Source: an optimization exercise on an open RTL-to-GDS flow (aim: small area). Production flows keep margins and buffers that such runs may drop.
RTL that was checked went through simulation tests only; none was proved equivalent to the original.
Some runs may be left out. An edit can pass the tests and still lose a function that they never use.
For runs 4 to 9, only the layout was checked, not whether the RTL still works.
The clock cells of run 13 come from the design's own scripts or RTL, not from TritonCTS.
The flow treats the clock pin as an ideal source. Dropping or thinning the clock tree relies on that and would not hold on a real chip.

==> design.v <==
`timescale 10ns/1ns
module servo( input clk, input rst, output reg PWM, input [1:0]boton_cambiar_grados );
integer contador;
integer frecuencia;
integer auxContador;
reg C;
always@(posedge clk) begin
if (rst) begin
	PWM<=0;
	contador<=0;
end else begin
PWM<=~boton_cambiar_grados;
	auxContador=auxContador+1;
	if(boton_cambiar_grados==1)
		begin
				contador<= contador +1;                      
				if (contador< 75_000) 
				begin
					PWM <= 1;
				end
				else
				if (contador < 1_900_000)  
				begin
				PWM <= 0;
				end
	end			
	else if(boton_cambiar_grados==2)
		begin
				contador<= contador +1;                      
				if (contador<150_000)  
				begin
					PWM <= 1;
				end
				else
				if (contador < 1_850_000)  
				begin
				PWM <= 0;
				end
	end	
	else if(boton_cambiar_grados==3)
		begin
				contador<= contador +1;                      
				if (contador<240_000)	 
				begin
					PWM <= 1;
				end
				else
				if (contador < 1_800_000)  
				begin
				PWM <= 0;
				end
	end
	if(contador >=2_100_000)  
	begin
		contador <= 0;
	end			
end
end
 endmodule 
module ultrasonido1(input ultra, input clk, input rst, input echo, output reg done, output reg trigger, output reg [15:0] distance);
	parameter divH = 1000; 
	parameter divL = 2000;
	integer countF;
	integer countEcho;
	always @(posedge clk) begin 
		if (rst | ultra) 
		begin 
			countF <= 0;
			trigger <= 0;
		end 
		else 
		begin
			countF <= countF +1;  
			if (countF < divH+1)
				trigger <= 1;
			else
			if (countF < divL+1)
				trigger <= 0;
			else 
				countF <= 0;
		end
	end
	always @(posedge clk) begin
		if (rst) begin
			countEcho <= 0;
			done <= 0;
			distance <= 0;
		end
		else if (echo == 1) begin
			countEcho <= countEcho +1;
			done <= 0;
		end
		else
		begin
			if (echo == 0 & countEcho != 0)	
				distance <= (~countEcho*340)/2000000;
				countEcho <=0;
				done <= 1; 	
		end
	end
endmodule
`timescale 10ns/1ns
 module radar(  input clk, input rst, input echo, input [1:0] boton_cambiar_grados, output done, output trigger,
 output [15:0] distance, output PWM, input ultra);
 servo   servo( .clk (clk), .rst(rst), .PWM(PWM), .boton_cambiar_grados(boton_cambiar_grados));
 ultrasonido1 ultrasonido2( .ultra(ultra), .clk(clk), .rst(rst),  .echo(echo), .done(done), .trigger(trigger),.distance(distance));
 endmodule
==> run.sh <==
#!/bin/bash
# synth_recipe.tcl (not shown) runs the flow's synth.tcl, then flattens the netlist and writes it again
# the make line also repeats each setting of config.mk as NAME=value (left out here)
make -C /OpenROAD-flow-scripts/flow DESIGN_CONFIG=/design/flow/config.mk WORK_HOME=/design/flow/orfs CLKGATE_MAP_FILE= SYNTH_SCRIPT=/design/flow/synth_recipe.tcl finish
==> config.mk <==
export PLATFORM = sky130hd
export DESIGN_NAME = radar
export DESIGN_NICKNAME = radar
export VERILOG_FILES = /design/flow/design.v
export SDC_FILE = /design/flow/constraint.sdc
export NUM_CORES = 4
export LEC_CHECK = 0
export CAP_MARGIN = 20
export CORE_MARGIN = 2
export CORE_UTILIZATION = 40
export SLEW_MARGIN = 20
==> constraint.sdc <==
create_clock -name core_clock -period 25.0 [get_ports {clk}]
set_input_delay 5.0000 -clock core_clock [delete_from_list [all_inputs] [get_ports {clk}]]
set_output_delay 5.0000 -clock core_clock [all_outputs]
set_load 0.01 [all_outputs]
==> impl_metrics.toml, run 1 <==
[finish]
seq-cell-share = 0.106
final_cell_mix = "307 x nor2_1, 187 x nand2_1, 184 x xnor2_1"
final_core_util = 0.433
clock_buffers = 17
syn2layout_area_growth_pct = 6.89
seq_cell_count = 115
multi_input_area_share = 0.779
nNetsFinal = 2843
final-clk-cell-share = 0.0282
fillers = 5239
drive_gt1_frac = 0.0817
final_cells = 3365
multi_input_gates = 2330
reg.largest.list = "servo.contador: 32 flops, ultrasonido2.countEcho: 32 flops, ultrasonido2.countF: 32 flops"
buffers_excl_clock = 43
largest_class = "multi-input combinational cells"
final-seq-area_um2 = 2300

[synth]
ys_types = 143
synth_top_family_by_area = "compound AO/OA/AOI/OAI gates"
synth_compound_area_frac = 0.303
synthXorXnorAreaFrac = 0.122
yosys.area_share.simple = 0.275
syn_nets = 2888
syn_avg_cell_area_um2 = 7.45
yosys.area_share.adder = 0.114
yosysWarnings = 2
synth_top_cells_by_area = "dfxtp_1 11%, xnor2_1 8.0%, ha_1 6.8%"
synth.area.mux_share = 0.0166
synth_edf_count = 0
synthTopCellsByCount = "307 x nor2_1, 187 x nand2_1, 185 x xnor2_1"
yosysTopAreaCell = "dfxtp_1"
yosysMostFrequentCell = "nor2_1"
ys_ff_latch = 115
synthFlopType = "dfxtp_1"
yosysTopAreaCellShare = 0.113
netlist_instances = 2725
ys_seq_area_frac = 0.113

[drt]
met2_length_um = 31700
drt-vias-per-instance = 6.28
drt_iter0_markers = 1639
drc = 0
ant_nets = 0
first_pass_iters = 6

[place]
dp_hpwl_um = 53300
dp_slack_ns = 2.31
routabilityCongestion = 0.933
place_inst = 3333

[grt]
top_usage_layer = "met2"
grt_use_met1 = 0.320
use_met2 = 0.425
use_met3 = 0.0245
grt_antenna_before_repair = 0
grt_max_degree = 47

[worst_setup_path]
rr_endpoint = "ultrasonido2.distance[8]$_SDFFE_PP0P_"
cp.arrival_ns = 23.12
path_max_fanout = 46
worstRegToRegCells = 65
cpMostUsedCell = "nor2_1"
crit_family = "compound AO/OA/AOI/OAI gates"
setup.worst_path.start = "ultrasonido2.countEcho[18]$_SDFF_PP0_"
critPathMaxStageDelay_ns = 0.85
cp_num_buf_inv = 3
critPathSlowestCell = "o21ai_1"
reg2reg_slack_ns = 2.14

[clocking]
cts_tree = "yes"
numCtsBuffers = 17
post_cts_buffers = 0
clock_sinks = 115
htreeDepth = 4
clkLatencyLatePin_ns = 0.41
cts_buffer_depth = 2
path_clk_slew_ns = 0.07
cts_hold_buf = 0
cts_resized = 0

[sta]
rsz0062_at_grt = "false"
maxSlewViolCount = 0
period_share = 0.914
tns_ns = 0
max-slew-margin-rel = 0.288
fin_crit_ns = 22.86
setup_viol = 0
final_hold_viol_count = 0
setup_ws_ns = 2.14
tightest_slew_ns = 1.06
fmax_mhz = 43.7

[outcome]
status = "finished clean"

[min_path]
min-delay-start = "ultrasonido2.distance[12]$_SDFFE_PP0P_"
hold_end = "ultrasonido2.distance[12]$_SDFFE_PP0P_"
min_path_cells = 2

[job]
maxCapViolCount = 0

[floorplan]
die_area_um2 = 52500
std_cell_rows = 82
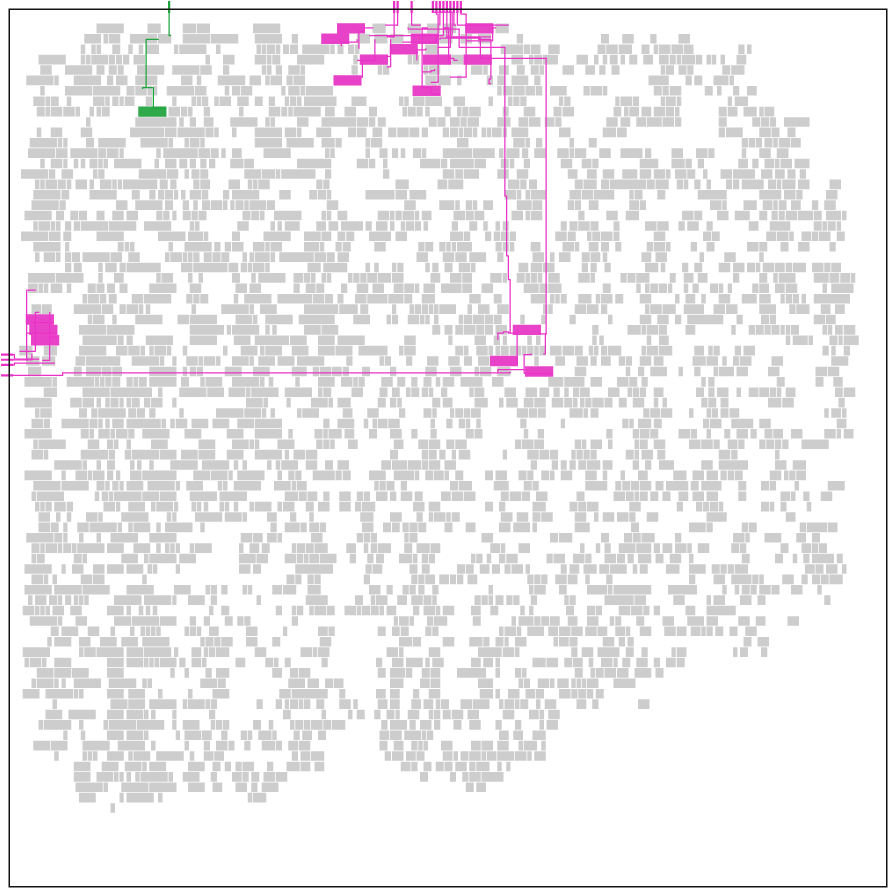
*Nets reached from selected ports, run 1*
| colour | port | bits | direction | edge | end cells | buffers | wire |
|---|---|---|---|---|---|---|---|
| magenta | distance | 16 | output | 12 top, 4 left | 16 | 16 | 760 µm |
| green | trigger | 1 | output | top | 1 | 1 | 34.3 µm |
I/O pin count: 25
port buffer count: 24

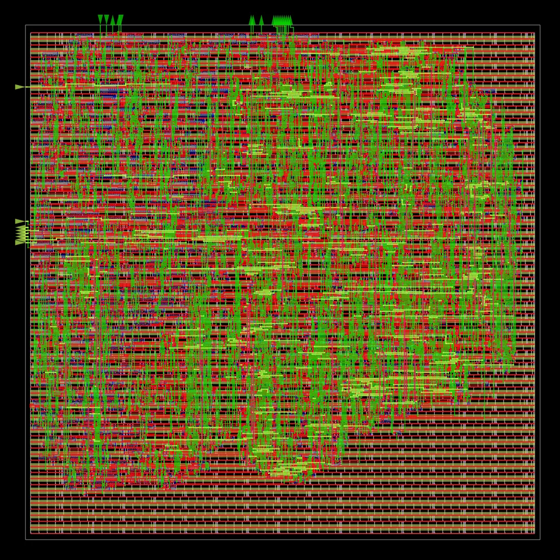
*Routing view, run 1*
routed via count: 21133
All-Layer GR Usage: 0.245
WL per Instance: 19.8 µm
uppermost layer routed: met4

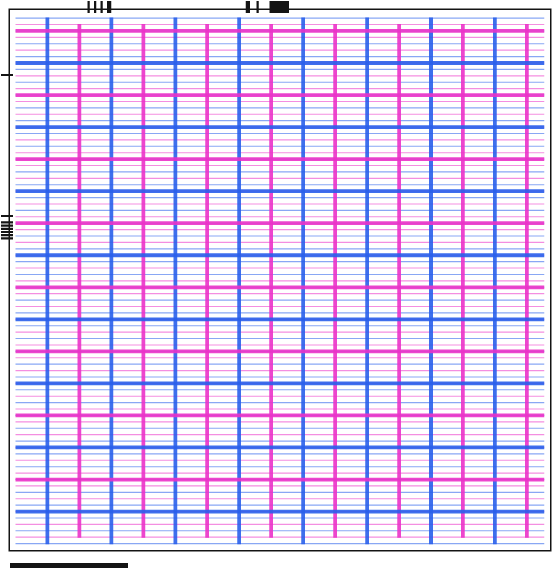
*PDN straps and rails, run 1*
Bar = 50 µm. Pins as bars on the die edge.
| colour | net |
|---|---|
| blue | VSS |
| magenta | VDD |
rows: 82
met1 rails: 83
met4 straps: 16
signal pins: 25
Die W: 229 µm
Core Footprint: 50100 µm²

==> run 1 -> run 2 <==
==> design.v (replaced) <==
module servo(input clk, input rst, output reg PWM, input [1:0] boton_cambiar_grados);
  reg [21:0] contador;
  wire wrap = contador[21] & contador[11] & contador[9] & contador[8] & contador[5];
  always @(posedge clk) begin
    if (rst) begin
      PWM <= 1'b0;
      contador <= 22'd0;
    end else begin
      case (boton_cambiar_grados)
        2'd0: PWM <= 1'b1;
        2'd1: PWM <= contador < 22'd75_000;
        2'd2: PWM <= (contador < 22'd150_000) | (contador >= 22'd1_850_000);
        2'd3: PWM <= contador < 22'd240_000;
      endcase
      if (wrap)
        contador <= 22'd0;
      else
        contador <= contador + {21'd0, |boton_cambiar_grados};
    end
  end
endmodule
module ultrasonido1(input ultra, input clk, input rst, input echo,
                    output reg done, output reg trigger, output [15:0] distance);
  localparam [9:0] TRIG_X = 10'd209;
  reg  [9:0] tsr;
  wire       tx = (tsr == TRIG_X);
  always @(posedge clk) begin
    if (rst | ultra) begin
      tsr <= TRIG_X;
      trigger <= 1'b0;
    end else begin
      tsr <= {tsr[8:0], tsr[9] ^ tsr[6] ^ tx};
      trigger <= trigger ^ tx;
    end
  end
  localparam [12:0] ECHO_A = 13'h13bb;
  reg  [12:0] esr;
  reg  [9:0]  qn;       
  reg         hi;       
  reg  [9:0]  dreg;     
  reg long_gap;
  always @(*) begin
    case (qn)
      10'd0: long_gap = 1'b0;
      default: begin : m17
        reg [9:0] q;
        q = -qn;
        case (q % 17)
          0, 2, 5, 8, 11, 14: long_gap = 1'b1;
          default: long_gap = 1'b0;
        endcase
      end
    endcase
  end
  wire step = (&esr[12:1]) & (esr[0] ^ long_gap);
  always @(posedge clk) begin
    if (rst | ~echo) begin
      esr <= ECHO_A;
      qn <= 10'd0;
    end else if (step) begin
      esr <= ECHO_A;
      qn <= qn - 10'd1;
    end else begin
      esr <= {esr[11:0], esr[12] ^ esr[3] ^ esr[2] ^ esr[0]};
    end
  end
  always @(posedge clk) begin
    if (rst) begin
      hi <= 1'b0;
      done <= 1'b0;
      dreg <= 10'd0;
    end else begin
      hi <= echo;
      done <= ~echo;
      if (~echo & hi)
        dreg <= qn;
    end
  end
  assign distance = {{6{|dreg}}, dreg};
endmodule
module radar(input clk, input rst, input echo, input [1:0] boton_cambiar_grados,
             output done, output trigger, output [15:0] distance, output PWM, input ultra);
  servo servo (.clk(clk), .rst(rst), .PWM(PWM), .boton_cambiar_grados(boton_cambiar_grados));
  ultrasonido1 ultrasonido2 (.ultra(ultra), .clk(clk), .rst(rst), .echo(echo), .done(done),
                             .trigger(trigger), .distance(distance));
endmodule
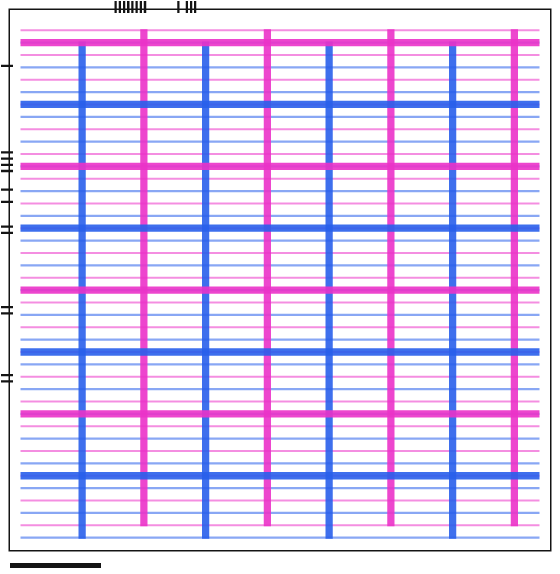
*PDN straps and rails, run 2*
Bar = 20 µm. Pins as bars on the die edge.
| colour | net |
|---|---|
| blue | VSS |
| magenta | VDD |
met1 rails: 42
met5 straps: 8
Die W: 119 µm
vertical die dimension: 119 µm
Core Footprint: 12700 µm²

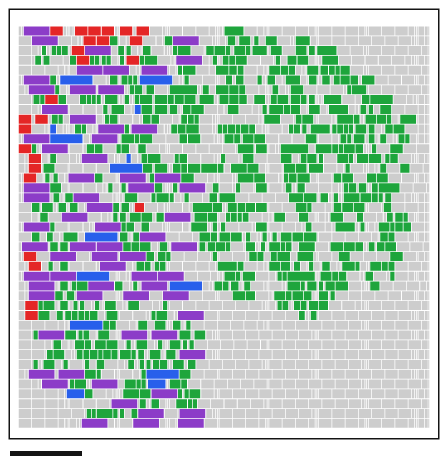
*Placed cells, one colour a class, run 2*
Bar = 20 µm. Fill, decap, tap and diode cells in grey.
| colour | class | cells | share of their area |
|---|---|---|---|
| red | other buffers and delay cells | 25 | 4.5% |
| blue | clock drivers and dummy loads | 14 | 4.8% |
| purple | flops | 69 | 25% |
| green | combinational and other logic | 549 | 66% |
post-layout util: 0.453
Seq/total area: 0.240
Site Rows: 41
final instance area: 5760 µm²

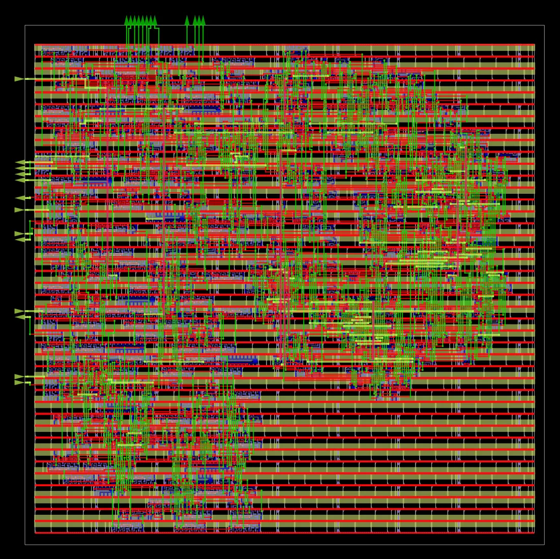
*Routing view, run 2*
All-Layer GR Usage: 0.182
Total Routed Length: 12900 µm

==> run 2 against run 1 <==
  * Still clean on timing, DRC and antenna
  * Sequential share of layout area is 13 points higher
  * Fmax is 130% higher
  * Routed wire length is 81% lower
  * Non-clock buffer count is 18 lower
  * Cell area is 73% lower
  * Setup slack better by 13 ns
  * Synthesized cell count is 76% lower
  * Area after synthesis is 74% lower
  * Global-route usage is 6.3 points lower
  * Die area is 73% lower
  * Critical path type unchanged
==> impl_metrics.toml, run 2 <==
[clocking]
post_cts_buffers = 0
clkLatencyLatePin_ns = 0.33
clock_sinks = 69
htreeDepth = 3
numCtsBuffers = 9
cts_buffer_depth = 2
cts_resized = 0
cts_tree = "yes"
path_clk_slew_ns = 0.05
cts_hold_buf = 0
cts_root_buffer = "clkbuf_16"

[grt]
grt_pass1_vias = 4369
grt_antenna_before_repair = 0
top_usage_layer = "met2"
grt_use_met1 = 0.256
grt_pass1_wl_um = 21400
use_met2 = 0.280
overflow = 0
use_met3 = 0.0294
grt_max_degree = 24

[synth]
yosysMostFrequentCell = "dfxtp_1"
yosysTopAreaCell = "dfxtp_1"
synth_edf_count = 0
yosysTopAreaCellShare = 0.263
syn_avg_cell_area_um2 = 8.01
yosysWarnings = 2
yosys.area_share.simple = 0.299
ys_async_sr_fraction = 0
yosys.area_share.adder = 0.0238
ys_types = 91
synth_top_cells_by_area = "dfxtp_1 26%, mux2i_1 5.1%, nor2_1 4.4%"
synth_top_family_by_area = "simple AND/OR/NAND/NOR gates"
netlist_instances = 657
synth.cell_area_um2 = 5260
synthXorXnorAreaFrac = 0.0749
synth_compound_area_frac = 0.215
syn_nets = 673
synthFlopType = "dfxtp_1"
synth.area.mux_share = 0.0661
ys_seq_area_frac = 0.263
synthTopCellsByCount = "69 x dfxtp_1, 62 x nor2_1, 60 x nand2_1"
ys_ff_latch = 69

[outcome]
status = "finished clean"

[place]
place_area_um2 = 5500
port_buffers = 24
dp_slack_ns = 15.10
routabilityCongestion = 0.899
dp_hpwl_um = 9610
place_inst = 815

[finish]
final_cell_mix = "69 x dfxtp_1, 62 x nor2_1, 60 x nand2_1"
top_register = "servo.contador"
largest_reg_flops = 22
syn2layout_area_growth_pct = 9.56
clock_buffers = 12
reg.largest.list = "servo.contador: 22 flops, ultrasonido2.esr: 13 flops"
nNetsFinal = 670
final-clk-cell-share = 0.0462
fillers = 1310
layout.nonclk_buf_frac = 0.0430
drive_gt1_frac = 0.0761
largest_class = "multi-input combinational cells"
final_cells = 829
multi_input_area_share = 0.621
diodes = 0
multi_input_gates = 529
seq_cell_count = 69
final_common_cell = "dfxtp_1"
multi_input_area_um2 = 3580
buffers_excl_clock = 25
final-seq-area_um2 = 1380
inv_count = 20

[drt]
drt-vias-per-instance = 5.82
drc = 0
top_layer = "met4"
vias = 4825
met2_length_um = 5880
wl_met1_um = 6200
drt_iter0_markers = 435
first_pass_iters = 7
ant_nets = 0
wire_per_inst_um = 15.5
wl_met3_um = 557

[sta]
final_hold_viol_count = 0
period_share = 0.399
fmax_mhz = 100
hold_ws_ns = 0.432
finalClockSkew_ns = 0.00577
setup_viol = 0
fin_crit_ns = 9.98
tightest_slew_ns = 0.985
rsz0062_at_grt = "false"
setup_ws_ns = 15.02
tns_ns = 0
max-slew-margin-rel = 0.343
maxSlewViolCount = 0

[worst_setup_path]
cp_num_cells = 30
critical_path.endpoint_type = "flip-flop"
reg2reg_slack_ns = 15.02
critPathMaxStageDelay_ns = 0.87
cp.arrival_ns = 10.23
crit_type = "flip-flop to flip-flop"
setup.worst_path.start = "ultrasonido2.qn[0]$_SDFFE_PP0P_"
worstRegToRegCells = 30
rr_endpoint = "ultrasonido2.qn[1]$_SDFFE_PP0P_"
worstReg2RegStart = "ultrasonido2.qn[0]$_SDFFE_PP0P_"
cp-endpoint = "ultrasonido2.qn[1]$_SDFFE_PP0P_"
cpMostUsedCell = "inv_1"
critPathSlowestCell = "mux2i_1"
path_max_fanout = 14
critical_path_required_ns = 25.25
start_kind = "flip-flop"
crit_family = "compound AO/OA/AOI/OAI gates"
cp_num_buf_inv = 5

[min_path]
min_path_cells = 1
hold_class = "flip-flop to flip-flop"
hold_end = "ultrasonido2.tsr[4]$_SDFF_PP1_"
min-delay-start = "ultrasonido2.tsr[3]$_SDFF_PP0_"

[floorplan]
die_area_um2 = 14100
io_pins = 25
nWellTaps = 172
initial_core_util = 0.414

[job]
maxCapViolCount = 0
==> run 2 -> run 3 <==
--- a/config.mk
+++ b/config.mk
@@ -6,4 +6,5 @@
 export NUM_CORES = 4
 export LEC_CHECK = 0
+export ABC_AREA = 1
 export CAP_MARGIN = 20
 export CORE_MARGIN = 2
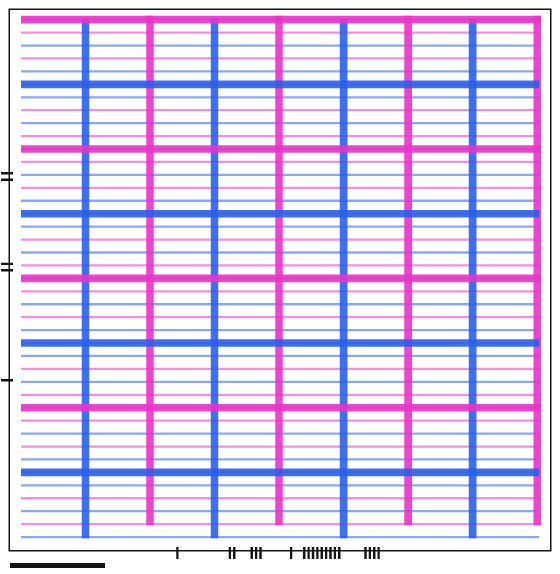
*PDN straps and rails, run 3*
Bar = 20 µm. Pins as bars on the die edge.
| colour | net |
|---|---|
| blue | VSS |
| magenta | VDD |
rows: 40
met4 straps: 8
vertical die dimension: 114 µm
Core Footprint: 11900 µm²
Die W: 114 µm

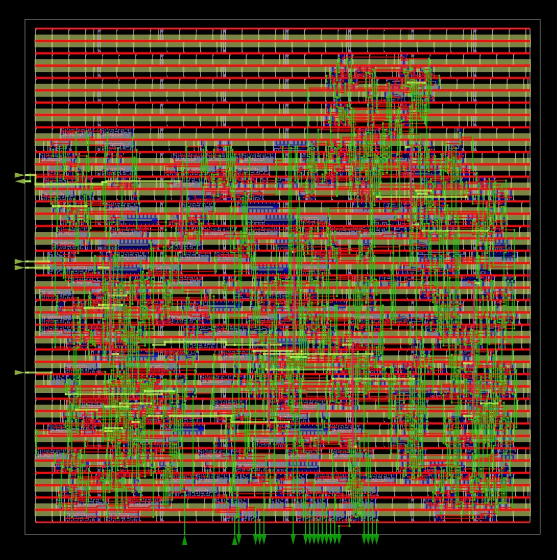
*Routing view, run 3*
met2 routed WL: 5590 µm
routed via count: 4690

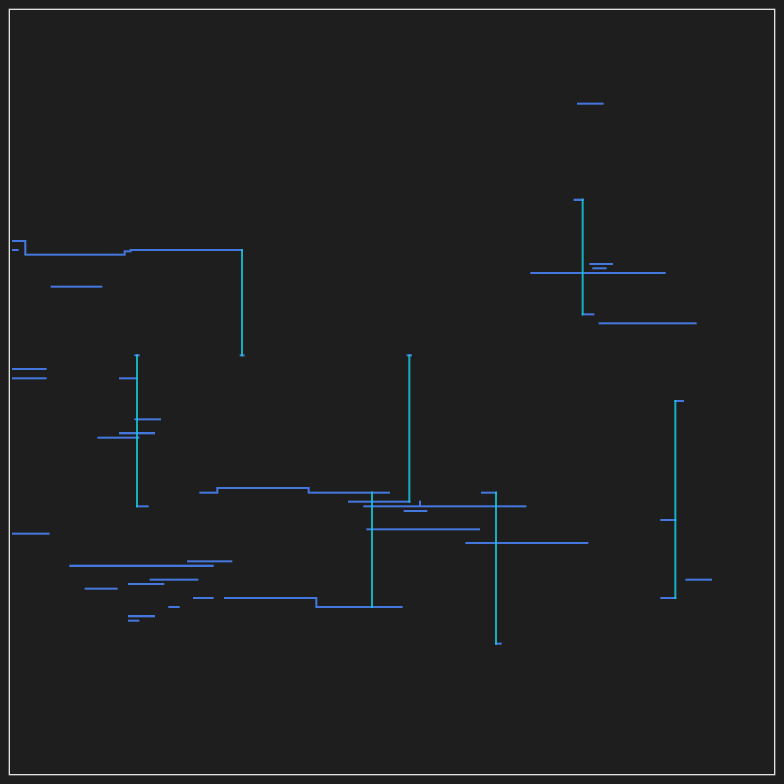
*Signal wires by layer, run 3*
Two of the layers only.
| colour | layer | wire length |
|---|---|---|
| cyan | metal 4 | 146 µm |
| blue | metal 3 | 318 µm |
All-Layer GR Usage: 0.182
Total Routed Length: 11100 µm
WL per Instance: 12.1 µm

==> run 3 against run 2 <==
  * Still clean
  * Routed wire length fell by 13%
  * Synthesized cell count increased by 13%
  * Fmax grew 37%
  * Via count down 2.8%
  * First-iteration DRC count fell by 51%
  * Global-route usage about the same
  * Critical path depth down 16
  * Cell area decreased by 4.7%
  * Die area is 8.5% lower
  * Highest routed layer unchanged
==> impl_metrics.toml, run 3 <==
[outcome]
status = "finished clean"

[finish]
final_common_cell = "nand2_1"
drive_gt1_frac = 0.109
multi_input_area_share = 0.532
reg.largest.list = "servo.contador: 22 flops, ultrasonido2.esr: 13 flops"
fillers = 1221
final_core_util = 0.463
diodes = 0
buffers_excl_clock = 24

[worst_setup_path]
crit_family = "simple AND/OR/NAND/NOR gates"
critPathMaxStageDelay_ns = 0.52
worstRegToRegCells = 49
setup.worst_path.start = "boton_cambiar_grados[0]"
cp.arrival_ns = 7.50
cpMostUsedCell = "nor2_1"
path_max_fanout = 4
cp_num_buf_inv = 2
worstReg2RegStart = "ultrasonido2.qn[0]$_SDFFE_PP0P_"

[drt]
wl_met3_um = 318
drt-vias-per-instance = 5.10
wl_met1_um = 5070

[sta]
maxSlewViolCount = 0
fmax_mhz = 138
final_hold_viol_count = 0
fin_crit_ns = 7.26
hold_ws_ns = 0.427
tns_ns = 0
setup_viol = 0
rsz0062_at_grt = "false"

[grt]
grt_use_met1 = 0.228
grt_antenna_before_repair = 0
use_met3 = 0.0266
grt_pass1_wl_um = 19900
overflow = 0
grt_pass1_vias = 4491

[clocking]
clkLatencyLatePin_ns = 0.33
cts_tree = "yes"
cts_root_buffer = "clkbuf_16"
cts_resized = 0
cts_hold_buf = 0
htreeDepth = 3

[synth]
synth.cell_area_um2 = 4800
synth_compound_area_frac = 0.0975
ys_ff_latch = 69
yosysTopAreaCellShare = 0.288
yosysWarnings = 2
ys_seq_area_frac = 0.288
yosys.area_share.adder = 0.0261
syn_avg_cell_area_um2 = 6.45
netlist_instances = 744
syn_nets = 760
synthTopCellsByCount = "188 x nand2_1, 100 x inv_1, 80 x nor2_1"
yosysTopAreaCell = "dfxtp_1"

[place]
dp_hpwl_um = 8580
dp_slack_ns = 17.41

[job]
maxCapViolCount = 0

[min_path]
hold_class = "flip-flop to flip-flop"
min-delay-start = "ultrasonido2.esr[5]$_SDFF_PP1_"

[floorplan]
die_area_um2 = 12900
==> run 3 -> run 4 <==
--- a/design.v
+++ b/design.v
@@ -1,5 +1,24 @@
 module servo(input clk, input rst, output reg PWM, input [1:0] boton_cambiar_grados);
   reg [21:0] contador;
+  function lt_const(input [21:0] x, input [21:0] k);
+    integer i;
+    begin
+      lt_const = 1'b0;
+      for (i = 0; i < 22; i = i + 1)
+        lt_const = k[i] ? (~x[i] | lt_const) : (~x[i] & lt_const);
+    end
+  endfunction
   wire wrap = contador[21] & contador[11] & contador[9] & contador[8] & contador[5];
+  wire run  = |boton_cambiar_grados;
+  reg [21:0] inc;
+  reg        carry;
+  integer    i;
+  always @(*) begin
+    carry = run;
+    for (i = 0; i < 22; i = i + 1) begin
+      inc[i] = contador[i] ^ carry;
+      carry  = contador[i] & carry;
+    end
+  end
   always @(posedge clk) begin
     if (rst) begin
@@ -9,12 +28,9 @@
       case (boton_cambiar_grados)
         2'd0: PWM <= 1'b1;
-        2'd1: PWM <= contador < 22'd75_000;
-        2'd2: PWM <= (contador < 22'd150_000) | (contador >= 22'd1_850_000);
-        2'd3: PWM <= contador < 22'd240_000;
+        2'd1: PWM <= lt_const(contador, 22'd75_000);
+        2'd2: PWM <= lt_const(contador, 22'd150_000) | ~lt_const(contador, 22'd1_850_000);
+        2'd3: PWM <= lt_const(contador, 22'd240_000);
       endcase
-      if (wrap)
-        contador <= 22'd0;
-      else
-        contador <= contador + {21'd0, |boton_cambiar_grados};
+      contador <= wrap ? 22'd0 : inc;
     end
   end
@@ -37,28 +53,41 @@
   reg  [12:0] esr;
   reg  [9:0]  qn;       
+  reg  [4:0]  ph;
   reg         hi;       
   reg  [9:0]  dreg;     
   reg long_gap;
   always @(*) begin
-    case (qn)
-      10'd0: long_gap = 1'b0;
-      default: begin : m17
-        reg [9:0] q;
-        q = -qn;
-        case (q % 17)
-          0, 2, 5, 8, 11, 14: long_gap = 1'b1;
-          default: long_gap = 1'b0;
-        endcase
-      end
+    case (ph)
+      5'd2, 5'd5, 5'd8, 5'd11, 5'd14, 5'd17: long_gap = 1'b1;
+      default: long_gap = 1'b0;
     endcase
   end
   wire step = (&esr[12:1]) & (esr[0] ^ long_gap);
+  reg [9:0] dec;
+  reg       borrow;
+  reg [4:0] inc;
+  reg       carry;
+  integer   i;
+  always @(*) begin
+    borrow = 1'b1;
+    for (i = 0; i < 10; i = i + 1) begin
+      dec[i] = qn[i] ^ borrow;
+      borrow = ~qn[i] & borrow;
+    end
+    carry = 1'b1;
+    for (i = 0; i < 5; i = i + 1) begin
+      inc[i] = ph[i] ^ carry;
+      carry = ph[i] & carry;
+    end
+  end
   always @(posedge clk) begin
     if (rst | ~echo) begin
       esr <= ECHO_A;
       qn <= 10'd0;
+      ph <= 5'd0;
     end else if (step) begin
       esr <= ECHO_A;
-      qn <= qn - 10'd1;
+      qn <= dec;
+      ph <= (ph[4] & ph[0]) ? 5'd1 : inc;    
     end else begin
       esr <= {esr[11:0], esr[12] ^ esr[3] ^ esr[2] ^ esr[0]};
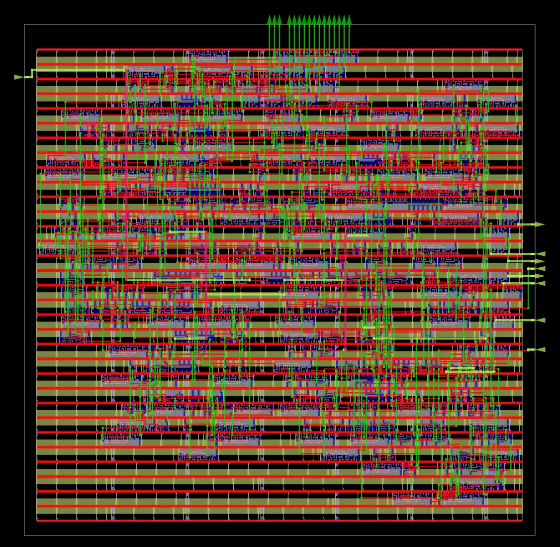
*Routing view, run 4*
routed wl met3: 153 µm
All-Layer GR Usage: 0.133
routed via count: 2366
Total Routed Length: 5400 µm
wl on met1: 2610 µm

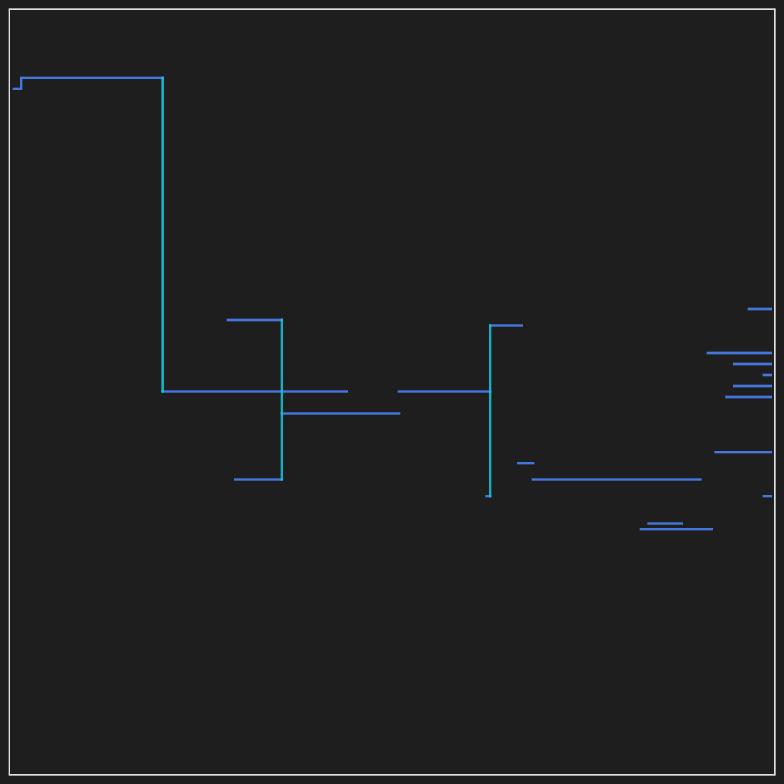
*Signal wires by layer, run 4*
Two of the layers only.
| colour | layer | wire length |
|---|---|---|
| cyan | metal 4 | 79.6 µm |
| blue | metal 3 | 154 µm |
WL per Instance: 10.3 µm

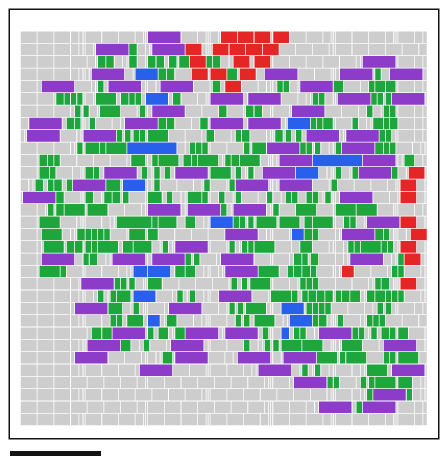
*Placed cells, one colour a class, run 4*
Bar = 20 µm. Fill, decap, tap and diode cells in grey.
| colour | class | cells | share of their area |
|---|---|---|---|
| red | other buffers and delay cells | 25 | 6.8% |
| purple | flops | 74 | 40% |
| blue | clock drivers and dummy loads | 16 | 6.2% |
| green | combinational and other logic | 309 | 47% |
Seq/total area: 0.391
Site Rows: 32
post-layout util: 0.485

==> run 4 against run 3 <==
  * Highest routed layer unchanged
  * Cell area decreased by 31%
  * First-iteration DRC count down 83%
  * Clock skew up 0.0044 ns
  * Setup slack lost 2.1 ns
  * Register-to-register slack gained 2.8 ns
==> impl_metrics.toml, run 4 <==
[outcome]
status = "finished clean"

[synth]
netlist_instances = 396
ys_ff_latch = 74
yosysWarnings = 2
synthXorXnorAreaFrac = 0.0161
synth_edf_count = 0
syn_avg_cell_area_um2 = 8.26
synth.cell_area_um2 = 3270
synthFlopType = "dfxtp_1"
synth_compound_area_frac = 0.0773
yosysTopAreaCell = "dfxtp_1"
syn_nets = 437
yosys.area_share.adder = 0.134
yosysTopAreaCellShare = 0.453
synth_top_cells_by_area = "dfxtp_1 45%, ha_1 13%, inv_1 7.3%"
ys_async_sr_fraction = 0
ys_seq_area_frac = 0.453
synth.area.mux_share = 0
ys_types = 34
synthTopCellsByCount = "74 x dfxtp_1, 64 x inv_1, 63 x nand2_1"
yosysMostFrequentCell = "dfxtp_1"

[grt]
overflow = 0
use_met3 = 0.0311
grt_antenna_before_repair = 0
grt_max_degree = 20
grt_pass1_wl_um = 9370
use_met2 = 0.223
top_usage_layer = "met2"
grt_use_met1 = 0.159

[finish]
top_register = "servo.contador"
multi_input_area_share = 0.385
final-seq-area_um2 = 1480
syn2layout_area_growth_pct = 15.8
final-clk-cell-share = 0.0598
clock_buffers = 10
nNetsFinal = 460
largest_reg_flops = 22
final_cell_mix = "74 x dfxtp_1, 64 x inv_1, 63 x nand2_1"
final_area_um2 = 3790
layout.nonclk_buf_frac = 0.0654
diodes = 0
inv_count = 66
final_common_cell = "dfxtp_1"
buffers_excl_clock = 25
seq_cell_count = 74
drive_gt1_frac = 0.0873
multi_input_area_um2 = 1460
final_cells = 526
fillers = 771
reg.largest.list = "servo.contador: 22 flops, ultrasonido2.esr: 13 flops"

[worst_setup_path]
reg2reg_slack_ns = 20.61
cp-endpoint = "servo.contador[21]$_SDFF_PP0_"
path_max_fanout = 3
crit_family = "adder cells"
cpMostUsedCell = "ha_1"
worstReg2RegStart = "servo.contador[0]$_SDFF_PP0_"
worstRegToRegCells = 23
rr_endpoint = "servo.contador[21]$_SDFF_PP0_"
critical_path.endpoint_type = "flip-flop"
critPathMaxStageDelay_ns = 0.44
cp_num_buf_inv = 2
cp_num_cells = 26
critical_path_required_ns = 25.21
critPathSlowestCell = "clkdlybuf4s50_1"
setup.worst_path.start = "boton_cambiar_grados[0]"
crit_type = "input pin to flip-flop"

[clocking]
path_clk_slew_ns = 0.08
cts_root_buffer = "clkbuf_8"
cts_hold_buf = 0
clkLatencyLatePin_ns = 0.34
post_cts_buffers = 0
numCtsBuffers = 9
cts_resized = 0
cts_tree = "yes"
htreeDepth = 3

[drt]
ant_nets = 0
drc = 0
drt_iter0_markers = 37
top_layer = "met4"
first_pass_iters = 4
drt-vias-per-instance = 4.50
met2_length_um = 2560

[sta]
rsz0062_at_grt = "false"
period_share = 0.373
fin_crit_ns = 9.32
final_hold_viol_count = 0
tightest_slew_ns = 0.593
tns_ns = 0
finalClockSkew_ns = 0.0106
setup_viol = 0
max-slew-margin-rel = 0.602
hold_ws_ns = 0.422
fmax_mhz = 107
setup_ws_ns = 15.68
maxSlewViolCount = 0

[floorplan]
core_um2 = 7810
nWellTaps = 102
io_pins = 25
dieHeight_um = 94.4
die_width_um = 94.4
initial_core_util = 0.419

[min_path]
hold_class = "flip-flop to flip-flop"
hold_end = "ultrasonido2.tsr[2]$_SDFF_PP0_"
min_path_cells = 2
min-delay-start = "ultrasonido2.tsr[1]$_SDFF_PP0_"

[place]
place_inst = 510
place_area_um2 = 3560
dp_hpwl_um = 3930
dp_slack_ns = 15.29
port_buffers = 24

[job]
maxCapViolCount = 0
==> run 4 -> run 5 <==
==> flow/run.sh (new file) <==
#!/bin/bash
# Standard ORFS layout with two changes: the port buffers use the
# smallest buffer cell, and clock tree synthesis inserts no dummy loads.
set -euo pipefail
export BUFFER_PORTS_ARGS="-buffer_cell sky130_fd_sc_hd__buf_1"
export CTS_ARGS="-sink_clustering_enable -repair_clock_nets -dont_use_dummy_load -sink_clustering_size 40 -sink_clustering_max_diameter 300"
bash standard.sh > standard.log 2>&1
==> standard.sh (new file) <==
#!/bin/bash
# synth_recipe.tcl (not shown) runs the flow's synth.tcl, then flattens the netlist and writes it again
# the make line also repeats each setting of config.mk as NAME=value (left out here)
make -C /OpenROAD-flow-scripts/flow DESIGN_CONFIG=/design/flow/config.mk WORK_HOME=/design/flow/orfs CLKGATE_MAP_FILE= SYNTH_SCRIPT=/design/flow/synth_recipe.tcl "${@:-finish}"
removed: run.sh
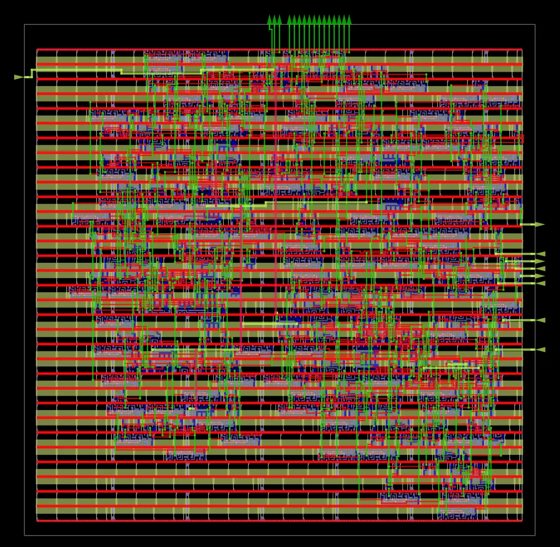
*Routing view, run 5*
WL per Instance: 10.2 µm
wl on met1: 2580 µm
met2 routed WL: 2460 µm
routed via count: 2362
routed wl met3: 158 µm

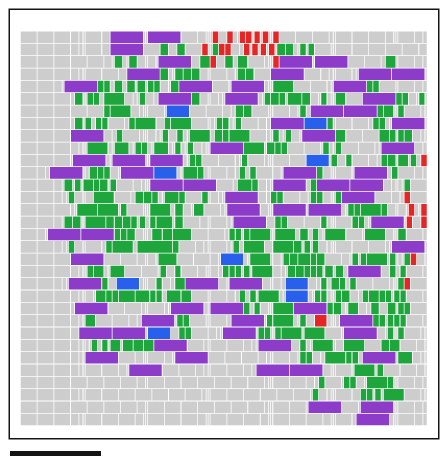
*Placed cells, one colour a class, run 5*
Bar = 20 µm. Fill, decap, tap and diode cells in grey.
| colour | class | cells | share of their area |
|---|---|---|---|
| green | combinational and other logic | 309 | 50% |
| red | other buffers and delay cells | 25 | 2.9% |
| blue | clock drivers | 9 | 3.6% |
| purple | flops | 74 | 43% |
Seq/total area: 0.419
final instance area: 3530 µm²
Core Footprint: 7810 µm²
post-layout util: 0.453

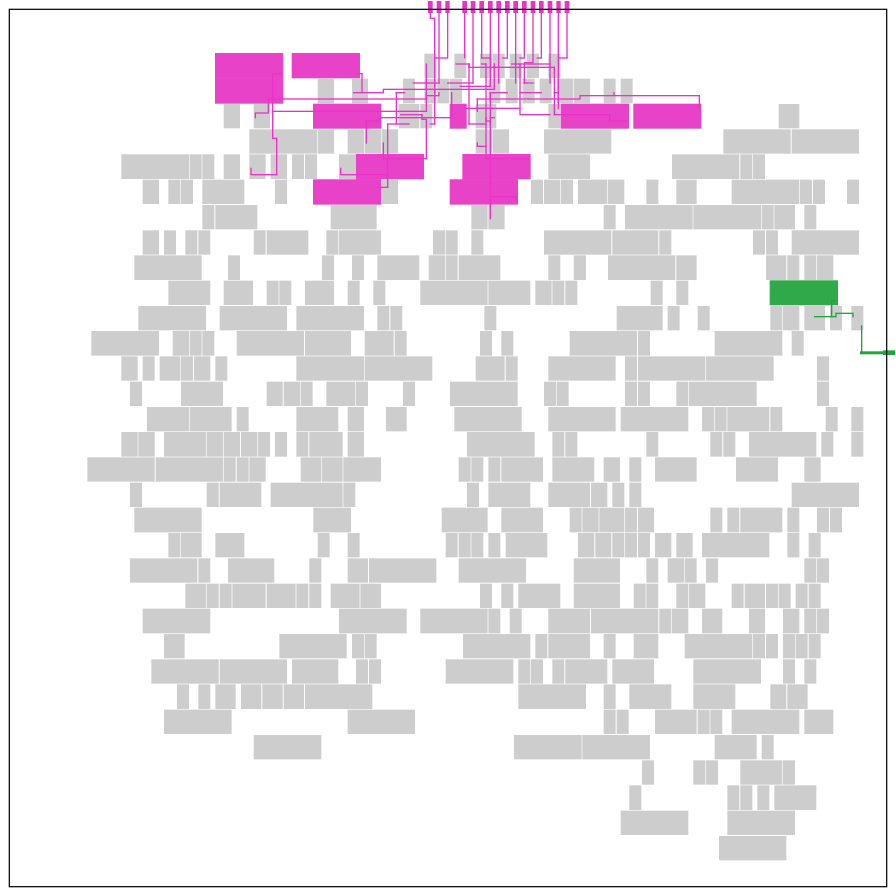
*Nets reached from selected ports, run 5*

==> run 5 against run 4 <==
  * Cell area shrank 6.7%
  * Register-to-register slack barely moved
  * Critical path depth stayed put
  * Utilization is 3.2 points lower
  * Routed wire length fell by 2.0%
  * Cell count fell by 1.3%
  * First-iteration DRC count up 76%
==> impl_metrics.toml, run 5 <==
[finish]
largest_reg_flops = 22
final-clk-cell-share = 0.0350
final-seq-area_um2 = 1480
drive_gt1_frac = 0.0719
seq_cell_count = 74
top_register = "servo.contador"
fillers = 810
multi_input_area_share = 0.412
diodes = 0
final_cell_mix = "74 x dfxtp_1, 64 x inv_1, 63 x nand2_1"
layout.nonclk_buf_frac = 0.0276
buffers_excl_clock = 25
nNetsFinal = 460
syn2layout_area_growth_pct = 8.11
multi_input_gates = 243
final_common_cell = "dfxtp_1"
final_cells = 519
reg.largest.list = "servo.contador: 22 flops, ultrasonido2.esr: 13 flops"
multi_input_area_um2 = 1460
inv_count = 66
clock_buffers = 9
largest_class = "registers"

[synth]
syn_avg_cell_area_um2 = 8.26
yosysMostFrequentCell = "dfxtp_1"
synthFlopType = "dfxtp_1"
ys_seq_area_frac = 0.453
synth.area.mux_share = 0
yosysWarnings = 2
yosys.area_share.simple = 0.218
yosysTopAreaCell = "dfxtp_1"
synthXorXnorAreaFrac = 0.0161
netlist_instances = 396
synth_edf_count = 0
ys_types = 34
ys_async_sr_fraction = 0
synth.cell_area_um2 = 3270
synthTopCellsByCount = "74 x dfxtp_1, 64 x inv_1, 63 x nand2_1"
yosysTopAreaCellShare = 0.453
synth_top_family_by_area = "simple AND/OR/NAND/NOR gates"
synth_compound_area_frac = 0.0773
ys_ff_latch = 74
yosys.area_share.adder = 0.134
synth_top_cells_by_area = "dfxtp_1 45%, ha_1 13%, inv_1 7.3%"
syn_nets = 437

[drt]
drt-vias-per-instance = 4.55
ant_nets = 0
drc = 0
first_pass_iters = 4
drt_iter0_markers = 65
top_layer = "met4"
drt-total-wl_um = 5290

[place]
place_inst = 510
routabilityCongestion = 0.725
dp_hpwl_um = 3840
dp_slack_ns = 15.65
place_area_um2 = 3410
port_buffers = 24

[clocking]
cts_hold_buf = 0
htreeDepth = 3
cts_buffer_depth = 2
numCtsBuffers = 9
cts_resized = 0
cts_tree = "yes"
path_clk_slew_ns = 0.08
post_cts_buffers = 0
clock_sinks = 74
clkLatencyLatePin_ns = 0.34
cts_root_buffer = "clkbuf_8"

[grt]
grt_max_degree = 20
top_usage_layer = "met2"
use_met2 = 0.222
grt_pass1_vias = 2210
grtUsageTotal = 0.132
use_met3 = 0.0431
overflow = 0
grt_pass1_wl_um = 9290
grt_antenna_before_repair = 0
grt_use_met1 = 0.157

[worst_setup_path]
path_max_fanout = 3
critical_path.endpoint_type = "flip-flop"
crit_type = "input pin to flip-flop"
critPathMaxStageDelay_ns = 0.19
rr_endpoint = "servo.contador[21]$_SDFF_PP0_"
critical_path_required_ns = 25.20
start_kind = "input pin"
cp_num_cells = 26
cp.arrival_ns = 9.18
worstReg2RegStart = "servo.contador[0]$_SDFF_PP0_"
cpMostUsedCell = "ha_1"
setup.worst_path.start = "boton_cambiar_grados[0]"
critPathSlowestCell = "ha_1"
cp-endpoint = "servo.contador[21]$_SDFF_PP0_"
reg2reg_slack_ns = 20.62
crit_family = "adder cells"
cp_num_buf_inv = 2
worstRegToRegCells = 23

[sta]
final_hold_viol_count = 0
finalClockSkew_ns = 0.0308
rsz0062_at_grt = "false"
hold_ws_ns = 0.416
tightest_slew_ns = 0.569
setup_viol = 0
setup_ws_ns = 16.02
fin_crit_ns = 8.98
max-slew-margin-rel = 0.618
period_share = 0.359
fmax_mhz = 111
tns_ns = 0
maxSlewViolCount = 0

[floorplan]
die_width_um = 94.4
nWellTaps = 102
dieHeight_um = 94.4
std_cell_rows = 32
initial_core_util = 0.419
io_pins = 25
die_area_um2 = 8910

[min_path]
min_path_cells = 2
hold_class = "flip-flop to flip-flop"
hold_end = "ultrasonido2.tsr[2]$_SDFF_PP0_"
min-delay-start = "ultrasonido2.tsr[1]$_SDFF_PP0_"

[job]
maxCapViolCount = 0

[outcome]
status = "finished clean"
==> run 5 -> run 6 <==
==> flow/run.sh (replaced) <==
#!/bin/bash
# Standard ORFS layout with two changes: the port buffers use the
# smallest buffer cell, and clock tree synthesis inserts no dummy loads.
set -euo pipefail
export BUFFER_PORTS_ARGS="-buffer_cell sky130_fd_sc_hd__buf_1"
export CTS_ARGS="-sink_clustering_enable -repair_clock_nets -dont_use_dummy_load"
bash standard.sh > standard.log 2>&1
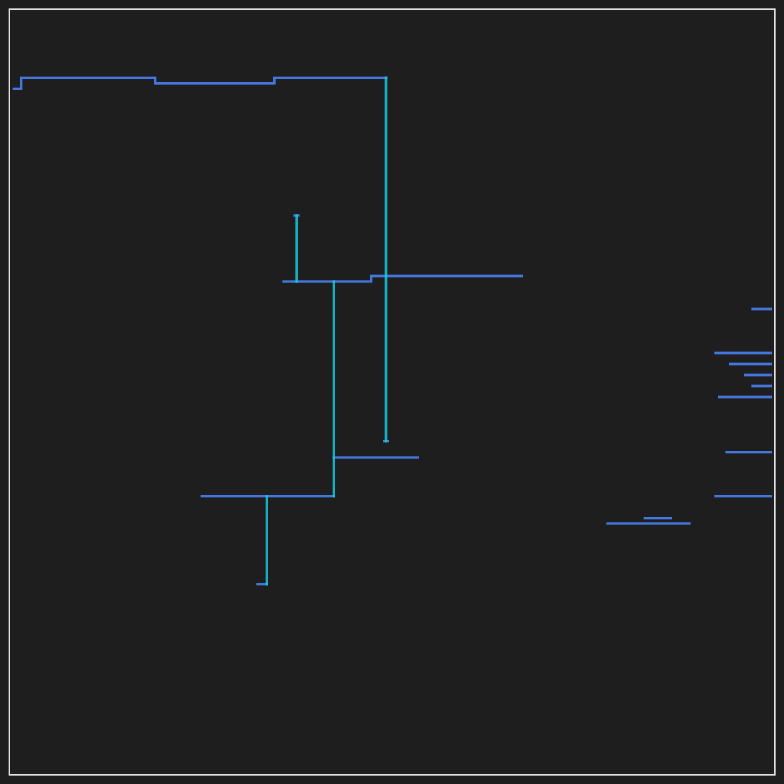
*Signal wires by layer, run 6*
Two of the layers only.
Total Routed Length: 5290 µm
All-Layer GR Usage: 0.132

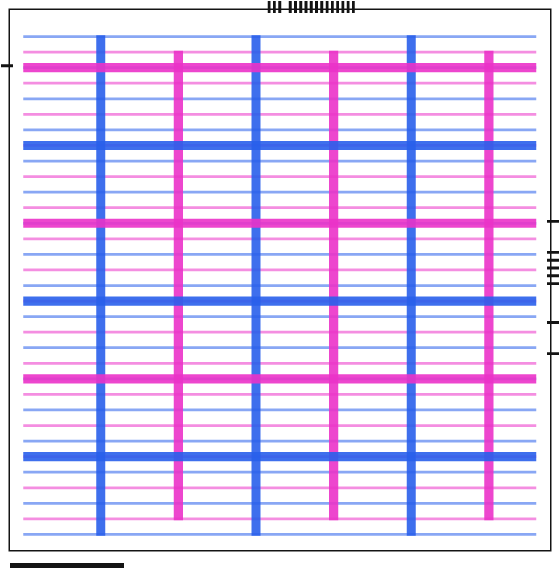
*PDN straps and rails, run 6*
Bar = 20 µm. Pins as bars on the die edge.
| colour | net |
|---|---|
| magenta | VDD |
| blue | VSS |
met4 straps: 6
met1 rails: 33
met5 straps: 6
vertical die dimension: 94.4 µm

==> run 6 against run 5 <==
  * Still clean on timing, DRC and antenna
  * Area after synthesis unchanged
  * Critical path depth unchanged
  * Clock skew unchanged
  * First-iteration DRC count unchanged
==> impl_metrics.toml, run 6 <==
[worst_setup_path]
critical_path_required_ns = 25.20
rr_endpoint = "servo.contador[21]$_SDFF_PP0_"
cp_num_buf_inv = 2
reg2reg_slack_ns = 20.62
cpMostUsedCell = "ha_1"
worstRegToRegCells = 23
worstReg2RegStart = "servo.contador[0]$_SDFF_PP0_"
critPathSlowestCell = "ha_1"
cp.arrival_ns = 9.18
cp_num_cells = 26
crit_family = "adder cells"
critPathMaxStageDelay_ns = 0.19
cp-endpoint = "servo.contador[21]$_SDFF_PP0_"
critical_path.endpoint_type = "flip-flop"
path_max_fanout = 3
start_kind = "input pin"
crit_type = "input pin to flip-flop"

[clocking]
clock_sinks = 74
htreeDepth = 3
cts_hold_buf = 0
cts_resized = 0
path_clk_slew_ns = 0.08
numCtsBuffers = 9
post_cts_buffers = 0
cts_buffer_depth = 2
clkLatencyLatePin_ns = 0.34
cts_tree = "yes"

[sta]
setup_viol = 0
final_hold_viol_count = 0
setup_ws_ns = 16.02
maxSlewViolCount = 0
period_share = 0.359
finalClockSkew_ns = 0.0308
max-slew-margin-rel = 0.618
fmax_mhz = 111
tightest_slew_ns = 0.569
hold_ws_ns = 0.416
tns_ns = 0
fin_crit_ns = 8.98

[min_path]
min-delay-start = "ultrasonido2.tsr[1]$_SDFF_PP0_"
hold_class = "flip-flop to flip-flop"
hold_end = "ultrasonido2.tsr[2]$_SDFF_PP0_"
min_path_cells = 2

[finish]
final-seq-area_um2 = 1480
final_cell_mix = "74 x dfxtp_1, 64 x inv_1, 63 x nand2_1"
final_cells = 519
buffers_excl_clock = 25
largest_class = "registers"
largest_reg_flops = 22
multi_input_area_um2 = 1460
reg.largest.list = "servo.contador: 22 flops, ultrasonido2.esr: 13 flops"
final_core_util = 0.453
multi_input_area_share = 0.412
multi_input_gates = 243
layout.nonclk_buf_frac = 0.0276
fillers = 810
seq_cell_count = 74
nNetsFinal = 460
clock_buffers = 9
top_register = "servo.contador"
seq-cell-share = 0.419
inv_count = 66
final_common_cell = "dfxtp_1"
final-clk-cell-share = 0.0350
syn2layout_area_growth_pct = 8.11
drive_gt1_frac = 0.0719

[floorplan]
nWellTaps = 102
io_pins = 25
std_cell_rows = 32
core_um2 = 7810
die_width_um = 94.4
die_area_um2 = 8910

[synth]
synth_top_family_by_area = "simple AND/OR/NAND/NOR gates"
ys_types = 34
synth_edf_count = 0
synthTopCellsByCount = "74 x dfxtp_1, 64 x inv_1, 63 x nand2_1"
netlist_instances = 396
synthFlopType = "dfxtp_1"
yosys.area_share.adder = 0.134
syn_avg_cell_area_um2 = 8.26
synth_top_cells_by_area = "dfxtp_1 45%, ha_1 13%, inv_1 7.3%"
yosysMostFrequentCell = "dfxtp_1"
ys_seq_area_frac = 0.453
yosysWarnings = 2
synth.area.mux_share = 0
syn_nets = 437
synth.cell_area_um2 = 3270
yosysTopAreaCell = "dfxtp_1"
yosysTopAreaCellShare = 0.453
ys_ff_latch = 74
yosys.area_share.simple = 0.218
synthXorXnorAreaFrac = 0.0161
synth_compound_area_frac = 0.0773

[grt]
use_met3 = 0.0431
grt_antenna_before_repair = 0
overflow = 0
grt_pass1_vias = 2210
grt_use_met1 = 0.157
grt_max_degree = 20
use_met2 = 0.222
top_usage_layer = "met2"
grt_pass1_wl_um = 9290

[place]
dp_hpwl_um = 3840
port_buffers = 24
dp_slack_ns = 15.65
place_area_um2 = 3410
place_inst = 510
routabilityCongestion = 0.725

[drt]
first_pass_iters = 4
drt-vias-per-instance = 4.55
wire_per_inst_um = 10.2
drc = 0
drt_iter0_markers = 65
ant_nets = 0
vias = 2362
wl_met3_um = 158
met2_length_um = 2460

[outcome]
status = "finished clean"
==> run 6 -> run 7 <==
--- a/flow/run.sh
+++ b/flow/run.sh
@@ -4,4 +4,4 @@
 set -euo pipefail
 export BUFFER_PORTS_ARGS="-buffer_cell sky130_fd_sc_hd__buf_1"
-export CTS_ARGS="-sink_clustering_enable -repair_clock_nets -dont_use_dummy_load"
+export CTS_ARGS="-sink_clustering_enable -repair_clock_nets -dont_use_dummy_load -buf_list sky130_fd_sc_hd__clkbuf_16 -root_buf sky130_fd_sc_hd__clkbuf_16 -sink_clustering_size 80 -sink_clustering_max_diameter 500"
 bash standard.sh > standard.log 2>&1
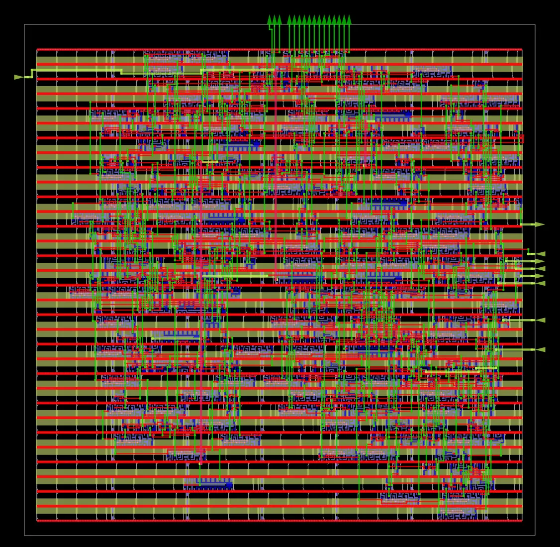
*Routing view, run 7*
routed via count: 2382
All-Layer GR Usage: 0.137
met2 routed WL: 2550 µm

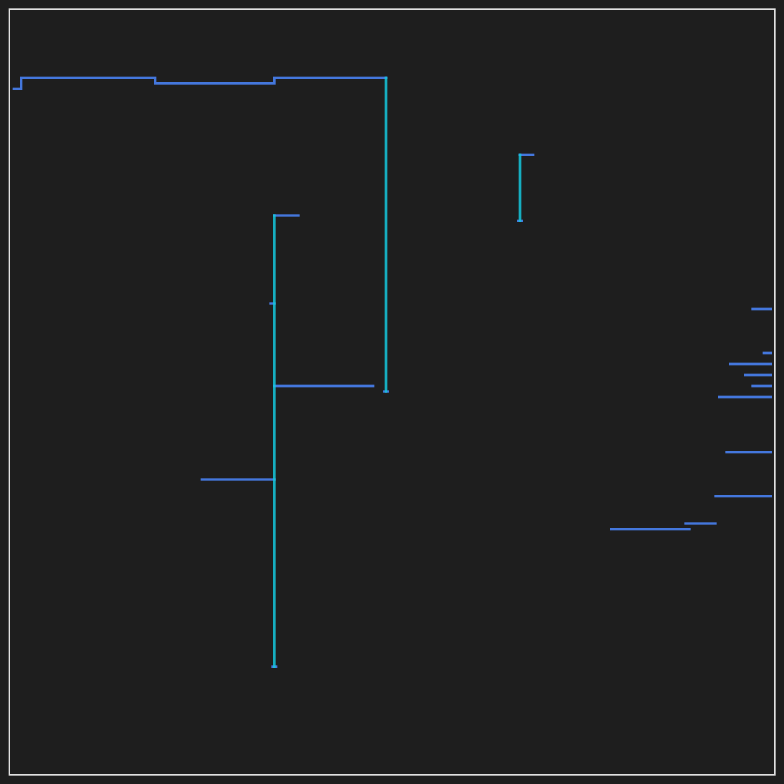
*Signal wires by layer, run 7*
Two of the layers only.
| colour | layer | wire length |
|---|---|---|
| blue | metal 3 | 121 µm |
| cyan | metal 4 | 103 µm |
Total Routed Length: 5340 µm
WL per Instance: 10.3 µm

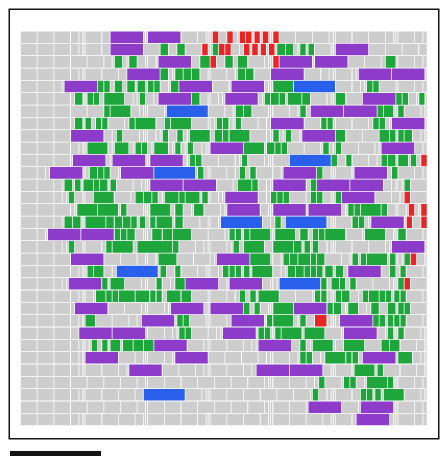
*Placed cells, one colour a class, run 7*
Bar = 20 µm. Fill, decap, tap and diode cells in grey.
| colour | class | cells | share of their area |
|---|---|---|---|
| red | other buffers and delay cells | 25 | 2.8% |
| purple | flops | 74 | 42% |
| blue | clock drivers | 9 | 6.4% |
| green | combinational and other logic | 309 | 49% |
Seq/total area: 0.407
post-layout util: 0.466
final instance area: 3640 µm²

==> run 7 against run 6 <==
  * Area after synthesis is the same
  * Register-to-register slack is essentially flat
  * Setup slack lost 0.012 ns
  * Die area is the same
  * First-iteration DRC count is the same
  * Sequential share of layout area shrank 1.2 points
  * Highest routed layer unchanged
  * Critical endpoint unchanged
  * Critical path depth is the same
  * Routed wire length grew 0.93%
  * Worst hold slack gained 0.0060 ns
  * Cell count is the same
  * Global-route usage grew 0.44 points
  * Via count grew 0.85%
==> impl_metrics.toml, run 7 <==
[outcome]
status = "finished clean"

[sta]
tightest_slew_ns = 0.564
hold_ws_ns = 0.422
tns_ns = 0
setup_viol = 0
final_hold_viol_count = 0
maxSlewViolCount = 0
setup_ws_ns = 16.01
period_share = 0.360
finalClockSkew_ns = 0.0199
fin_crit_ns = 8.99
max-slew-margin-rel = 0.621
rsz0062_at_grt = "false"
fmax_mhz = 111

[floorplan]
std_cell_rows = 32
die_width_um = 94.4
io_pins = 25
die_area_um2 = 8910
core_um2 = 7810
dieHeight_um = 94.4
nWellTaps = 102
initial_core_util = 0.419

[synth]
yosysWarnings = 2
synth_edf_count = 0
syn_nets = 437
yosysMostFrequentCell = "dfxtp_1"
yosysTopAreaCell = "dfxtp_1"
syn_avg_cell_area_um2 = 8.26
synth.cell_area_um2 = 3270
synth_compound_area_frac = 0.0773
synth_top_family_by_area = "simple AND/OR/NAND/NOR gates"
yosys.area_share.simple = 0.218
netlist_instances = 396
yosys.area_share.adder = 0.134
synth_top_cells_by_area = "dfxtp_1 45%, ha_1 13%, inv_1 7.3%"
ys_ff_latch = 74
ys_async_sr_fraction = 0
yosysTopAreaCellShare = 0.453
synthXorXnorAreaFrac = 0.0161
ys_seq_area_frac = 0.453
synthFlopType = "dfxtp_1"
synth.area.mux_share = 0
ys_types = 34

[worst_setup_path]
critPathSlowestCell = "ha_1"
crit_family = "adder cells"
rr_endpoint = "servo.contador[21]$_SDFF_PP0_"
critPathMaxStageDelay_ns = 0.19
start_kind = "input pin"
setup.worst_path.start = "boton_cambiar_grados[0]"
worstReg2RegStart = "servo.contador[0]$_SDFF_PP0_"
crit_type = "input pin to flip-flop"
path_max_fanout = 3
cp-endpoint = "servo.contador[21]$_SDFF_PP0_"
cp_num_buf_inv = 2
cp_num_cells = 26
reg2reg_slack_ns = 20.62
worstRegToRegCells = 23
cp.arrival_ns = 9.18
cpMostUsedCell = "ha_1"
critical_path_required_ns = 25.19

[grt]
top_usage_layer = "met2"
grt_antenna_before_repair = 0
use_met2 = 0.228
use_met3 = 0.0335
grt_pass1_vias = 2236
grt_use_met1 = 0.160
grt_max_degree = 20

[finish]
multi_input_area_share = 0.401
fillers = 794
multi_input_gates = 243
inv_count = 66
reg.largest.list = "servo.contador: 22 flops, ultrasonido2.esr: 13 flops"
seq_cell_count = 74
nNetsFinal = 460
largest_reg_flops = 22
largest_class = "registers"
final-seq-area_um2 = 1480
final_common_cell = "dfxtp_1"
top_register = "servo.contador"
drive_gt1_frac = 0.0719
final-clk-cell-share = 0.0619
buffers_excl_clock = 25
layout.nonclk_buf_frac = 0.0268
multi_input_area_um2 = 1460
diodes = 0
final_cell_mix = "74 x dfxtp_1, 64 x inv_1, 63 x nand2_1"
final_cells = 519
syn2layout_area_growth_pct = 11.2

[place]
place_inst = 510
port_buffers = 24
place_area_um2 = 3410
routabilityCongestion = 0.725
dp_slack_ns = 15.65

[min_path]
min_path_cells = 2
min-delay-start = "ultrasonido2.tsr[1]$_SDFF_PP0_"
hold_end = "ultrasonido2.tsr[2]$_SDFF_PP0_"
hold_class = "flip-flop to flip-flop"

[drt]
drc = 0
wl_met1_um = 2560
drt-vias-per-instance = 4.59
first_pass_iters = 4
drt_iter0_markers = 65
ant_nets = 0
wl_met3_um = 120
top_layer = "met4"

[clocking]
path_clk_slew_ns = 0.06
post_cts_buffers = 0
cts_tree = "yes"
numCtsBuffers = 9
cts_resized = 0
cts_hold_buf = 0
clkLatencyLatePin_ns = 0.33
cts_buffer_depth = 2
clock_sinks = 74

[job]
maxCapViolCount = 0
==> run 7 -> run 8 <==
--- a/design.v
+++ b/design.v
@@ -1,22 +1,31 @@
 module servo(input clk, input rst, output reg PWM, input [1:0] boton_cambiar_grados);
-  reg [21:0] contador;
-  function lt_const(input [21:0] x, input [21:0] k);
+  reg [12:0] lo;
+  reg [8:0]  hi;
+  wire run    = |boton_cambiar_grados;
+  wire lo_top = lo[12] & lo[9] & lo[8] & lo[7] & lo[2] & lo[1] & lo[0];
+  wire wrap   = hi[8] & hi[7] & hi[5] & hi[2];      
+  wire hi_run = run & lo_top;
+  function lt_const(input [8:0] x, input [8:0] k);
     integer i;
     begin
       lt_const = 1'b0;
-      for (i = 0; i < 22; i = i + 1)
+      for (i = 0; i < 9; i = i + 1)
         lt_const = k[i] ? (~x[i] | lt_const) : (~x[i] & lt_const);
     end
   endfunction
-  wire wrap = contador[21] & contador[11] & contador[9] & contador[8] & contador[5];
-  wire run  = |boton_cambiar_grados;
-  reg [21:0] inc;
-  reg        carry;
+  reg [12:0] lo_inc;
+  reg [8:0]  hi_inc;
+  reg        c;
   integer    i;
   always @(*) begin
-    carry = run;
-    for (i = 0; i < 22; i = i + 1) begin
-      inc[i] = contador[i] ^ carry;
-      carry  = contador[i] & carry;
+    c = 1'b1;
+    for (i = 0; i < 13; i = i + 1) begin
+      lo_inc[i] = lo[i] ^ c;
+      c = lo[i] & c;
+    end
+    c = 1'b1;
+    for (i = 0; i < 9; i = i + 1) begin
+      hi_inc[i] = hi[i] ^ c;
+      c = hi[i] & c;
     end
   end
@@ -24,13 +33,21 @@
     if (rst) begin
       PWM <= 1'b0;
-      contador <= 22'd0;
+      lo <= 13'd0;
+      hi <= 9'd0;
     end else begin
       case (boton_cambiar_grados)
         2'd0: PWM <= 1'b1;
-        2'd1: PWM <= lt_const(contador, 22'd75_000);
-        2'd2: PWM <= lt_const(contador, 22'd150_000) | ~lt_const(contador, 22'd1_850_000);
-        2'd3: PWM <= lt_const(contador, 22'd240_000);
+        2'd1: PWM <= lt_const(hi, 9'd15);                             
+        2'd2: PWM <= lt_const(hi, 9'd30) | ~lt_const(hi, 9'd370);     
+        2'd3: PWM <= lt_const(hi, 9'd48);                             
       endcase
-      contador <= wrap ? 22'd0 : inc;
+      if (wrap) begin
+        lo <= 13'd0;
+        hi <= 9'd0;
+      end else if (run) begin
+        lo <= lo_top ? 13'd0 : lo_inc;
+        if (lo_top)
+          hi <= hi_inc;
+      end
     end
   end
==> run.sh (new file) <==
#!/bin/bash
# synth_recipe.tcl (not shown) runs the flow's synth.tcl, then flattens the netlist and writes it again
# the make line also repeats each setting of config.mk as NAME=value (left out here)
make -C /OpenROAD-flow-scripts/flow DESIGN_CONFIG=/design/flow/config.mk WORK_HOME=/design/flow/orfs CLKGATE_MAP_FILE= SYNTH_SCRIPT=/design/flow/synth_recipe.tcl finish
removed: flow/run.sh
removed: standard.sh
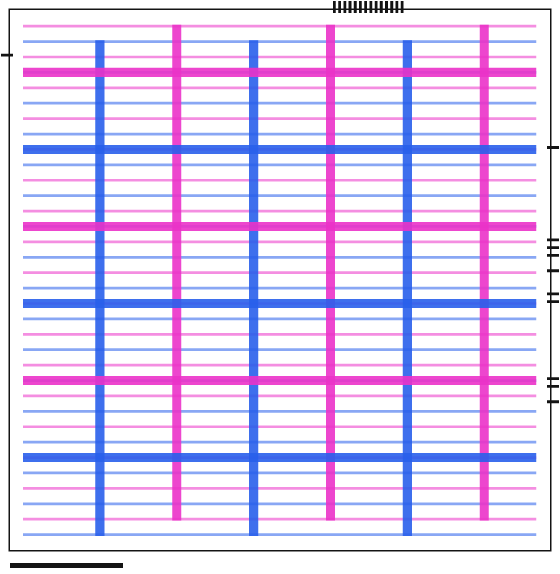
*PDN straps and rails, run 8*
Bar = 20 µm. Pins as bars on the die edge.
| colour | net |
|---|---|
| blue | VSS |
| magenta | VDD |
rows: 33
met5 straps: 6
signal pins: 25
Core Footprint: 8130 µm²
Die W: 95.3 µm

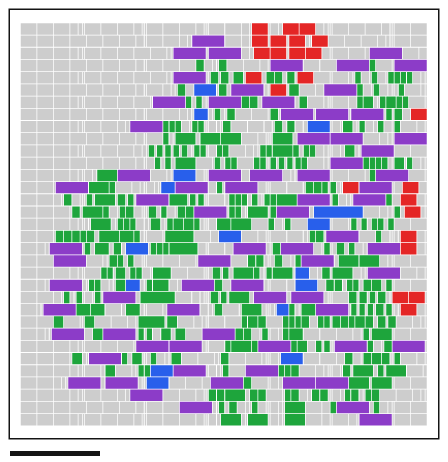
*Placed cells, one colour a class, run 8*
Bar = 20 µm. Fill, decap, tap and diode cells in grey.
| colour | class | cells | share of their area |
|---|---|---|---|
| red | other buffers and delay cells | 24 | 6.5% |
| purple | flops | 74 | 40% |
| blue | clock drivers and dummy loads | 16 | 5.7% |
| green | combinational and other logic | 317 | 48% |
post-layout util: 0.470
Site Rows: 33

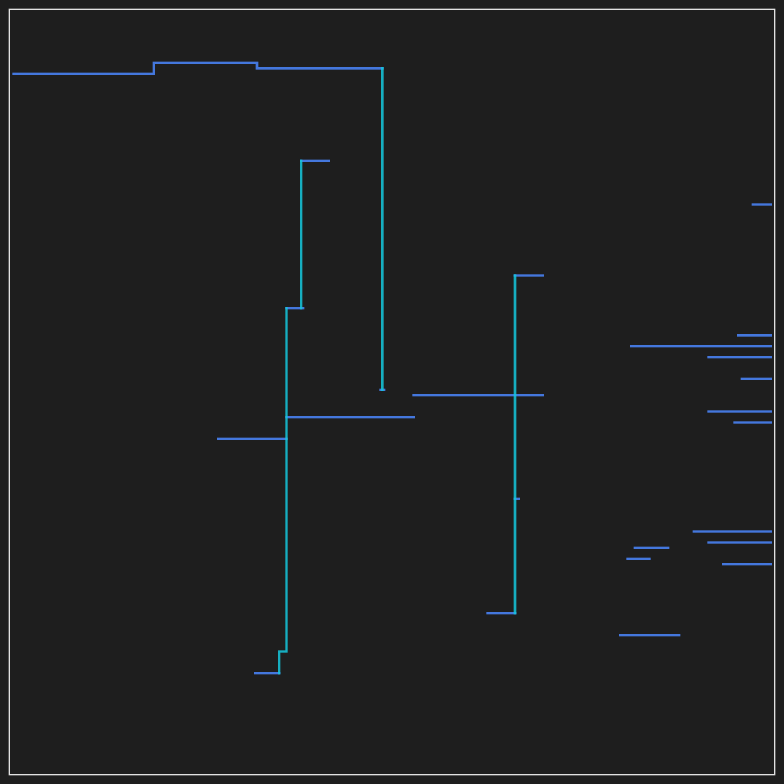
*Signal wires by layer, run 8*
Two of the layers only.
| colour | layer | wire length |
|---|---|---|
| cyan | metal 4 | 147 µm |
| blue | metal 3 | 189 µm |
All-Layer GR Usage: 0.140
routed via count: 2485
WL per Instance: 10.5 µm

==> run 8 against run 7 <==
  * Still clean on timing, DRC and antenna
  * Sequential cell count stayed put
  * Count of clock-buffer cells in the layout is 1 higher
  * Critical endpoint is now distance[15]
  * Register-to-register slack better by 1.4 ns
==> impl_metrics.toml, run 8 <==
[synth]
synthXorXnorAreaFrac = 0.0184
yosysTopAreaCellShare = 0.444
syn_nets = 446
ys_ff_latch = 74
synth_edf_count = 0
yosysMostFrequentCell = "dfxtp_1"
yosys.area_share.adder = 0.124
synthFlopType = "dfxtp_1"
yosysTopAreaCell = "dfxtp_1"
synthTopCellsByCount = "74 x dfxtp_1, 56 x nand2_1, 54 x inv_1"
synth.area.mux_share = 0
ys_types = 30

[sta]
hold_ws_ns = 0.428
tns_ns = 0
final_hold_viol_count = 0
tightest_slew_ns = 0.839
finalClockSkew_ns = 0.00933
setup_ws_ns = 18.24
setup_viol = 0
maxSlewViolCount = 0
fin_crit_ns = 6.76
max-slew-margin-rel = 0.438
period_share = 0.270

[clocking]
cts_root_buffer = "clkbuf_8"
cts_tree = "yes"
numCtsBuffers = 9
path_clk_slew_ns = 0.08
cts_buffer_depth = 2
cts_resized = 0
clock_sinks = 74
clkLatencyLatePin_ns = 0.35

[grt]
grt_max_degree = 24
grt_pass1_vias = 2311
use_met3 = 0.0340
grt_antenna_before_repair = 0
grt_use_met1 = 0.163
grt_pass1_wl_um = 9820

[finish]
clock_buffers = 10
final_cell_mix = "74 x dfxtp_1, 56 x nand2_1, 54 x inv_1"
reg.largest.list = "servo.lo: 13 flops, ultrasonido2.esr: 13 flops"
final-clk-cell-share = 0.0549
drive_gt1_frac = 0.0905
syn2layout_area_growth_pct = 14.7
fillers = 820
final_cells = 536
layout.nonclk_buf_frac = 0.0628
nNetsFinal = 465
final-seq-area_um2 = 1480
multi_input_area_um2 = 1550
multi_input_area_share = 0.405
seq-cell-share = 0.387
largest_class = "multi-input combinational cells"

[worst_setup_path]
start_kind = "flip-flop"
cp_num_cells = 3
path_max_fanout = 6
cp.arrival_ns = 1.76
rr_endpoint = "servo.lo[12]$_SDFFE_PP0P_"
critPathMaxStageDelay_ns = 0.53
worstReg2RegStart = "servo.lo[0]$_SDFFE_PP0P_"
crit_type = "flip-flop to output pin"
setup.worst_path.start = "ultrasonido2.dreg[1]$_SDFFE_PP0P_"
worstRegToRegCells = 14
reg2reg_slack_ns = 22.06

[drt]
wl_met1_um = 2750
top_layer = "met4"
drt_iter0_markers = 76
drt-total-wl_um = 5650
first_pass_iters = 6

[floorplan]
nWellTaps = 105
die_area_um2 = 9090
initial_core_util = 0.410

[place]
dp_hpwl_um = 4030
routabilityCongestion = 0.735
place_area_um2 = 3610
place_inst = 520
dp_slack_ns = 18.02

[min_path]
hold_class = "flip-flop to flip-flop"
min_path_cells = 2
min-delay-start = "ultrasonido2.tsr[1]$_SDFF_PP0_"

[outcome]
status = "finished clean"
==> run 8 -> run 9 <==
--- a/config.mk
+++ b/config.mk
@@ -10,3 +10,5 @@
 export CORE_MARGIN = 2
 export CORE_UTILIZATION = 40
+export CTS_CLUSTER_DIAMETER = 200
+export CTS_CLUSTER_SIZE = 40
 export SLEW_MARGIN = 20
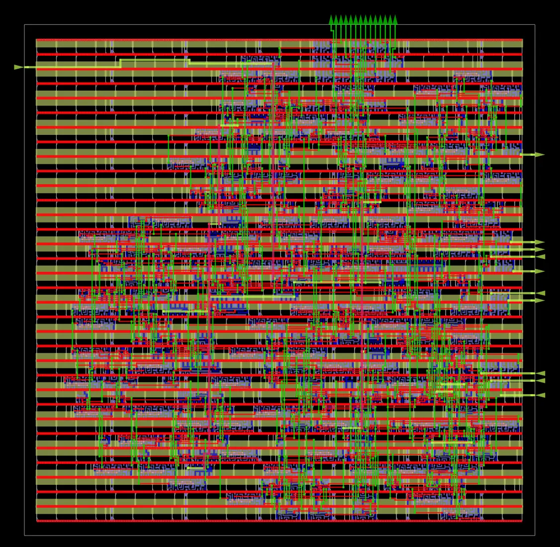
*Routing view, run 9*
Total Routed Length: 5650 µm
routed wl met3: 189 µm
met2 routed WL: 2560 µm
wl on met1: 2750 µm

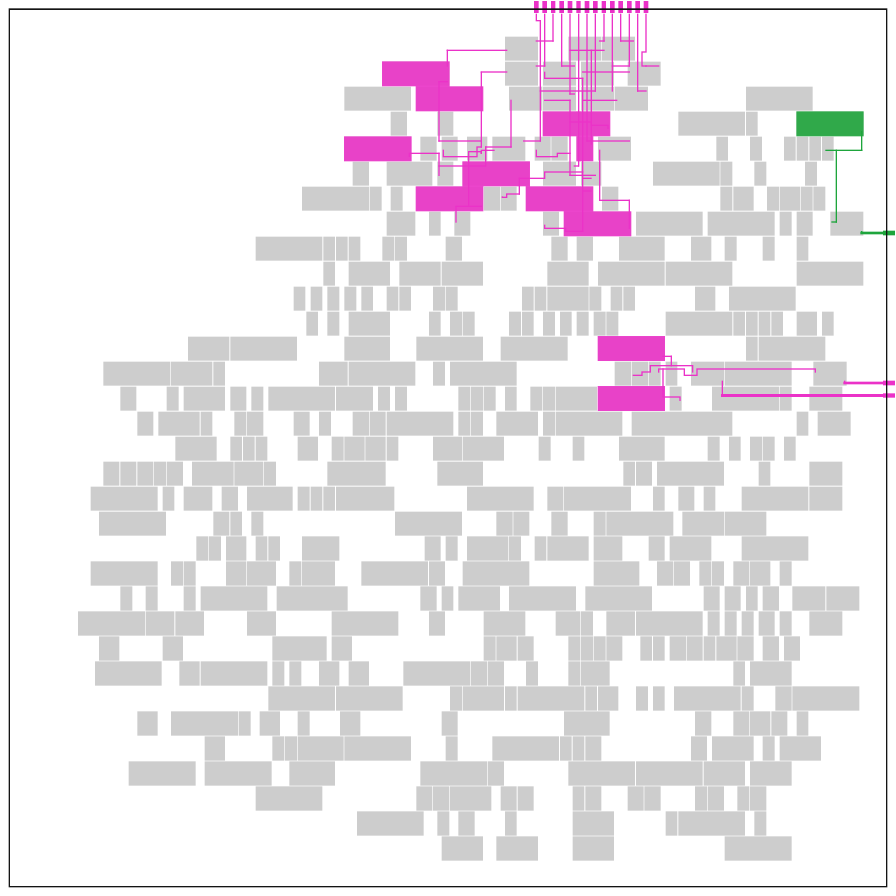
*Nets reached from selected ports, run 9*
| colour | port | bits | direction | edge | end cells | buffers | wire |
|---|---|---|---|---|---|---|---|
| magenta | distance | 16 | output | 14 top, 2 right | 11 | 16 | 360 µm |
| green | trigger | 1 | output | right | 1 | 1 | 16.6 µm |

==> run 9 against run 8 <==
  * Area after synthesis stayed put
  * Clock skew unchanged
  * Non-clock buffer count is the same
  * Die area did not move
  * Largest cell class unchanged
==> impl_metrics.toml, run 9 <==
[sta]
hold_ws_ns = 0.428
tns_ns = 0
setup_ws_ns = 18.24
maxSlewViolCount = 0
tightest_slew_ns = 0.839
fmax_mhz = 148

[grt]
grtUsageTotal = 0.140
grt_pass1_vias = 2311
grt_antenna_before_repair = 0
overflow = 0
grt_pass1_wl_um = 9820
top_usage_layer = "met2"

[clocking]
cts_buffer_depth = 2
post_cts_buffers = 0
clkLatencyLatePin_ns = 0.35
cts_tree = "yes"
path_clk_slew_ns = 0.08

[job]
maxCapViolCount = 0

[drt]
wire_per_inst_um = 10.5
drt-vias-per-instance = 4.64
ant_nets = 0
vias = 2485

[worst_setup_path]
crit_type = "flip-flop to output pin"
worstReg2RegStart = "servo.lo[0]$_SDFFE_PP0P_"
cp_num_cells = 3
rr_endpoint = "servo.lo[12]$_SDFFE_PP0P_"
reg2reg_slack_ns = 22.06
critical_path_required_ns = 20.00
cp-endpoint = "distance[15]"
setup.worst_path.start = "ultrasonido2.dreg[1]$_SDFFE_PP0P_"
start_kind = "flip-flop"
cp.arrival_ns = 1.76

[min_path]
min_path_cells = 2
min-delay-start = "ultrasonido2.tsr[1]$_SDFF_PP0_"
hold_class = "flip-flop to flip-flop"

[finish]
drive_gt1_frac = 0.0905
seq_cell_count = 74
multi_input_area_share = 0.405
largest_class = "multi-input combinational cells"
final_core_util = 0.470
inv_count = 57
final-clk-cell-share = 0.0549
fillers = 820
final_cells = 536
multi_input_gates = 260

[outcome]
status = "finished clean"

[synth]
ys_ff_latch = 74
synth.area.mux_share = 0
synth_top_cells_by_area = "dfxtp_1 44%, ha_1 12%, nand2_1 6.3%"
synthTopCellsByCount = "74 x dfxtp_1, 56 x nand2_1, 54 x inv_1"
ys_types = 30
synth.cell_area_um2 = 3340
ys_seq_area_frac = 0.444
synth_top_family_by_area = "simple AND/OR/NAND/NOR gates"
yosysTopAreaCell = "dfxtp_1"

[floorplan]
io_pins = 25
die_area_um2 = 9090

[place]
port_buffers = 24
--- run 10 (changed files replaced; the others as in run 9) ---
removed: run.sh
==> design.v <==
module servo(input clk, input rst, output reg PWM, input [1:0] boton_cambiar_grados);
  localparam [21:0] CMASK = 22'h0;
  reg  [21:0] cst;                   
  wire [21:0] contador = cst ^ CMASK;
  function lt_const(input [21:0] x, input [21:0] k);
    integer i;
    begin
      lt_const = 1'b0;
      for (i = 0; i < 22; i = i + 1)
        lt_const = k[i] ? (~x[i] | lt_const) : (~x[i] & lt_const);
    end
  endfunction
  wire wrap = contador[21] & contador[11] & contador[9] & contador[8] & contador[5];
  wire run  = |boton_cambiar_grados;
  reg [21:0] nxt;
  reg        c;
  integer    i;
  always @(*) begin
    c = run;
    for (i = 0; i < 22; i = i + 1) begin
      nxt[i] = contador[i] ^ c;
      c = contador[i] & c;
    end
  end
  always @(posedge clk) begin
    if (rst) begin
      PWM <= 1'b0;
      cst <= CMASK;
    end else begin
      case (boton_cambiar_grados)
        2'd0: PWM <= 1'b1;
        2'd1: PWM <= lt_const(contador, 22'd75_000);
        2'd2: PWM <= lt_const(contador, 22'd150_000) | ~lt_const(contador, 22'd1_850_000);
        2'd3: PWM <= lt_const(contador, 22'd240_000);
      endcase
      cst <= (wrap ? 22'd0 : nxt) ^ CMASK;
    end
  end
endmodule
module ultrasonido1(input ultra, input clk, input rst, input echo,
                    output reg done, output reg trigger, output [15:0] distance);
  localparam [9:0] TRIG_X = 10'd209;
  localparam [9:0] TMASK  = 10'h2AA;
  reg  [9:0] tst;                    
  wire [9:0] tsr = tst ^ TMASK;
  wire       tx  = (tsr == TRIG_X);
  always @(posedge clk) begin
    if (rst | ultra) begin
      tst <= TRIG_X ^ TMASK;
      trigger <= 1'b0;
    end else begin
      tst <= {tsr[8:0], tsr[9] ^ tsr[6] ^ tx} ^ TMASK;
      trigger <= trigger ^ tx;
    end
  end
  localparam [12:0] ECHO_A = 13'h13bb;
  localparam [12:0] EMASK  = 13'h0AAA;
  localparam [9:0]  QMASK  = 10'h0;
  localparam [4:0]  PMASK  = 5'h0;
  reg  [12:0] est;                   
  reg  [9:0]  qst;                   
  reg  [4:0]  pst;                   
  wire [12:0] esr = est ^ EMASK;
  wire [9:0]  qn  = qst ^ QMASK;     
  wire [4:0]  ph  = pst ^ PMASK;
  reg         hi;                    
  reg  [9:0]  dreg;                  
  reg long_gap;
  always @(*) begin
    case (ph)
      5'd2, 5'd5, 5'd8, 5'd11, 5'd14, 5'd17: long_gap = 1'b1;
      default: long_gap = 1'b0;
    endcase
  end
  wire step = (&esr[12:1]) & (esr[0] ^ long_gap);
  reg [9:0] dec;
  reg [4:0] inc;
  reg       c;
  integer   i;
  always @(*) begin
    c = 1'b1;
    for (i = 0; i < 10; i = i + 1) begin
      dec[i] = qn[i] ^ c;
      c = ~qn[i] & c;
    end
    c = 1'b1;
    for (i = 0; i < 5; i = i + 1) begin
      inc[i] = ph[i] ^ c;
      c = ph[i] & c;
    end
  end
  always @(posedge clk) begin
    if (rst | ~echo) begin
      est <= ECHO_A ^ EMASK;
      qst <= QMASK;
      pst <= PMASK;
    end else if (step) begin
      est <= ECHO_A ^ EMASK;
      qst <= dec ^ QMASK;
      pst <= ((ph[4] & ph[0]) ? 5'd1 : inc) ^ PMASK;    
    end else begin
      est <= {esr[11:0], esr[12] ^ esr[3] ^ esr[2] ^ esr[0]} ^ EMASK;
    end
  end
  always @(posedge clk) begin
    if (rst) begin
      hi <= 1'b0;
      done <= 1'b0;
      dreg <= 10'd0;
    end else begin
      hi <= echo;
      done <= ~echo;
      if (~echo & hi)
        dreg <= qn;
    end
  end
  assign distance = {{6{|dreg}}, dreg};
endmodule
module radar(input clk, input rst, input echo, input [1:0] boton_cambiar_grados,
             output done, output trigger, output [15:0] distance, output PWM, input ultra);
  servo servo (.clk(clk), .rst(rst), .PWM(PWM), .boton_cambiar_grados(boton_cambiar_grados));
  ultrasonido1 ultrasonido2 (.ultra(ultra), .clk(clk), .rst(rst), .echo(echo), .done(done),
                             .trigger(trigger), .distance(distance));
endmodule
==> flow/run.sh <==
#!/bin/bash
# Standard ORFS layout with two changes: the port buffers use the
# smallest buffer cell, and clock tree synthesis inserts no dummy loads.
set -euo pipefail
export BUFFER_PORTS_ARGS="-buffer_cell sky130_fd_sc_hd__buf_1"
export CTS_ARGS="-sink_clustering_enable -repair_clock_nets -dont_use_dummy_load -sink_clustering_size 40 -sink_clustering_max_diameter 1000 -sink_clustering_levels 1"
bash standard.sh > standard.log 2>&1
==> standard.sh <==
#!/bin/bash
# synth_recipe.tcl (not shown) runs the flow's synth.tcl, then flattens the netlist and writes it again
# the make line also repeats each setting of config.mk as NAME=value (left out here)
make -C /OpenROAD-flow-scripts/flow DESIGN_CONFIG=/design/flow/config.mk WORK_HOME=/design/flow/orfs CLKGATE_MAP_FILE= SYNTH_SCRIPT=/design/flow/synth_recipe.tcl "${@:-finish}"
==> config.mk <==
export PLATFORM = sky130hd
export DESIGN_NAME = radar
export DESIGN_NICKNAME = radar
export VERILOG_FILES = /design/flow/design.v
export SDC_FILE = /design/flow/constraint.sdc
export NUM_CORES = 4
export LEC_CHECK = 0
export ABC_AREA = 1
export CAP_MARGIN = 20
export CORE_MARGIN = 2
export CORE_UTILIZATION = 40
export SLEW_MARGIN = 20
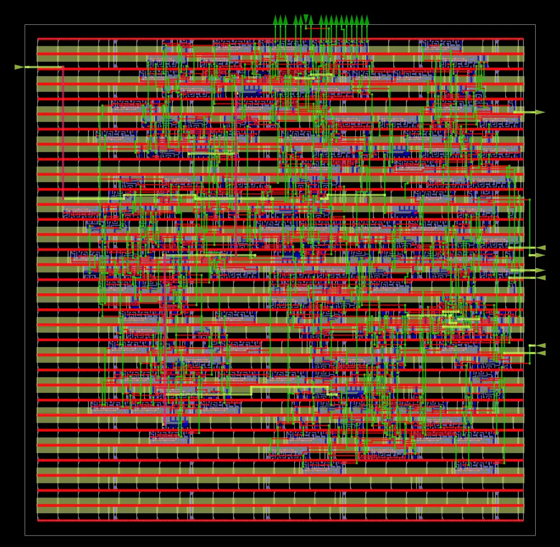
*Routing view, run 10*
routed via count: 2330
All-Layer GR Usage: 0.140
met2 routed WL: 2370 µm
Total Routed Length: 5170 µm
wl on met1: 2560 µm

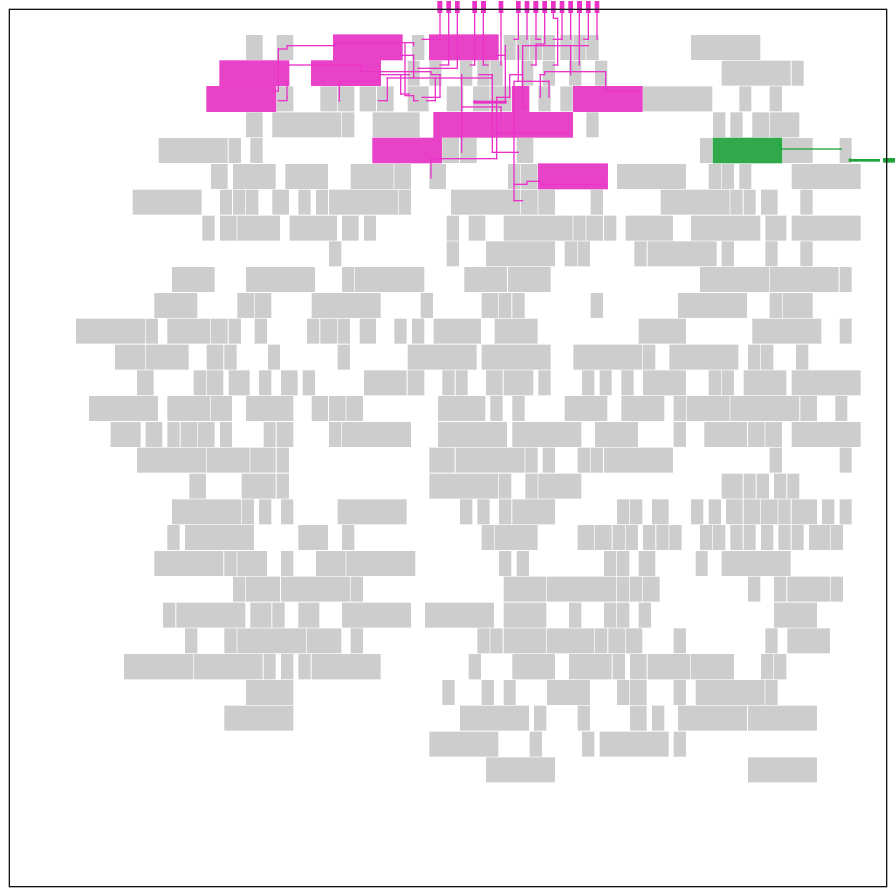
*Nets reached from selected ports, run 10*
| colour | port | bits | direction | edge | end cells | buffers | wire |
|---|---|---|---|---|---|---|---|
| green | trigger | 1 | output | right | 1 | 1 | 10.3 µm |
| magenta | distance | 16 | output | top | 11 | 16 | 297 µm |

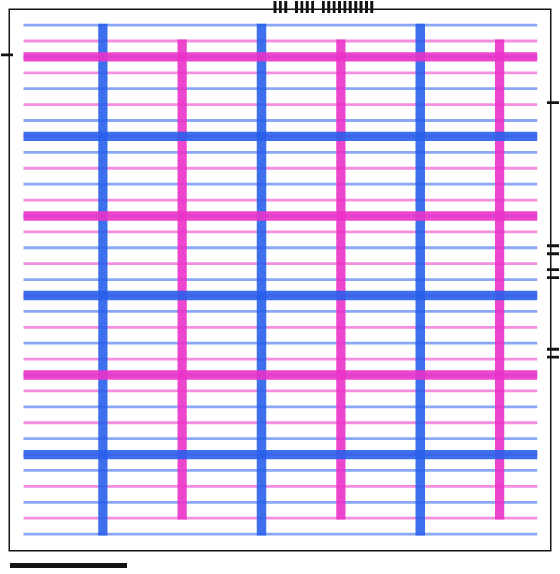
*PDN straps and rails, run 10*
Bar = 20 µm. Pins as bars on the die edge.
Die W: 92.3 µm
Core Footprint: 7650 µm²
vertical die dimension: 92.3 µm

==> run 10 against run 9 <==
  * Clock skew grew 0.0067 ns
  * Cell area shrank 12%
  * Sequential share of layout area grew 5.1 points
  * Sequential cell count is the same
  * Die area shrank 6.2%
  * Global-route usage is essentially flat
==> impl_metrics.toml, run 10 <==
[sta]
max-slew-margin-rel = 0.430
fin_crit_ns = 9.14
hold_ws_ns = 0.384
setup_ws_ns = 15.86
final_hold_viol_count = 0
maxSlewViolCount = 0
rsz0062_at_grt = "false"
fmax_mhz = 109
setup_viol = 0
tns_ns = 0

[grt]
grt_use_met1 = 0.177
overflow = 0
use_met2 = 0.224
use_met3 = 0.0464
top_usage_layer = "met2"
grt_antenna_before_repair = 0
grt_pass1_vias = 2231
grt_max_degree = 20

[place]
port_buffers = 24
dp_slack_ns = 15.50
routabilityCongestion = 0.740

[synth]
syn_nets = 414
synth_top_cells_by_area = "dfxtp_1 47%, ha_1 14%, nand2_1 7.9%"
synth_compound_area_frac = 0.0786
ys_seq_area_frac = 0.475
ys_ff_latch = 74
synthXorXnorAreaFrac = 0.0196
synth.cell_area_um2 = 3120
netlist_instances = 373
ys_async_sr_fraction = 0
yosysWarnings = 2
synthTopCellsByCount = "74 x dfxtp_1, 66 x nand2_1, 49 x nor2_1"
synth.area.mux_share = 0
ys_types = 26
syn_avg_cell_area_um2 = 8.37
synth_top_family_by_area = "simple AND/OR/NAND/NOR gates"
yosysTopAreaCellShare = 0.475

[clocking]
cts_resized = 0
cts_hold_buf = 0
htreeDepth = 3
post_cts_buffers = 0
cts_tree = "yes"
clock_sinks = 74
cts_buffer_depth = 2
numCtsBuffers = 9

[finish]
buffers_excl_clock = 25
final_common_cell = "dfxtp_1"
multi_input_area_share = 0.403
final_core_util = 0.442
fillers = 784
final_area_um2 = 3380
final_cell_mix = "74 x dfxtp_1, 66 x nand2_1, 49 x nor2_1"
inv_count = 50
clock_buffers = 9
layout.nonclk_buf_frac = 0.0288
seq_cell_count = 74
largest_reg_flops = 22
multi_input_gates = 236
final-clk-cell-share = 0.0366
reg.largest.list = "servo.cst: 22 flops, ultrasonido2.est: 13 flops"
drive_gt1_frac = 0.0533
multi_input_area_um2 = 1370

[worst_setup_path]
critPathSlowestCell = "or2_2"
worstReg2RegStart = "servo.cst[0]$_SDFF_PP0_"
start_kind = "input pin"
critPathMaxStageDelay_ns = 0.30
worstRegToRegCells = 23
critical_path.endpoint_type = "flip-flop"
cp-endpoint = "servo.cst[21]$_SDFF_PP0_"
cp.arrival_ns = 9.37
path_max_fanout = 4
reg2reg_slack_ns = 20.62
crit_type = "input pin to flip-flop"

[floorplan]
die_area_um2 = 8530
nWellTaps = 102
std_cell_rows = 32
io_pins = 25

[drt]
drt_iter0_markers = 108
first_pass_iters = 4
wire_per_inst_um = 10.4
drc = 0
drt-vias-per-instance = 4.70

[min_path]
min-delay-start = "ultrasonido2.tst[4]$_SDFF_PP1_"
hold_end = "ultrasonido2.tst[5]$_SDFF_PP1_"

[job]
maxCapViolCount = 0

[outcome]
status = "finished clean"
==> run 10 -> run 11 <==
==> flow/run.sh (replaced) <==
#!/bin/bash
# Standard ORFS layout with two changes: the port buffers use the
# smallest buffer cell, and clock tree synthesis inserts no dummy loads.
set -euo pipefail
export BUFFER_PORTS_ARGS="-buffer_cell sky130_fd_sc_hd__buf_1"
export CTS_ARGS="-sink_clustering_enable -repair_clock_nets -dont_use_dummy_load"
bash standard.sh > standard.log 2>&1
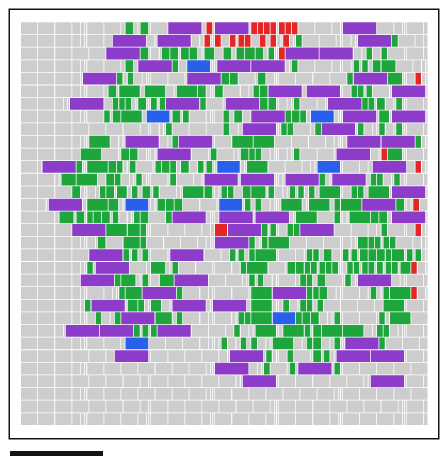
*Placed cells, one colour a class, run 11*
Bar = 20 µm. Fill, decap, tap and diode cells in grey.
| colour | class | cells | share of their area |
|---|---|---|---|
| purple | flops | 74 | 46% |
| red | other buffers and delay cells | 25 | 3.0% |
| green | combinational and other logic | 286 | 48% |
| blue | clock drivers | 9 | 3.8% |
final instance area: 3380 µm²
Seq/total area: 0.438
post-layout util: 0.442
Site Rows: 32

==> run 11 against run 10 <==
  * Still clean on timing, DRC and antenna
  * Count of clock-buffer cells in the layout stayed put
  * Fmax stayed put
==> impl_metrics.toml, run 11 <==
[clocking]
cts_buffer_depth = 2
cts_tree = "yes"
htreeDepth = 3
path_clk_slew_ns = 0.08
numCtsBuffers = 9
post_cts_buffers = 0
cts_hold_buf = 0
clkLatencyLatePin_ns = 0.34
cts_resized = 0
clock_sinks = 74
cts_root_buffer = "clkbuf_8"

[synth]
synth_edf_count = 0
netlist_instances = 373
yosys.area_share.simple = 0.199
syn_avg_cell_area_um2 = 8.37
synthTopCellsByCount = "74 x dfxtp_1, 66 x nand2_1, 49 x nor2_1"
synthXorXnorAreaFrac = 0.0196
ys_types = 26
yosysTopAreaCellShare = 0.475
synth_top_cells_by_area = "dfxtp_1 47%, ha_1 14%, nand2_1 7.9%"
synth_compound_area_frac = 0.0786
yosysWarnings = 2
yosysTopAreaCell = "dfxtp_1"
synth.area.mux_share = 0
synthFlopType = "dfxtp_1"
ys_async_sr_fraction = 0
syn_nets = 414
ys_ff_latch = 74
ys_seq_area_frac = 0.475
synth.cell_area_um2 = 3120
synth_top_family_by_area = "simple AND/OR/NAND/NOR gates"
yosys.area_share.adder = 0.140

[worst_setup_path]
crit_type = "input pin to flip-flop"
critical_path_required_ns = 25.23
critical_path.endpoint_type = "flip-flop"
crit_family = "adder cells"
worstRegToRegCells = 23
setup.worst_path.start = "boton_cambiar_grados[0]"
cp_num_cells = 25
rr_endpoint = "servo.cst[21]$_SDFF_PP0_"
worstReg2RegStart = "servo.cst[0]$_SDFF_PP0_"
critPathMaxStageDelay_ns = 0.30
cp.arrival_ns = 9.37
reg2reg_slack_ns = 20.62
cpMostUsedCell = "ha_1"
critPathSlowestCell = "or2_2"
cp-endpoint = "servo.cst[21]$_SDFF_PP0_"

[finish]
reg.largest.list = "servo.cst: 22 flops, ultrasonido2.est: 13 flops"
fillers = 784
drive_gt1_frac = 0.0533
inv_count = 50
top_register = "servo.cst"
nNetsFinal = 437
layout.nonclk_buf_frac = 0.0288
seq_cell_count = 74
multi_input_gates = 236
final-clk-cell-share = 0.0366
clock_buffers = 9
final_cells = 496
diodes = 0
multi_input_area_um2 = 1370
syn2layout_area_growth_pct = 8.38
final_common_cell = "dfxtp_1"
final_cell_mix = "74 x dfxtp_1, 66 x nand2_1, 49 x nor2_1"
largest_class = "registers"

[sta]
tns_ns = 0
tightest_slew_ns = 0.852
max-slew-margin-rel = 0.430
rsz0062_at_grt = "false"
period_share = 0.365
finalClockSkew_ns = 0.0160
final_hold_viol_count = 0
maxSlewViolCount = 0
fmax_mhz = 109
hold_ws_ns = 0.384
setup_ws_ns = 15.86

[floorplan]
die_area_um2 = 8530
dieHeight_um = 92.3
initial_core_util = 0.408
core_um2 = 7650
die_width_um = 92.3
nWellTaps = 102

[drt]
drt_iter0_markers = 108
wl_met3_um = 164
drc = 0
drt-total-wl_um = 5170
vias = 2330
drt-vias-per-instance = 4.70
wire_per_inst_um = 10.4
met2_length_um = 2370
top_layer = "met4"

[place]
place_inst = 487
place_area_um2 = 3260
routabilityCongestion = 0.740
dp_slack_ns = 15.50
port_buffers = 24
dp_hpwl_um = 3800

[grt]
grt_pass1_vias = 2231
grtUsageTotal = 0.140
use_met3 = 0.0464
grt_antenna_before_repair = 0
top_usage_layer = "met2"
grt_use_met1 = 0.177
grt_max_degree = 20
grt_pass1_wl_um = 9580
overflow = 0
use_met2 = 0.224

[min_path]
min-delay-start = "ultrasonido2.tst[4]$_SDFF_PP1_"
hold_end = "ultrasonido2.tst[5]$_SDFF_PP1_"
hold_class = "flip-flop to flip-flop"
min_path_cells = 1

[outcome]
status = "finished clean"

[job]
maxCapViolCount = 0
==> run 11 -> run 12 <==
--- a/flow/run.sh
+++ b/flow/run.sh
@@ -4,4 +4,4 @@
 set -euo pipefail
 export BUFFER_PORTS_ARGS="-buffer_cell sky130_fd_sc_hd__buf_1"
-export CTS_ARGS="-sink_clustering_enable -repair_clock_nets -dont_use_dummy_load"
+export CTS_ARGS="-repair_clock_nets -dont_use_dummy_load -root_buf sky130_fd_sc_hd__clkbuf_16 -buf_list sky130_fd_sc_hd__clkbuf_16 -sink_buffer_max_cap_derate 0.05"
 bash standard.sh > standard.log 2>&1
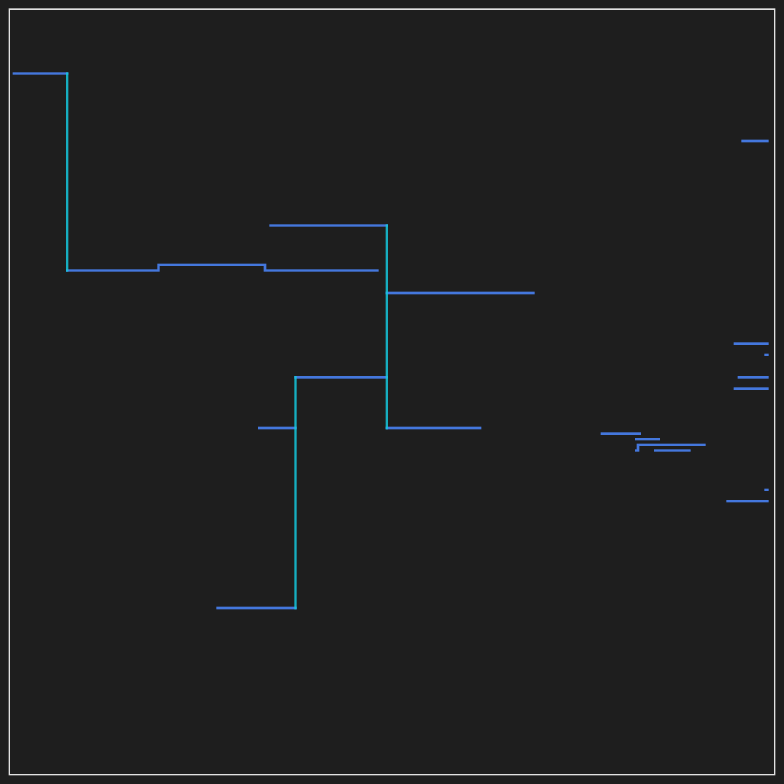
*Signal wires by layer, run 12*
Two of the layers only.
| colour | layer | wire length |
|---|---|---|
| cyan | metal 4 | 76.2 µm |
| blue | metal 3 | 153 µm |
All-Layer GR Usage: 0.138
routed via count: 2308
WL per Instance: 10.4 µm

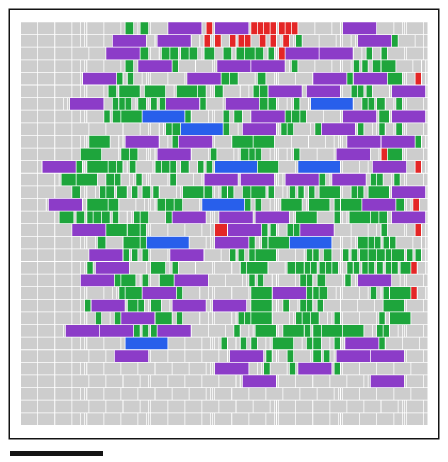
*Placed cells, one colour a class, run 12*
Bar = 20 µm. Fill, decap, tap and diode cells in grey.
| colour | class | cells | share of their area |
|---|---|---|---|
| purple | flops | 74 | 44% |
| red | other buffers and delay cells | 25 | 2.9% |
| blue | clock drivers | 9 | 6.7% |
| green | combinational and other logic | 286 | 46% |
Seq/total area: 0.425
final instance area: 3480 µm²
post-layout util: 0.456

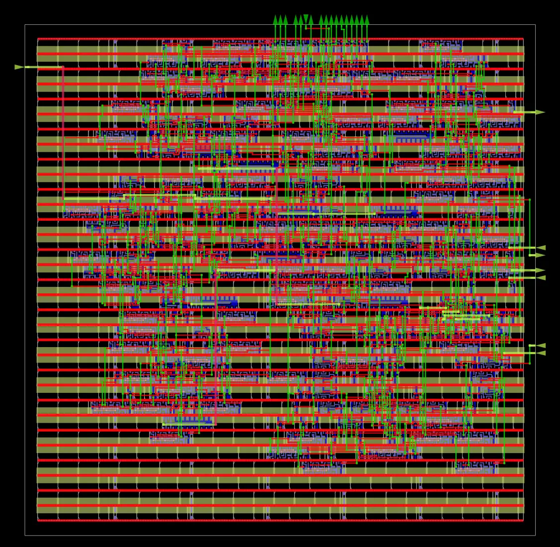
*Routing view, run 12*
routed wl met3: 153 µm
wl on met1: 2600 µm
Total Routed Length: 5170 µm
met2 routed WL: 2340 µm

==> run 12 against run 11 <==
  * Still clean on timing, DRC and antenna
  * Die area is the same
  * Count of clock-buffer cells in the layout is the same
  * Area after synthesis is the same
  * Sequential cell count is the same
  * Setup slack lost 0.014 ns
  * Register-to-register slack is essentially flat
  * Cell count is the same
  * Critical path depth is the same
  * Sequential share of layout area shrank 1.3 points
  * Cell area grew 3.0%
  * Critical path type unchanged
  * Highest routed layer unchanged
==> impl_metrics.toml, run 12 <==
[finish]
final-clk-cell-share = 0.0646
buffers_excl_clock = 25
drive_gt1_frac = 0.0533
final_cells = 496
top_register = "servo.cst"
final_common_cell = "dfxtp_1"
syn2layout_area_growth_pct = 11.6
fillers = 764
multi_input_area_share = 0.392
diodes = 0
reg.largest.list = "servo.cst: 22 flops, ultrasonido2.est: 13 flops"
clock_buffers = 9
inv_count = 50
final-seq-area_um2 = 1480
layout.nonclk_buf_frac = 0.0280
multi_input_area_um2 = 1370
final_cell_mix = "74 x dfxtp_1, 66 x nand2_1, 49 x nor2_1"
nNetsFinal = 437

[sta]
tightest_slew_ns = 0.806
max-slew-margin-rel = 0.461
maxSlewViolCount = 0
rsz0062_at_grt = "false"
hold_ws_ns = 0.384
period_share = 0.366

[min_path]
hold_class = "flip-flop to flip-flop"
hold_end = "ultrasonido2.tst[5]$_SDFF_PP1_"

[grt]
grt_max_degree = 20
overflow = 0
grt_pass1_vias = 2242
use_met2 = 0.226
use_met3 = 0.0391

[floorplan]
core_um2 = 7650
initial_core_util = 0.408
dieHeight_um = 92.3
die_width_um = 92.3
io_pins = 25

[clocking]
cts_buffer_depth = 2
htreeDepth = 3
path_clk_slew_ns = 0.06
numCtsBuffers = 9
post_cts_buffers = 0
cts_tree = "yes"
clkLatencyLatePin_ns = 0.32
cts_resized = 0

[place]
place_area_um2 = 3260
routabilityCongestion = 0.740
dp_slack_ns = 15.50
dp_hpwl_um = 3800

[drt]
ant_nets = 0
top_layer = "met4"
drt_iter0_markers = 104
drc = 0
first_pass_iters = 4

[job]
maxCapViolCount = 0

[synth]
syn_nets = 414
yosysMostFrequentCell = "dfxtp_1"
synth_top_cells_by_area = "dfxtp_1 47%, ha_1 14%, nand2_1 7.9%"
synthFlopType = "dfxtp_1"
synth_top_family_by_area = "simple AND/OR/NAND/NOR gates"
synthXorXnorAreaFrac = 0.0196
yosys.area_share.adder = 0.140
synth.area.mux_share = 0
synth_edf_count = 0
synth_compound_area_frac = 0.0786
yosysTopAreaCellShare = 0.475
netlist_instances = 373
synthTopCellsByCount = "74 x dfxtp_1, 66 x nand2_1, 49 x nor2_1"
ys_seq_area_frac = 0.475
ys_types = 26
yosysTopAreaCell = "dfxtp_1"

[worst_setup_path]
start_kind = "input pin"
rr_endpoint = "servo.cst[21]$_SDFF_PP0_"
cp-endpoint = "servo.cst[21]$_SDFF_PP0_"
cp.arrival_ns = 9.36
cpMostUsedCell = "ha_1"
critical_path.endpoint_type = "flip-flop"
critical_path_required_ns = 25.21
reg2reg_slack_ns = 20.63
cp_num_cells = 25
setup.worst_path.start = "boton_cambiar_grados[0]"
worstReg2RegStart = "servo.cst[0]$_SDFF_PP0_"
critPathMaxStageDelay_ns = 0.30

[outcome]
status = "finished clean"
==> run 12 -> run 13 <==
==> flow/run.sh (replaced) <==
#!/bin/bash
# Standard ORFS layout with three changes: the port buffers use the
# smallest buffer cell, and the clock tree is a flat one (flow/cts_pre.tcl):
# the clock port drives CTS_NGROUPS buffers, each driving a group of
# flip-flops.
set -euo pipefail
here=$(cd "$(dirname "$0")" && pwd)
export BUFFER_PORTS_ARGS="-buffer_cell sky130_fd_sc_hd__buf_1"
export PRE_CTS_TCL="$here/cts_pre.tcl"
export CTS_NGROUPS=4
export CTS_BUFCELL=sky130_fd_sc_hd__clkbuf_8
export CTS_CLOCK_NET=clk
bash standard.sh > standard.log 2>&1
==> flow/cts_pre.tcl (new file) <==
# Sourced by ORFS's cts.tcl before clock tree synthesis (PRE_CTS_TCL).
# Replaces TritonCTS's H-tree with a flat clock tree: the clock port drives
# CTS_NGROUPS clock buffers, each placed at the centre of its group of
# flip-flops (the flip-flops split into groups by x position) and driving
# that group directly.
rename clock_tree_synthesis orig_clock_tree_synthesis
proc clock_tree_synthesis { args } {
  set ngroups $::env(CTS_NGROUPS)
  set bufname $::env(CTS_BUFCELL)
  set block [ord::get_db_block]
  set db [ord::get_db]
  set master [$db findMaster $bufname]
  set clknet [$block findNet $::env(CTS_CLOCK_NET)]
  set sinks {}
  foreach it [$clknet getITerms] {
    set inst [$it getInst]
    set loc [$inst getLocation]
    lappend sinks [list [lindex $loc 0] [lindex $loc 1] $it]
  }
  set sinks [lsort -integer -index 0 $sinks]
  set n [llength $sinks]
  puts "flat clock tree: $n sinks in $ngroups groups of $bufname"
  for { set g 0 } { $g < $ngroups } { incr g } {
    set lo [expr { $g * $n / $ngroups }]
    set hi [expr { ($g + 1) * $n / $ngroups - 1 }]
    set group [lrange $sinks $lo $hi]
    set sx 0
    set sy 0
    foreach s $group {
      set sx [expr { $sx + [lindex $s 0] }]
      set sy [expr { $sy + [lindex $s 1] }]
    }
    set cnt [llength $group]
    set bx [expr { $sx / $cnt }]
    set by [expr { $sy / $cnt }]
    set inst [odb::dbInst_create $block $master "clkbuf_flat_$g"]
    set net [odb::dbNet_create $block "clknet_flat_$g"]
    $net setSigType CLOCK
    foreach s $group {
      set it [lindex $s 2]
      $it disconnect
      $it connect $net
    }
    [$inst findITerm A] connect $clknet
    [$inst findITerm X] connect $net
    $inst setLocation $bx $by
    $inst setPlacementStatus PLACED
    puts "  clkbuf_flat_$g: $cnt sinks at ($bx, $by)"
  }
  set_propagated_clock [all_clocks]
}
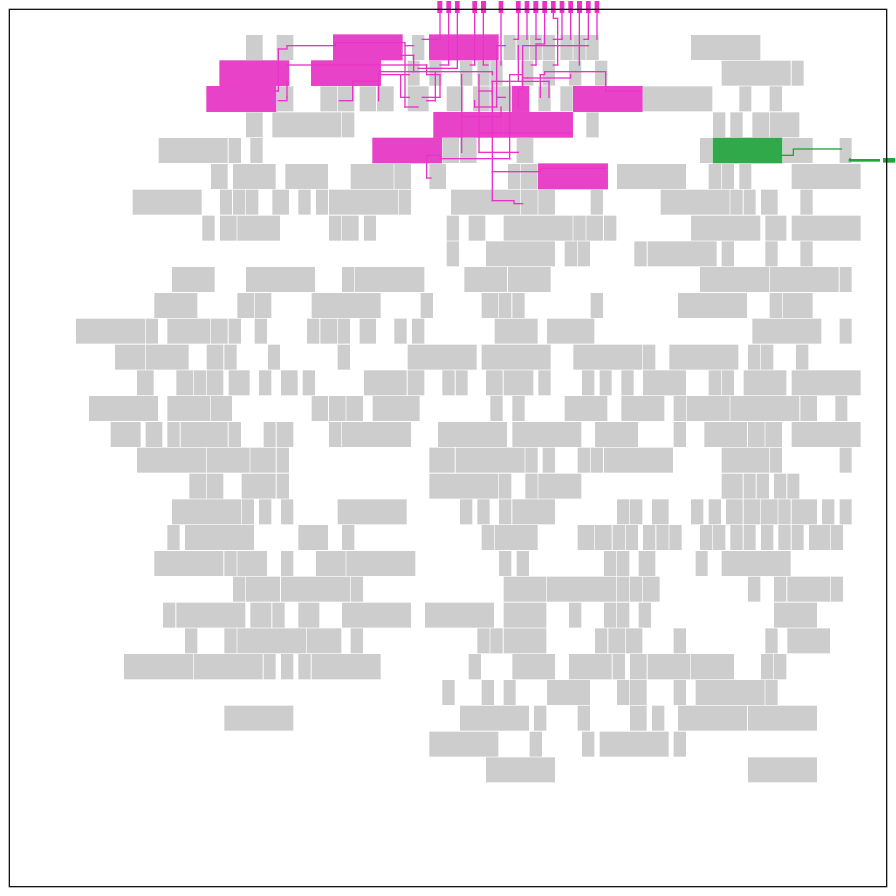
*Nets reached from selected ports, run 13*

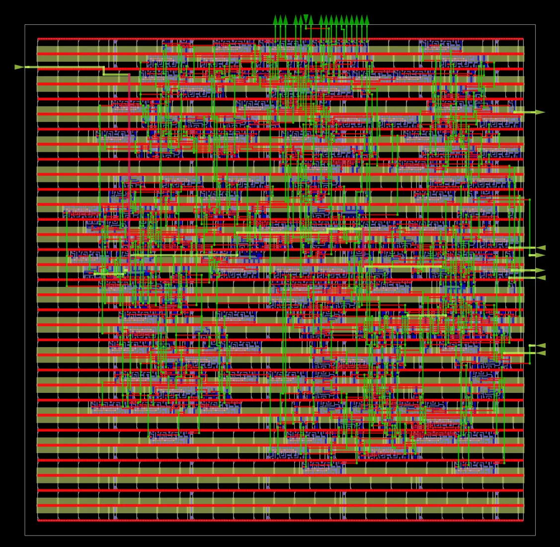
*Routing view, run 13*
routed via count: 2287
routed wl met3: 108 µm
All-Layer GR Usage: 0.128

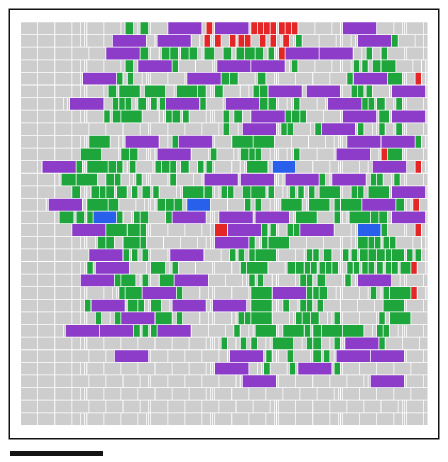
*Placed cells, one colour a class, run 13*
Bar = 20 µm. Fill, decap, tap and diode cells in grey.
| colour | class | cells | share of their area |
|---|---|---|---|
| green | combinational and other logic | 286 | 49% |
| purple | flops | 74 | 46% |
| blue | clock drivers | 4 | 1.7% |
| red | other buffers and delay cells | 25 | 3.1% |
post-layout util: 0.433
final instance area: 3310 µm²

==> run 13 against run 12 <==
  * Still clean
  * Setup slack got worse by 0.15 ns
  * Sequential share of layout area is 2.2 points higher
  * Fmax is 1.6% lower
  * Critical endpoint unchanged
==> impl_metrics.toml, run 13 <==
[clocking]
post_cts_buffers = 0
clkLatencyLatePin_ns = 0.17
path_clk_slew_ns = 0.11
cts_resized = 0

[floorplan]
io_pins = 25
std_cell_rows = 32
die_width_um = 92.3
core_um2 = 7650
die_area_um2 = 8530

[drt]
drt-total-wl_um = 5130
met2_length_um = 2520
top_layer = "met4"
drc = 0
wl_met1_um = 2470
drt_iter0_markers = 100
drt-vias-per-instance = 4.66
first_pass_iters = 4

[synth]
synth_edf_count = 0
ys_async_sr_fraction = 0
yosysMostFrequentCell = "dfxtp_1"
synth_top_cells_by_area = "dfxtp_1 47%, ha_1 14%, nand2_1 7.9%"
yosysTopAreaCellShare = 0.475
ys_ff_latch = 74
netlist_instances = 373
syn_avg_cell_area_um2 = 8.37
synthTopCellsByCount = "74 x dfxtp_1, 66 x nand2_1, 49 x nor2_1"
yosysTopAreaCell = "dfxtp_1"
ys_seq_area_frac = 0.475
synthFlopType = "dfxtp_1"
yosys.area_share.adder = 0.140
synthXorXnorAreaFrac = 0.0196
yosysWarnings = 2
ys_types = 26
syn_nets = 414

[place]
dp_hpwl_um = 3800
place_inst = 487
place_area_um2 = 3260
dp_slack_ns = 15.50

[worst_setup_path]
setup.worst_path.start = "boton_cambiar_grados[0]"
reg2reg_slack_ns = 20.62
crit_family = "adder cells"
cp-endpoint = "servo.cst[21]$_SDFF_PP0_"
rr_endpoint = "servo.cst[21]$_SDFF_PP0_"
start_kind = "input pin"
cp_num_cells = 25
cpMostUsedCell = "ha_1"
critical_path.endpoint_type = "flip-flop"
worstRegToRegCells = 23
critPathSlowestCell = "or2_2"
cp.arrival_ns = 9.37

[grt]
grt_use_met1 = 0.167
top_usage_layer = "met2"
grt_pass1_wl_um = 9520
use_met2 = 0.241
grt_antenna_before_repair = 0
grt_max_degree = 20

[sta]
final_hold_viol_count = 0
tightest_slew_ns = 0.848
hold_ws_ns = 0.400
setup_ws_ns = 15.70
tns_ns = 0
rsz0062_at_grt = "false"
period_share = 0.372
fmax_mhz = 108

[finish]
syn2layout_area_growth_pct = 6.17
diodes = 0
final_common_cell = "dfxtp_1"
final_cell_mix = "74 x dfxtp_1, 66 x nand2_1, 49 x nor2_1"
nNetsFinal = 432
largest_reg_flops = 22
final_cells = 491
multi_input_area_share = 0.412
reg.largest.list = "servo.cst: 22 flops, ultrasonido2.est: 13 flops"
seq-cell-share = 0.447
seq_cell_count = 74

[min_path]
min_path_cells = 1
min-delay-start = "ultrasonido2.tst[3]$_SDFF_PP1_"

[outcome]
status = "finished clean"

## Gallery

Nets reached from selected ports.
image #1
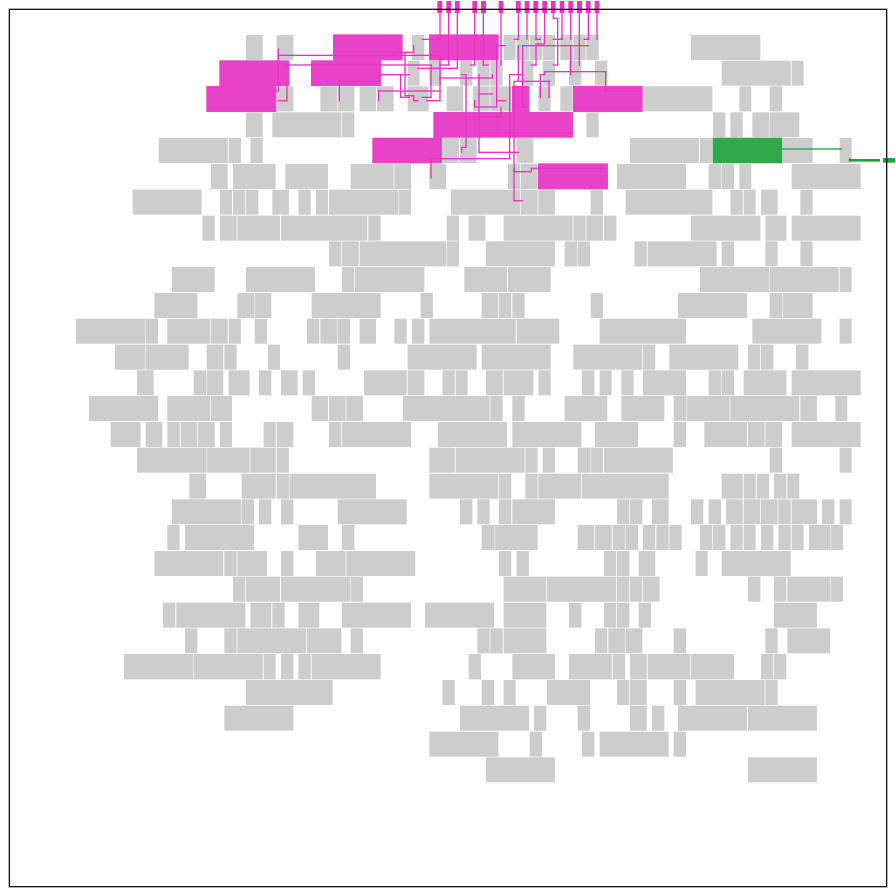
image #2
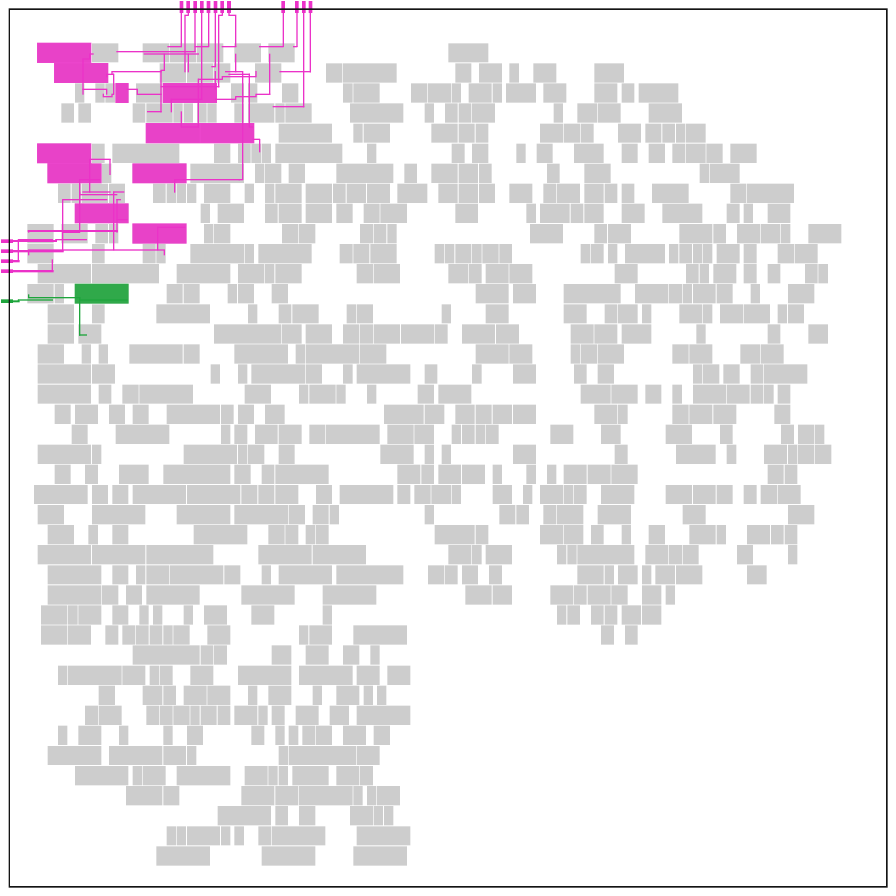
image #3
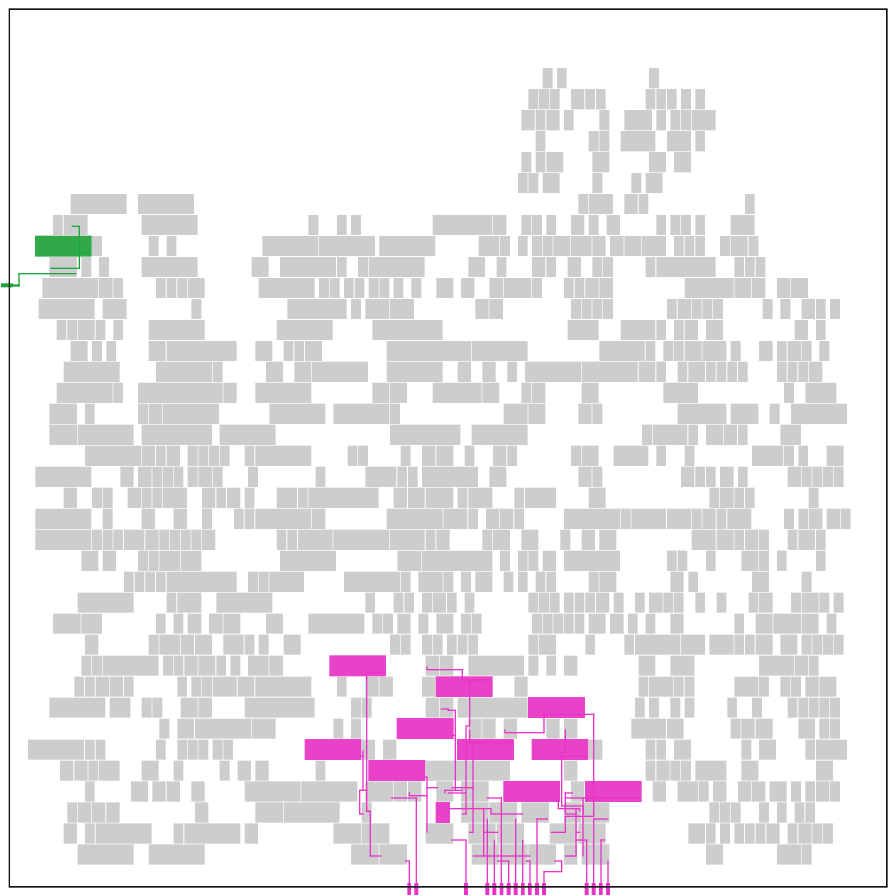
| picture | from |
|---|---|
| image #2 | run 2 |
| image #3 | run 3 |
| image #1 | run 12 |

Key to image #2:
| colour | port | bits | direction | edge | end cells | buffers | wire |
|---|---|---|---|---|---|---|---|
| green | trigger | 1 | output | left | 1 | 1 | 25.5 µm |
| magenta | distance | 16 | output | 12 top, 4 left | 11 | 16 | 388 µm |

## port drivers added, routing unchanged
The results above use ideal ports. As a check the final layouts listed here were re-extracted and re-timed, cells and wires unchanged.
Step 1: set_driving_cell puts a clkbuf_16 on clk and a buf_2 on each other input, an assumption about the parent block.
Step 2 adds t to the input delays and takes it off the output delays; t is the mean of the earliest and latest rising clock arrival at the registers after step 1. Input paths then give back, and output paths get back, about the clock's delay inside the block.
Three values: no drivers, after step 1, after step 2; two values: the first two.
run | shift t [ns] | setup slack, ns | slew at the worst register clock pin (ns)
run 1 | 0.453 | 2.140 / 2.140 / 2.140 | 0.07 / 0.07
run 2 | 0.356 | 15.020 / 15.020 / 15.020 | 0.05 / 0.05
run 3 | 0.355 | 17.741 / 17.750 / 17.394 | 0.06 / 0.06
run 4 | 0.362 | 15.677 / 15.685 / 15.322 | 0.08 / 0.08
run 5 | 0.354 | 16.019 / 16.030 / 15.677 | 0.08 / 0.08
run 6 | 0.354 | 16.019 / 16.030 / 15.677 | 0.08 / 0.08
run 7 | 0.351 | 16.008 / 16.022 / 15.671 | 0.06 / 0.06
run 8 | 0.378 | 18.244 / 18.213 / 18.074 | 0.08 / 0.08
run 9 | 0.378 | 18.244 / 18.213 / 18.074 | 0.08 / 0.08
run 10 | 0.360 | 15.864 / 15.869 / 15.509 | 0.08 / 0.08
run 11 | 0.360 | 15.864 / 15.869 / 15.509 | 0.08 / 0.08
run 12 | 0.349 | 15.850 / 15.860 / 15.511 | 0.06 / 0.06
run 13 | 0.218 | 15.701 / 15.732 / 15.514 | 0.11 / 0.11
After both steps every run listed still meets setup and hold.
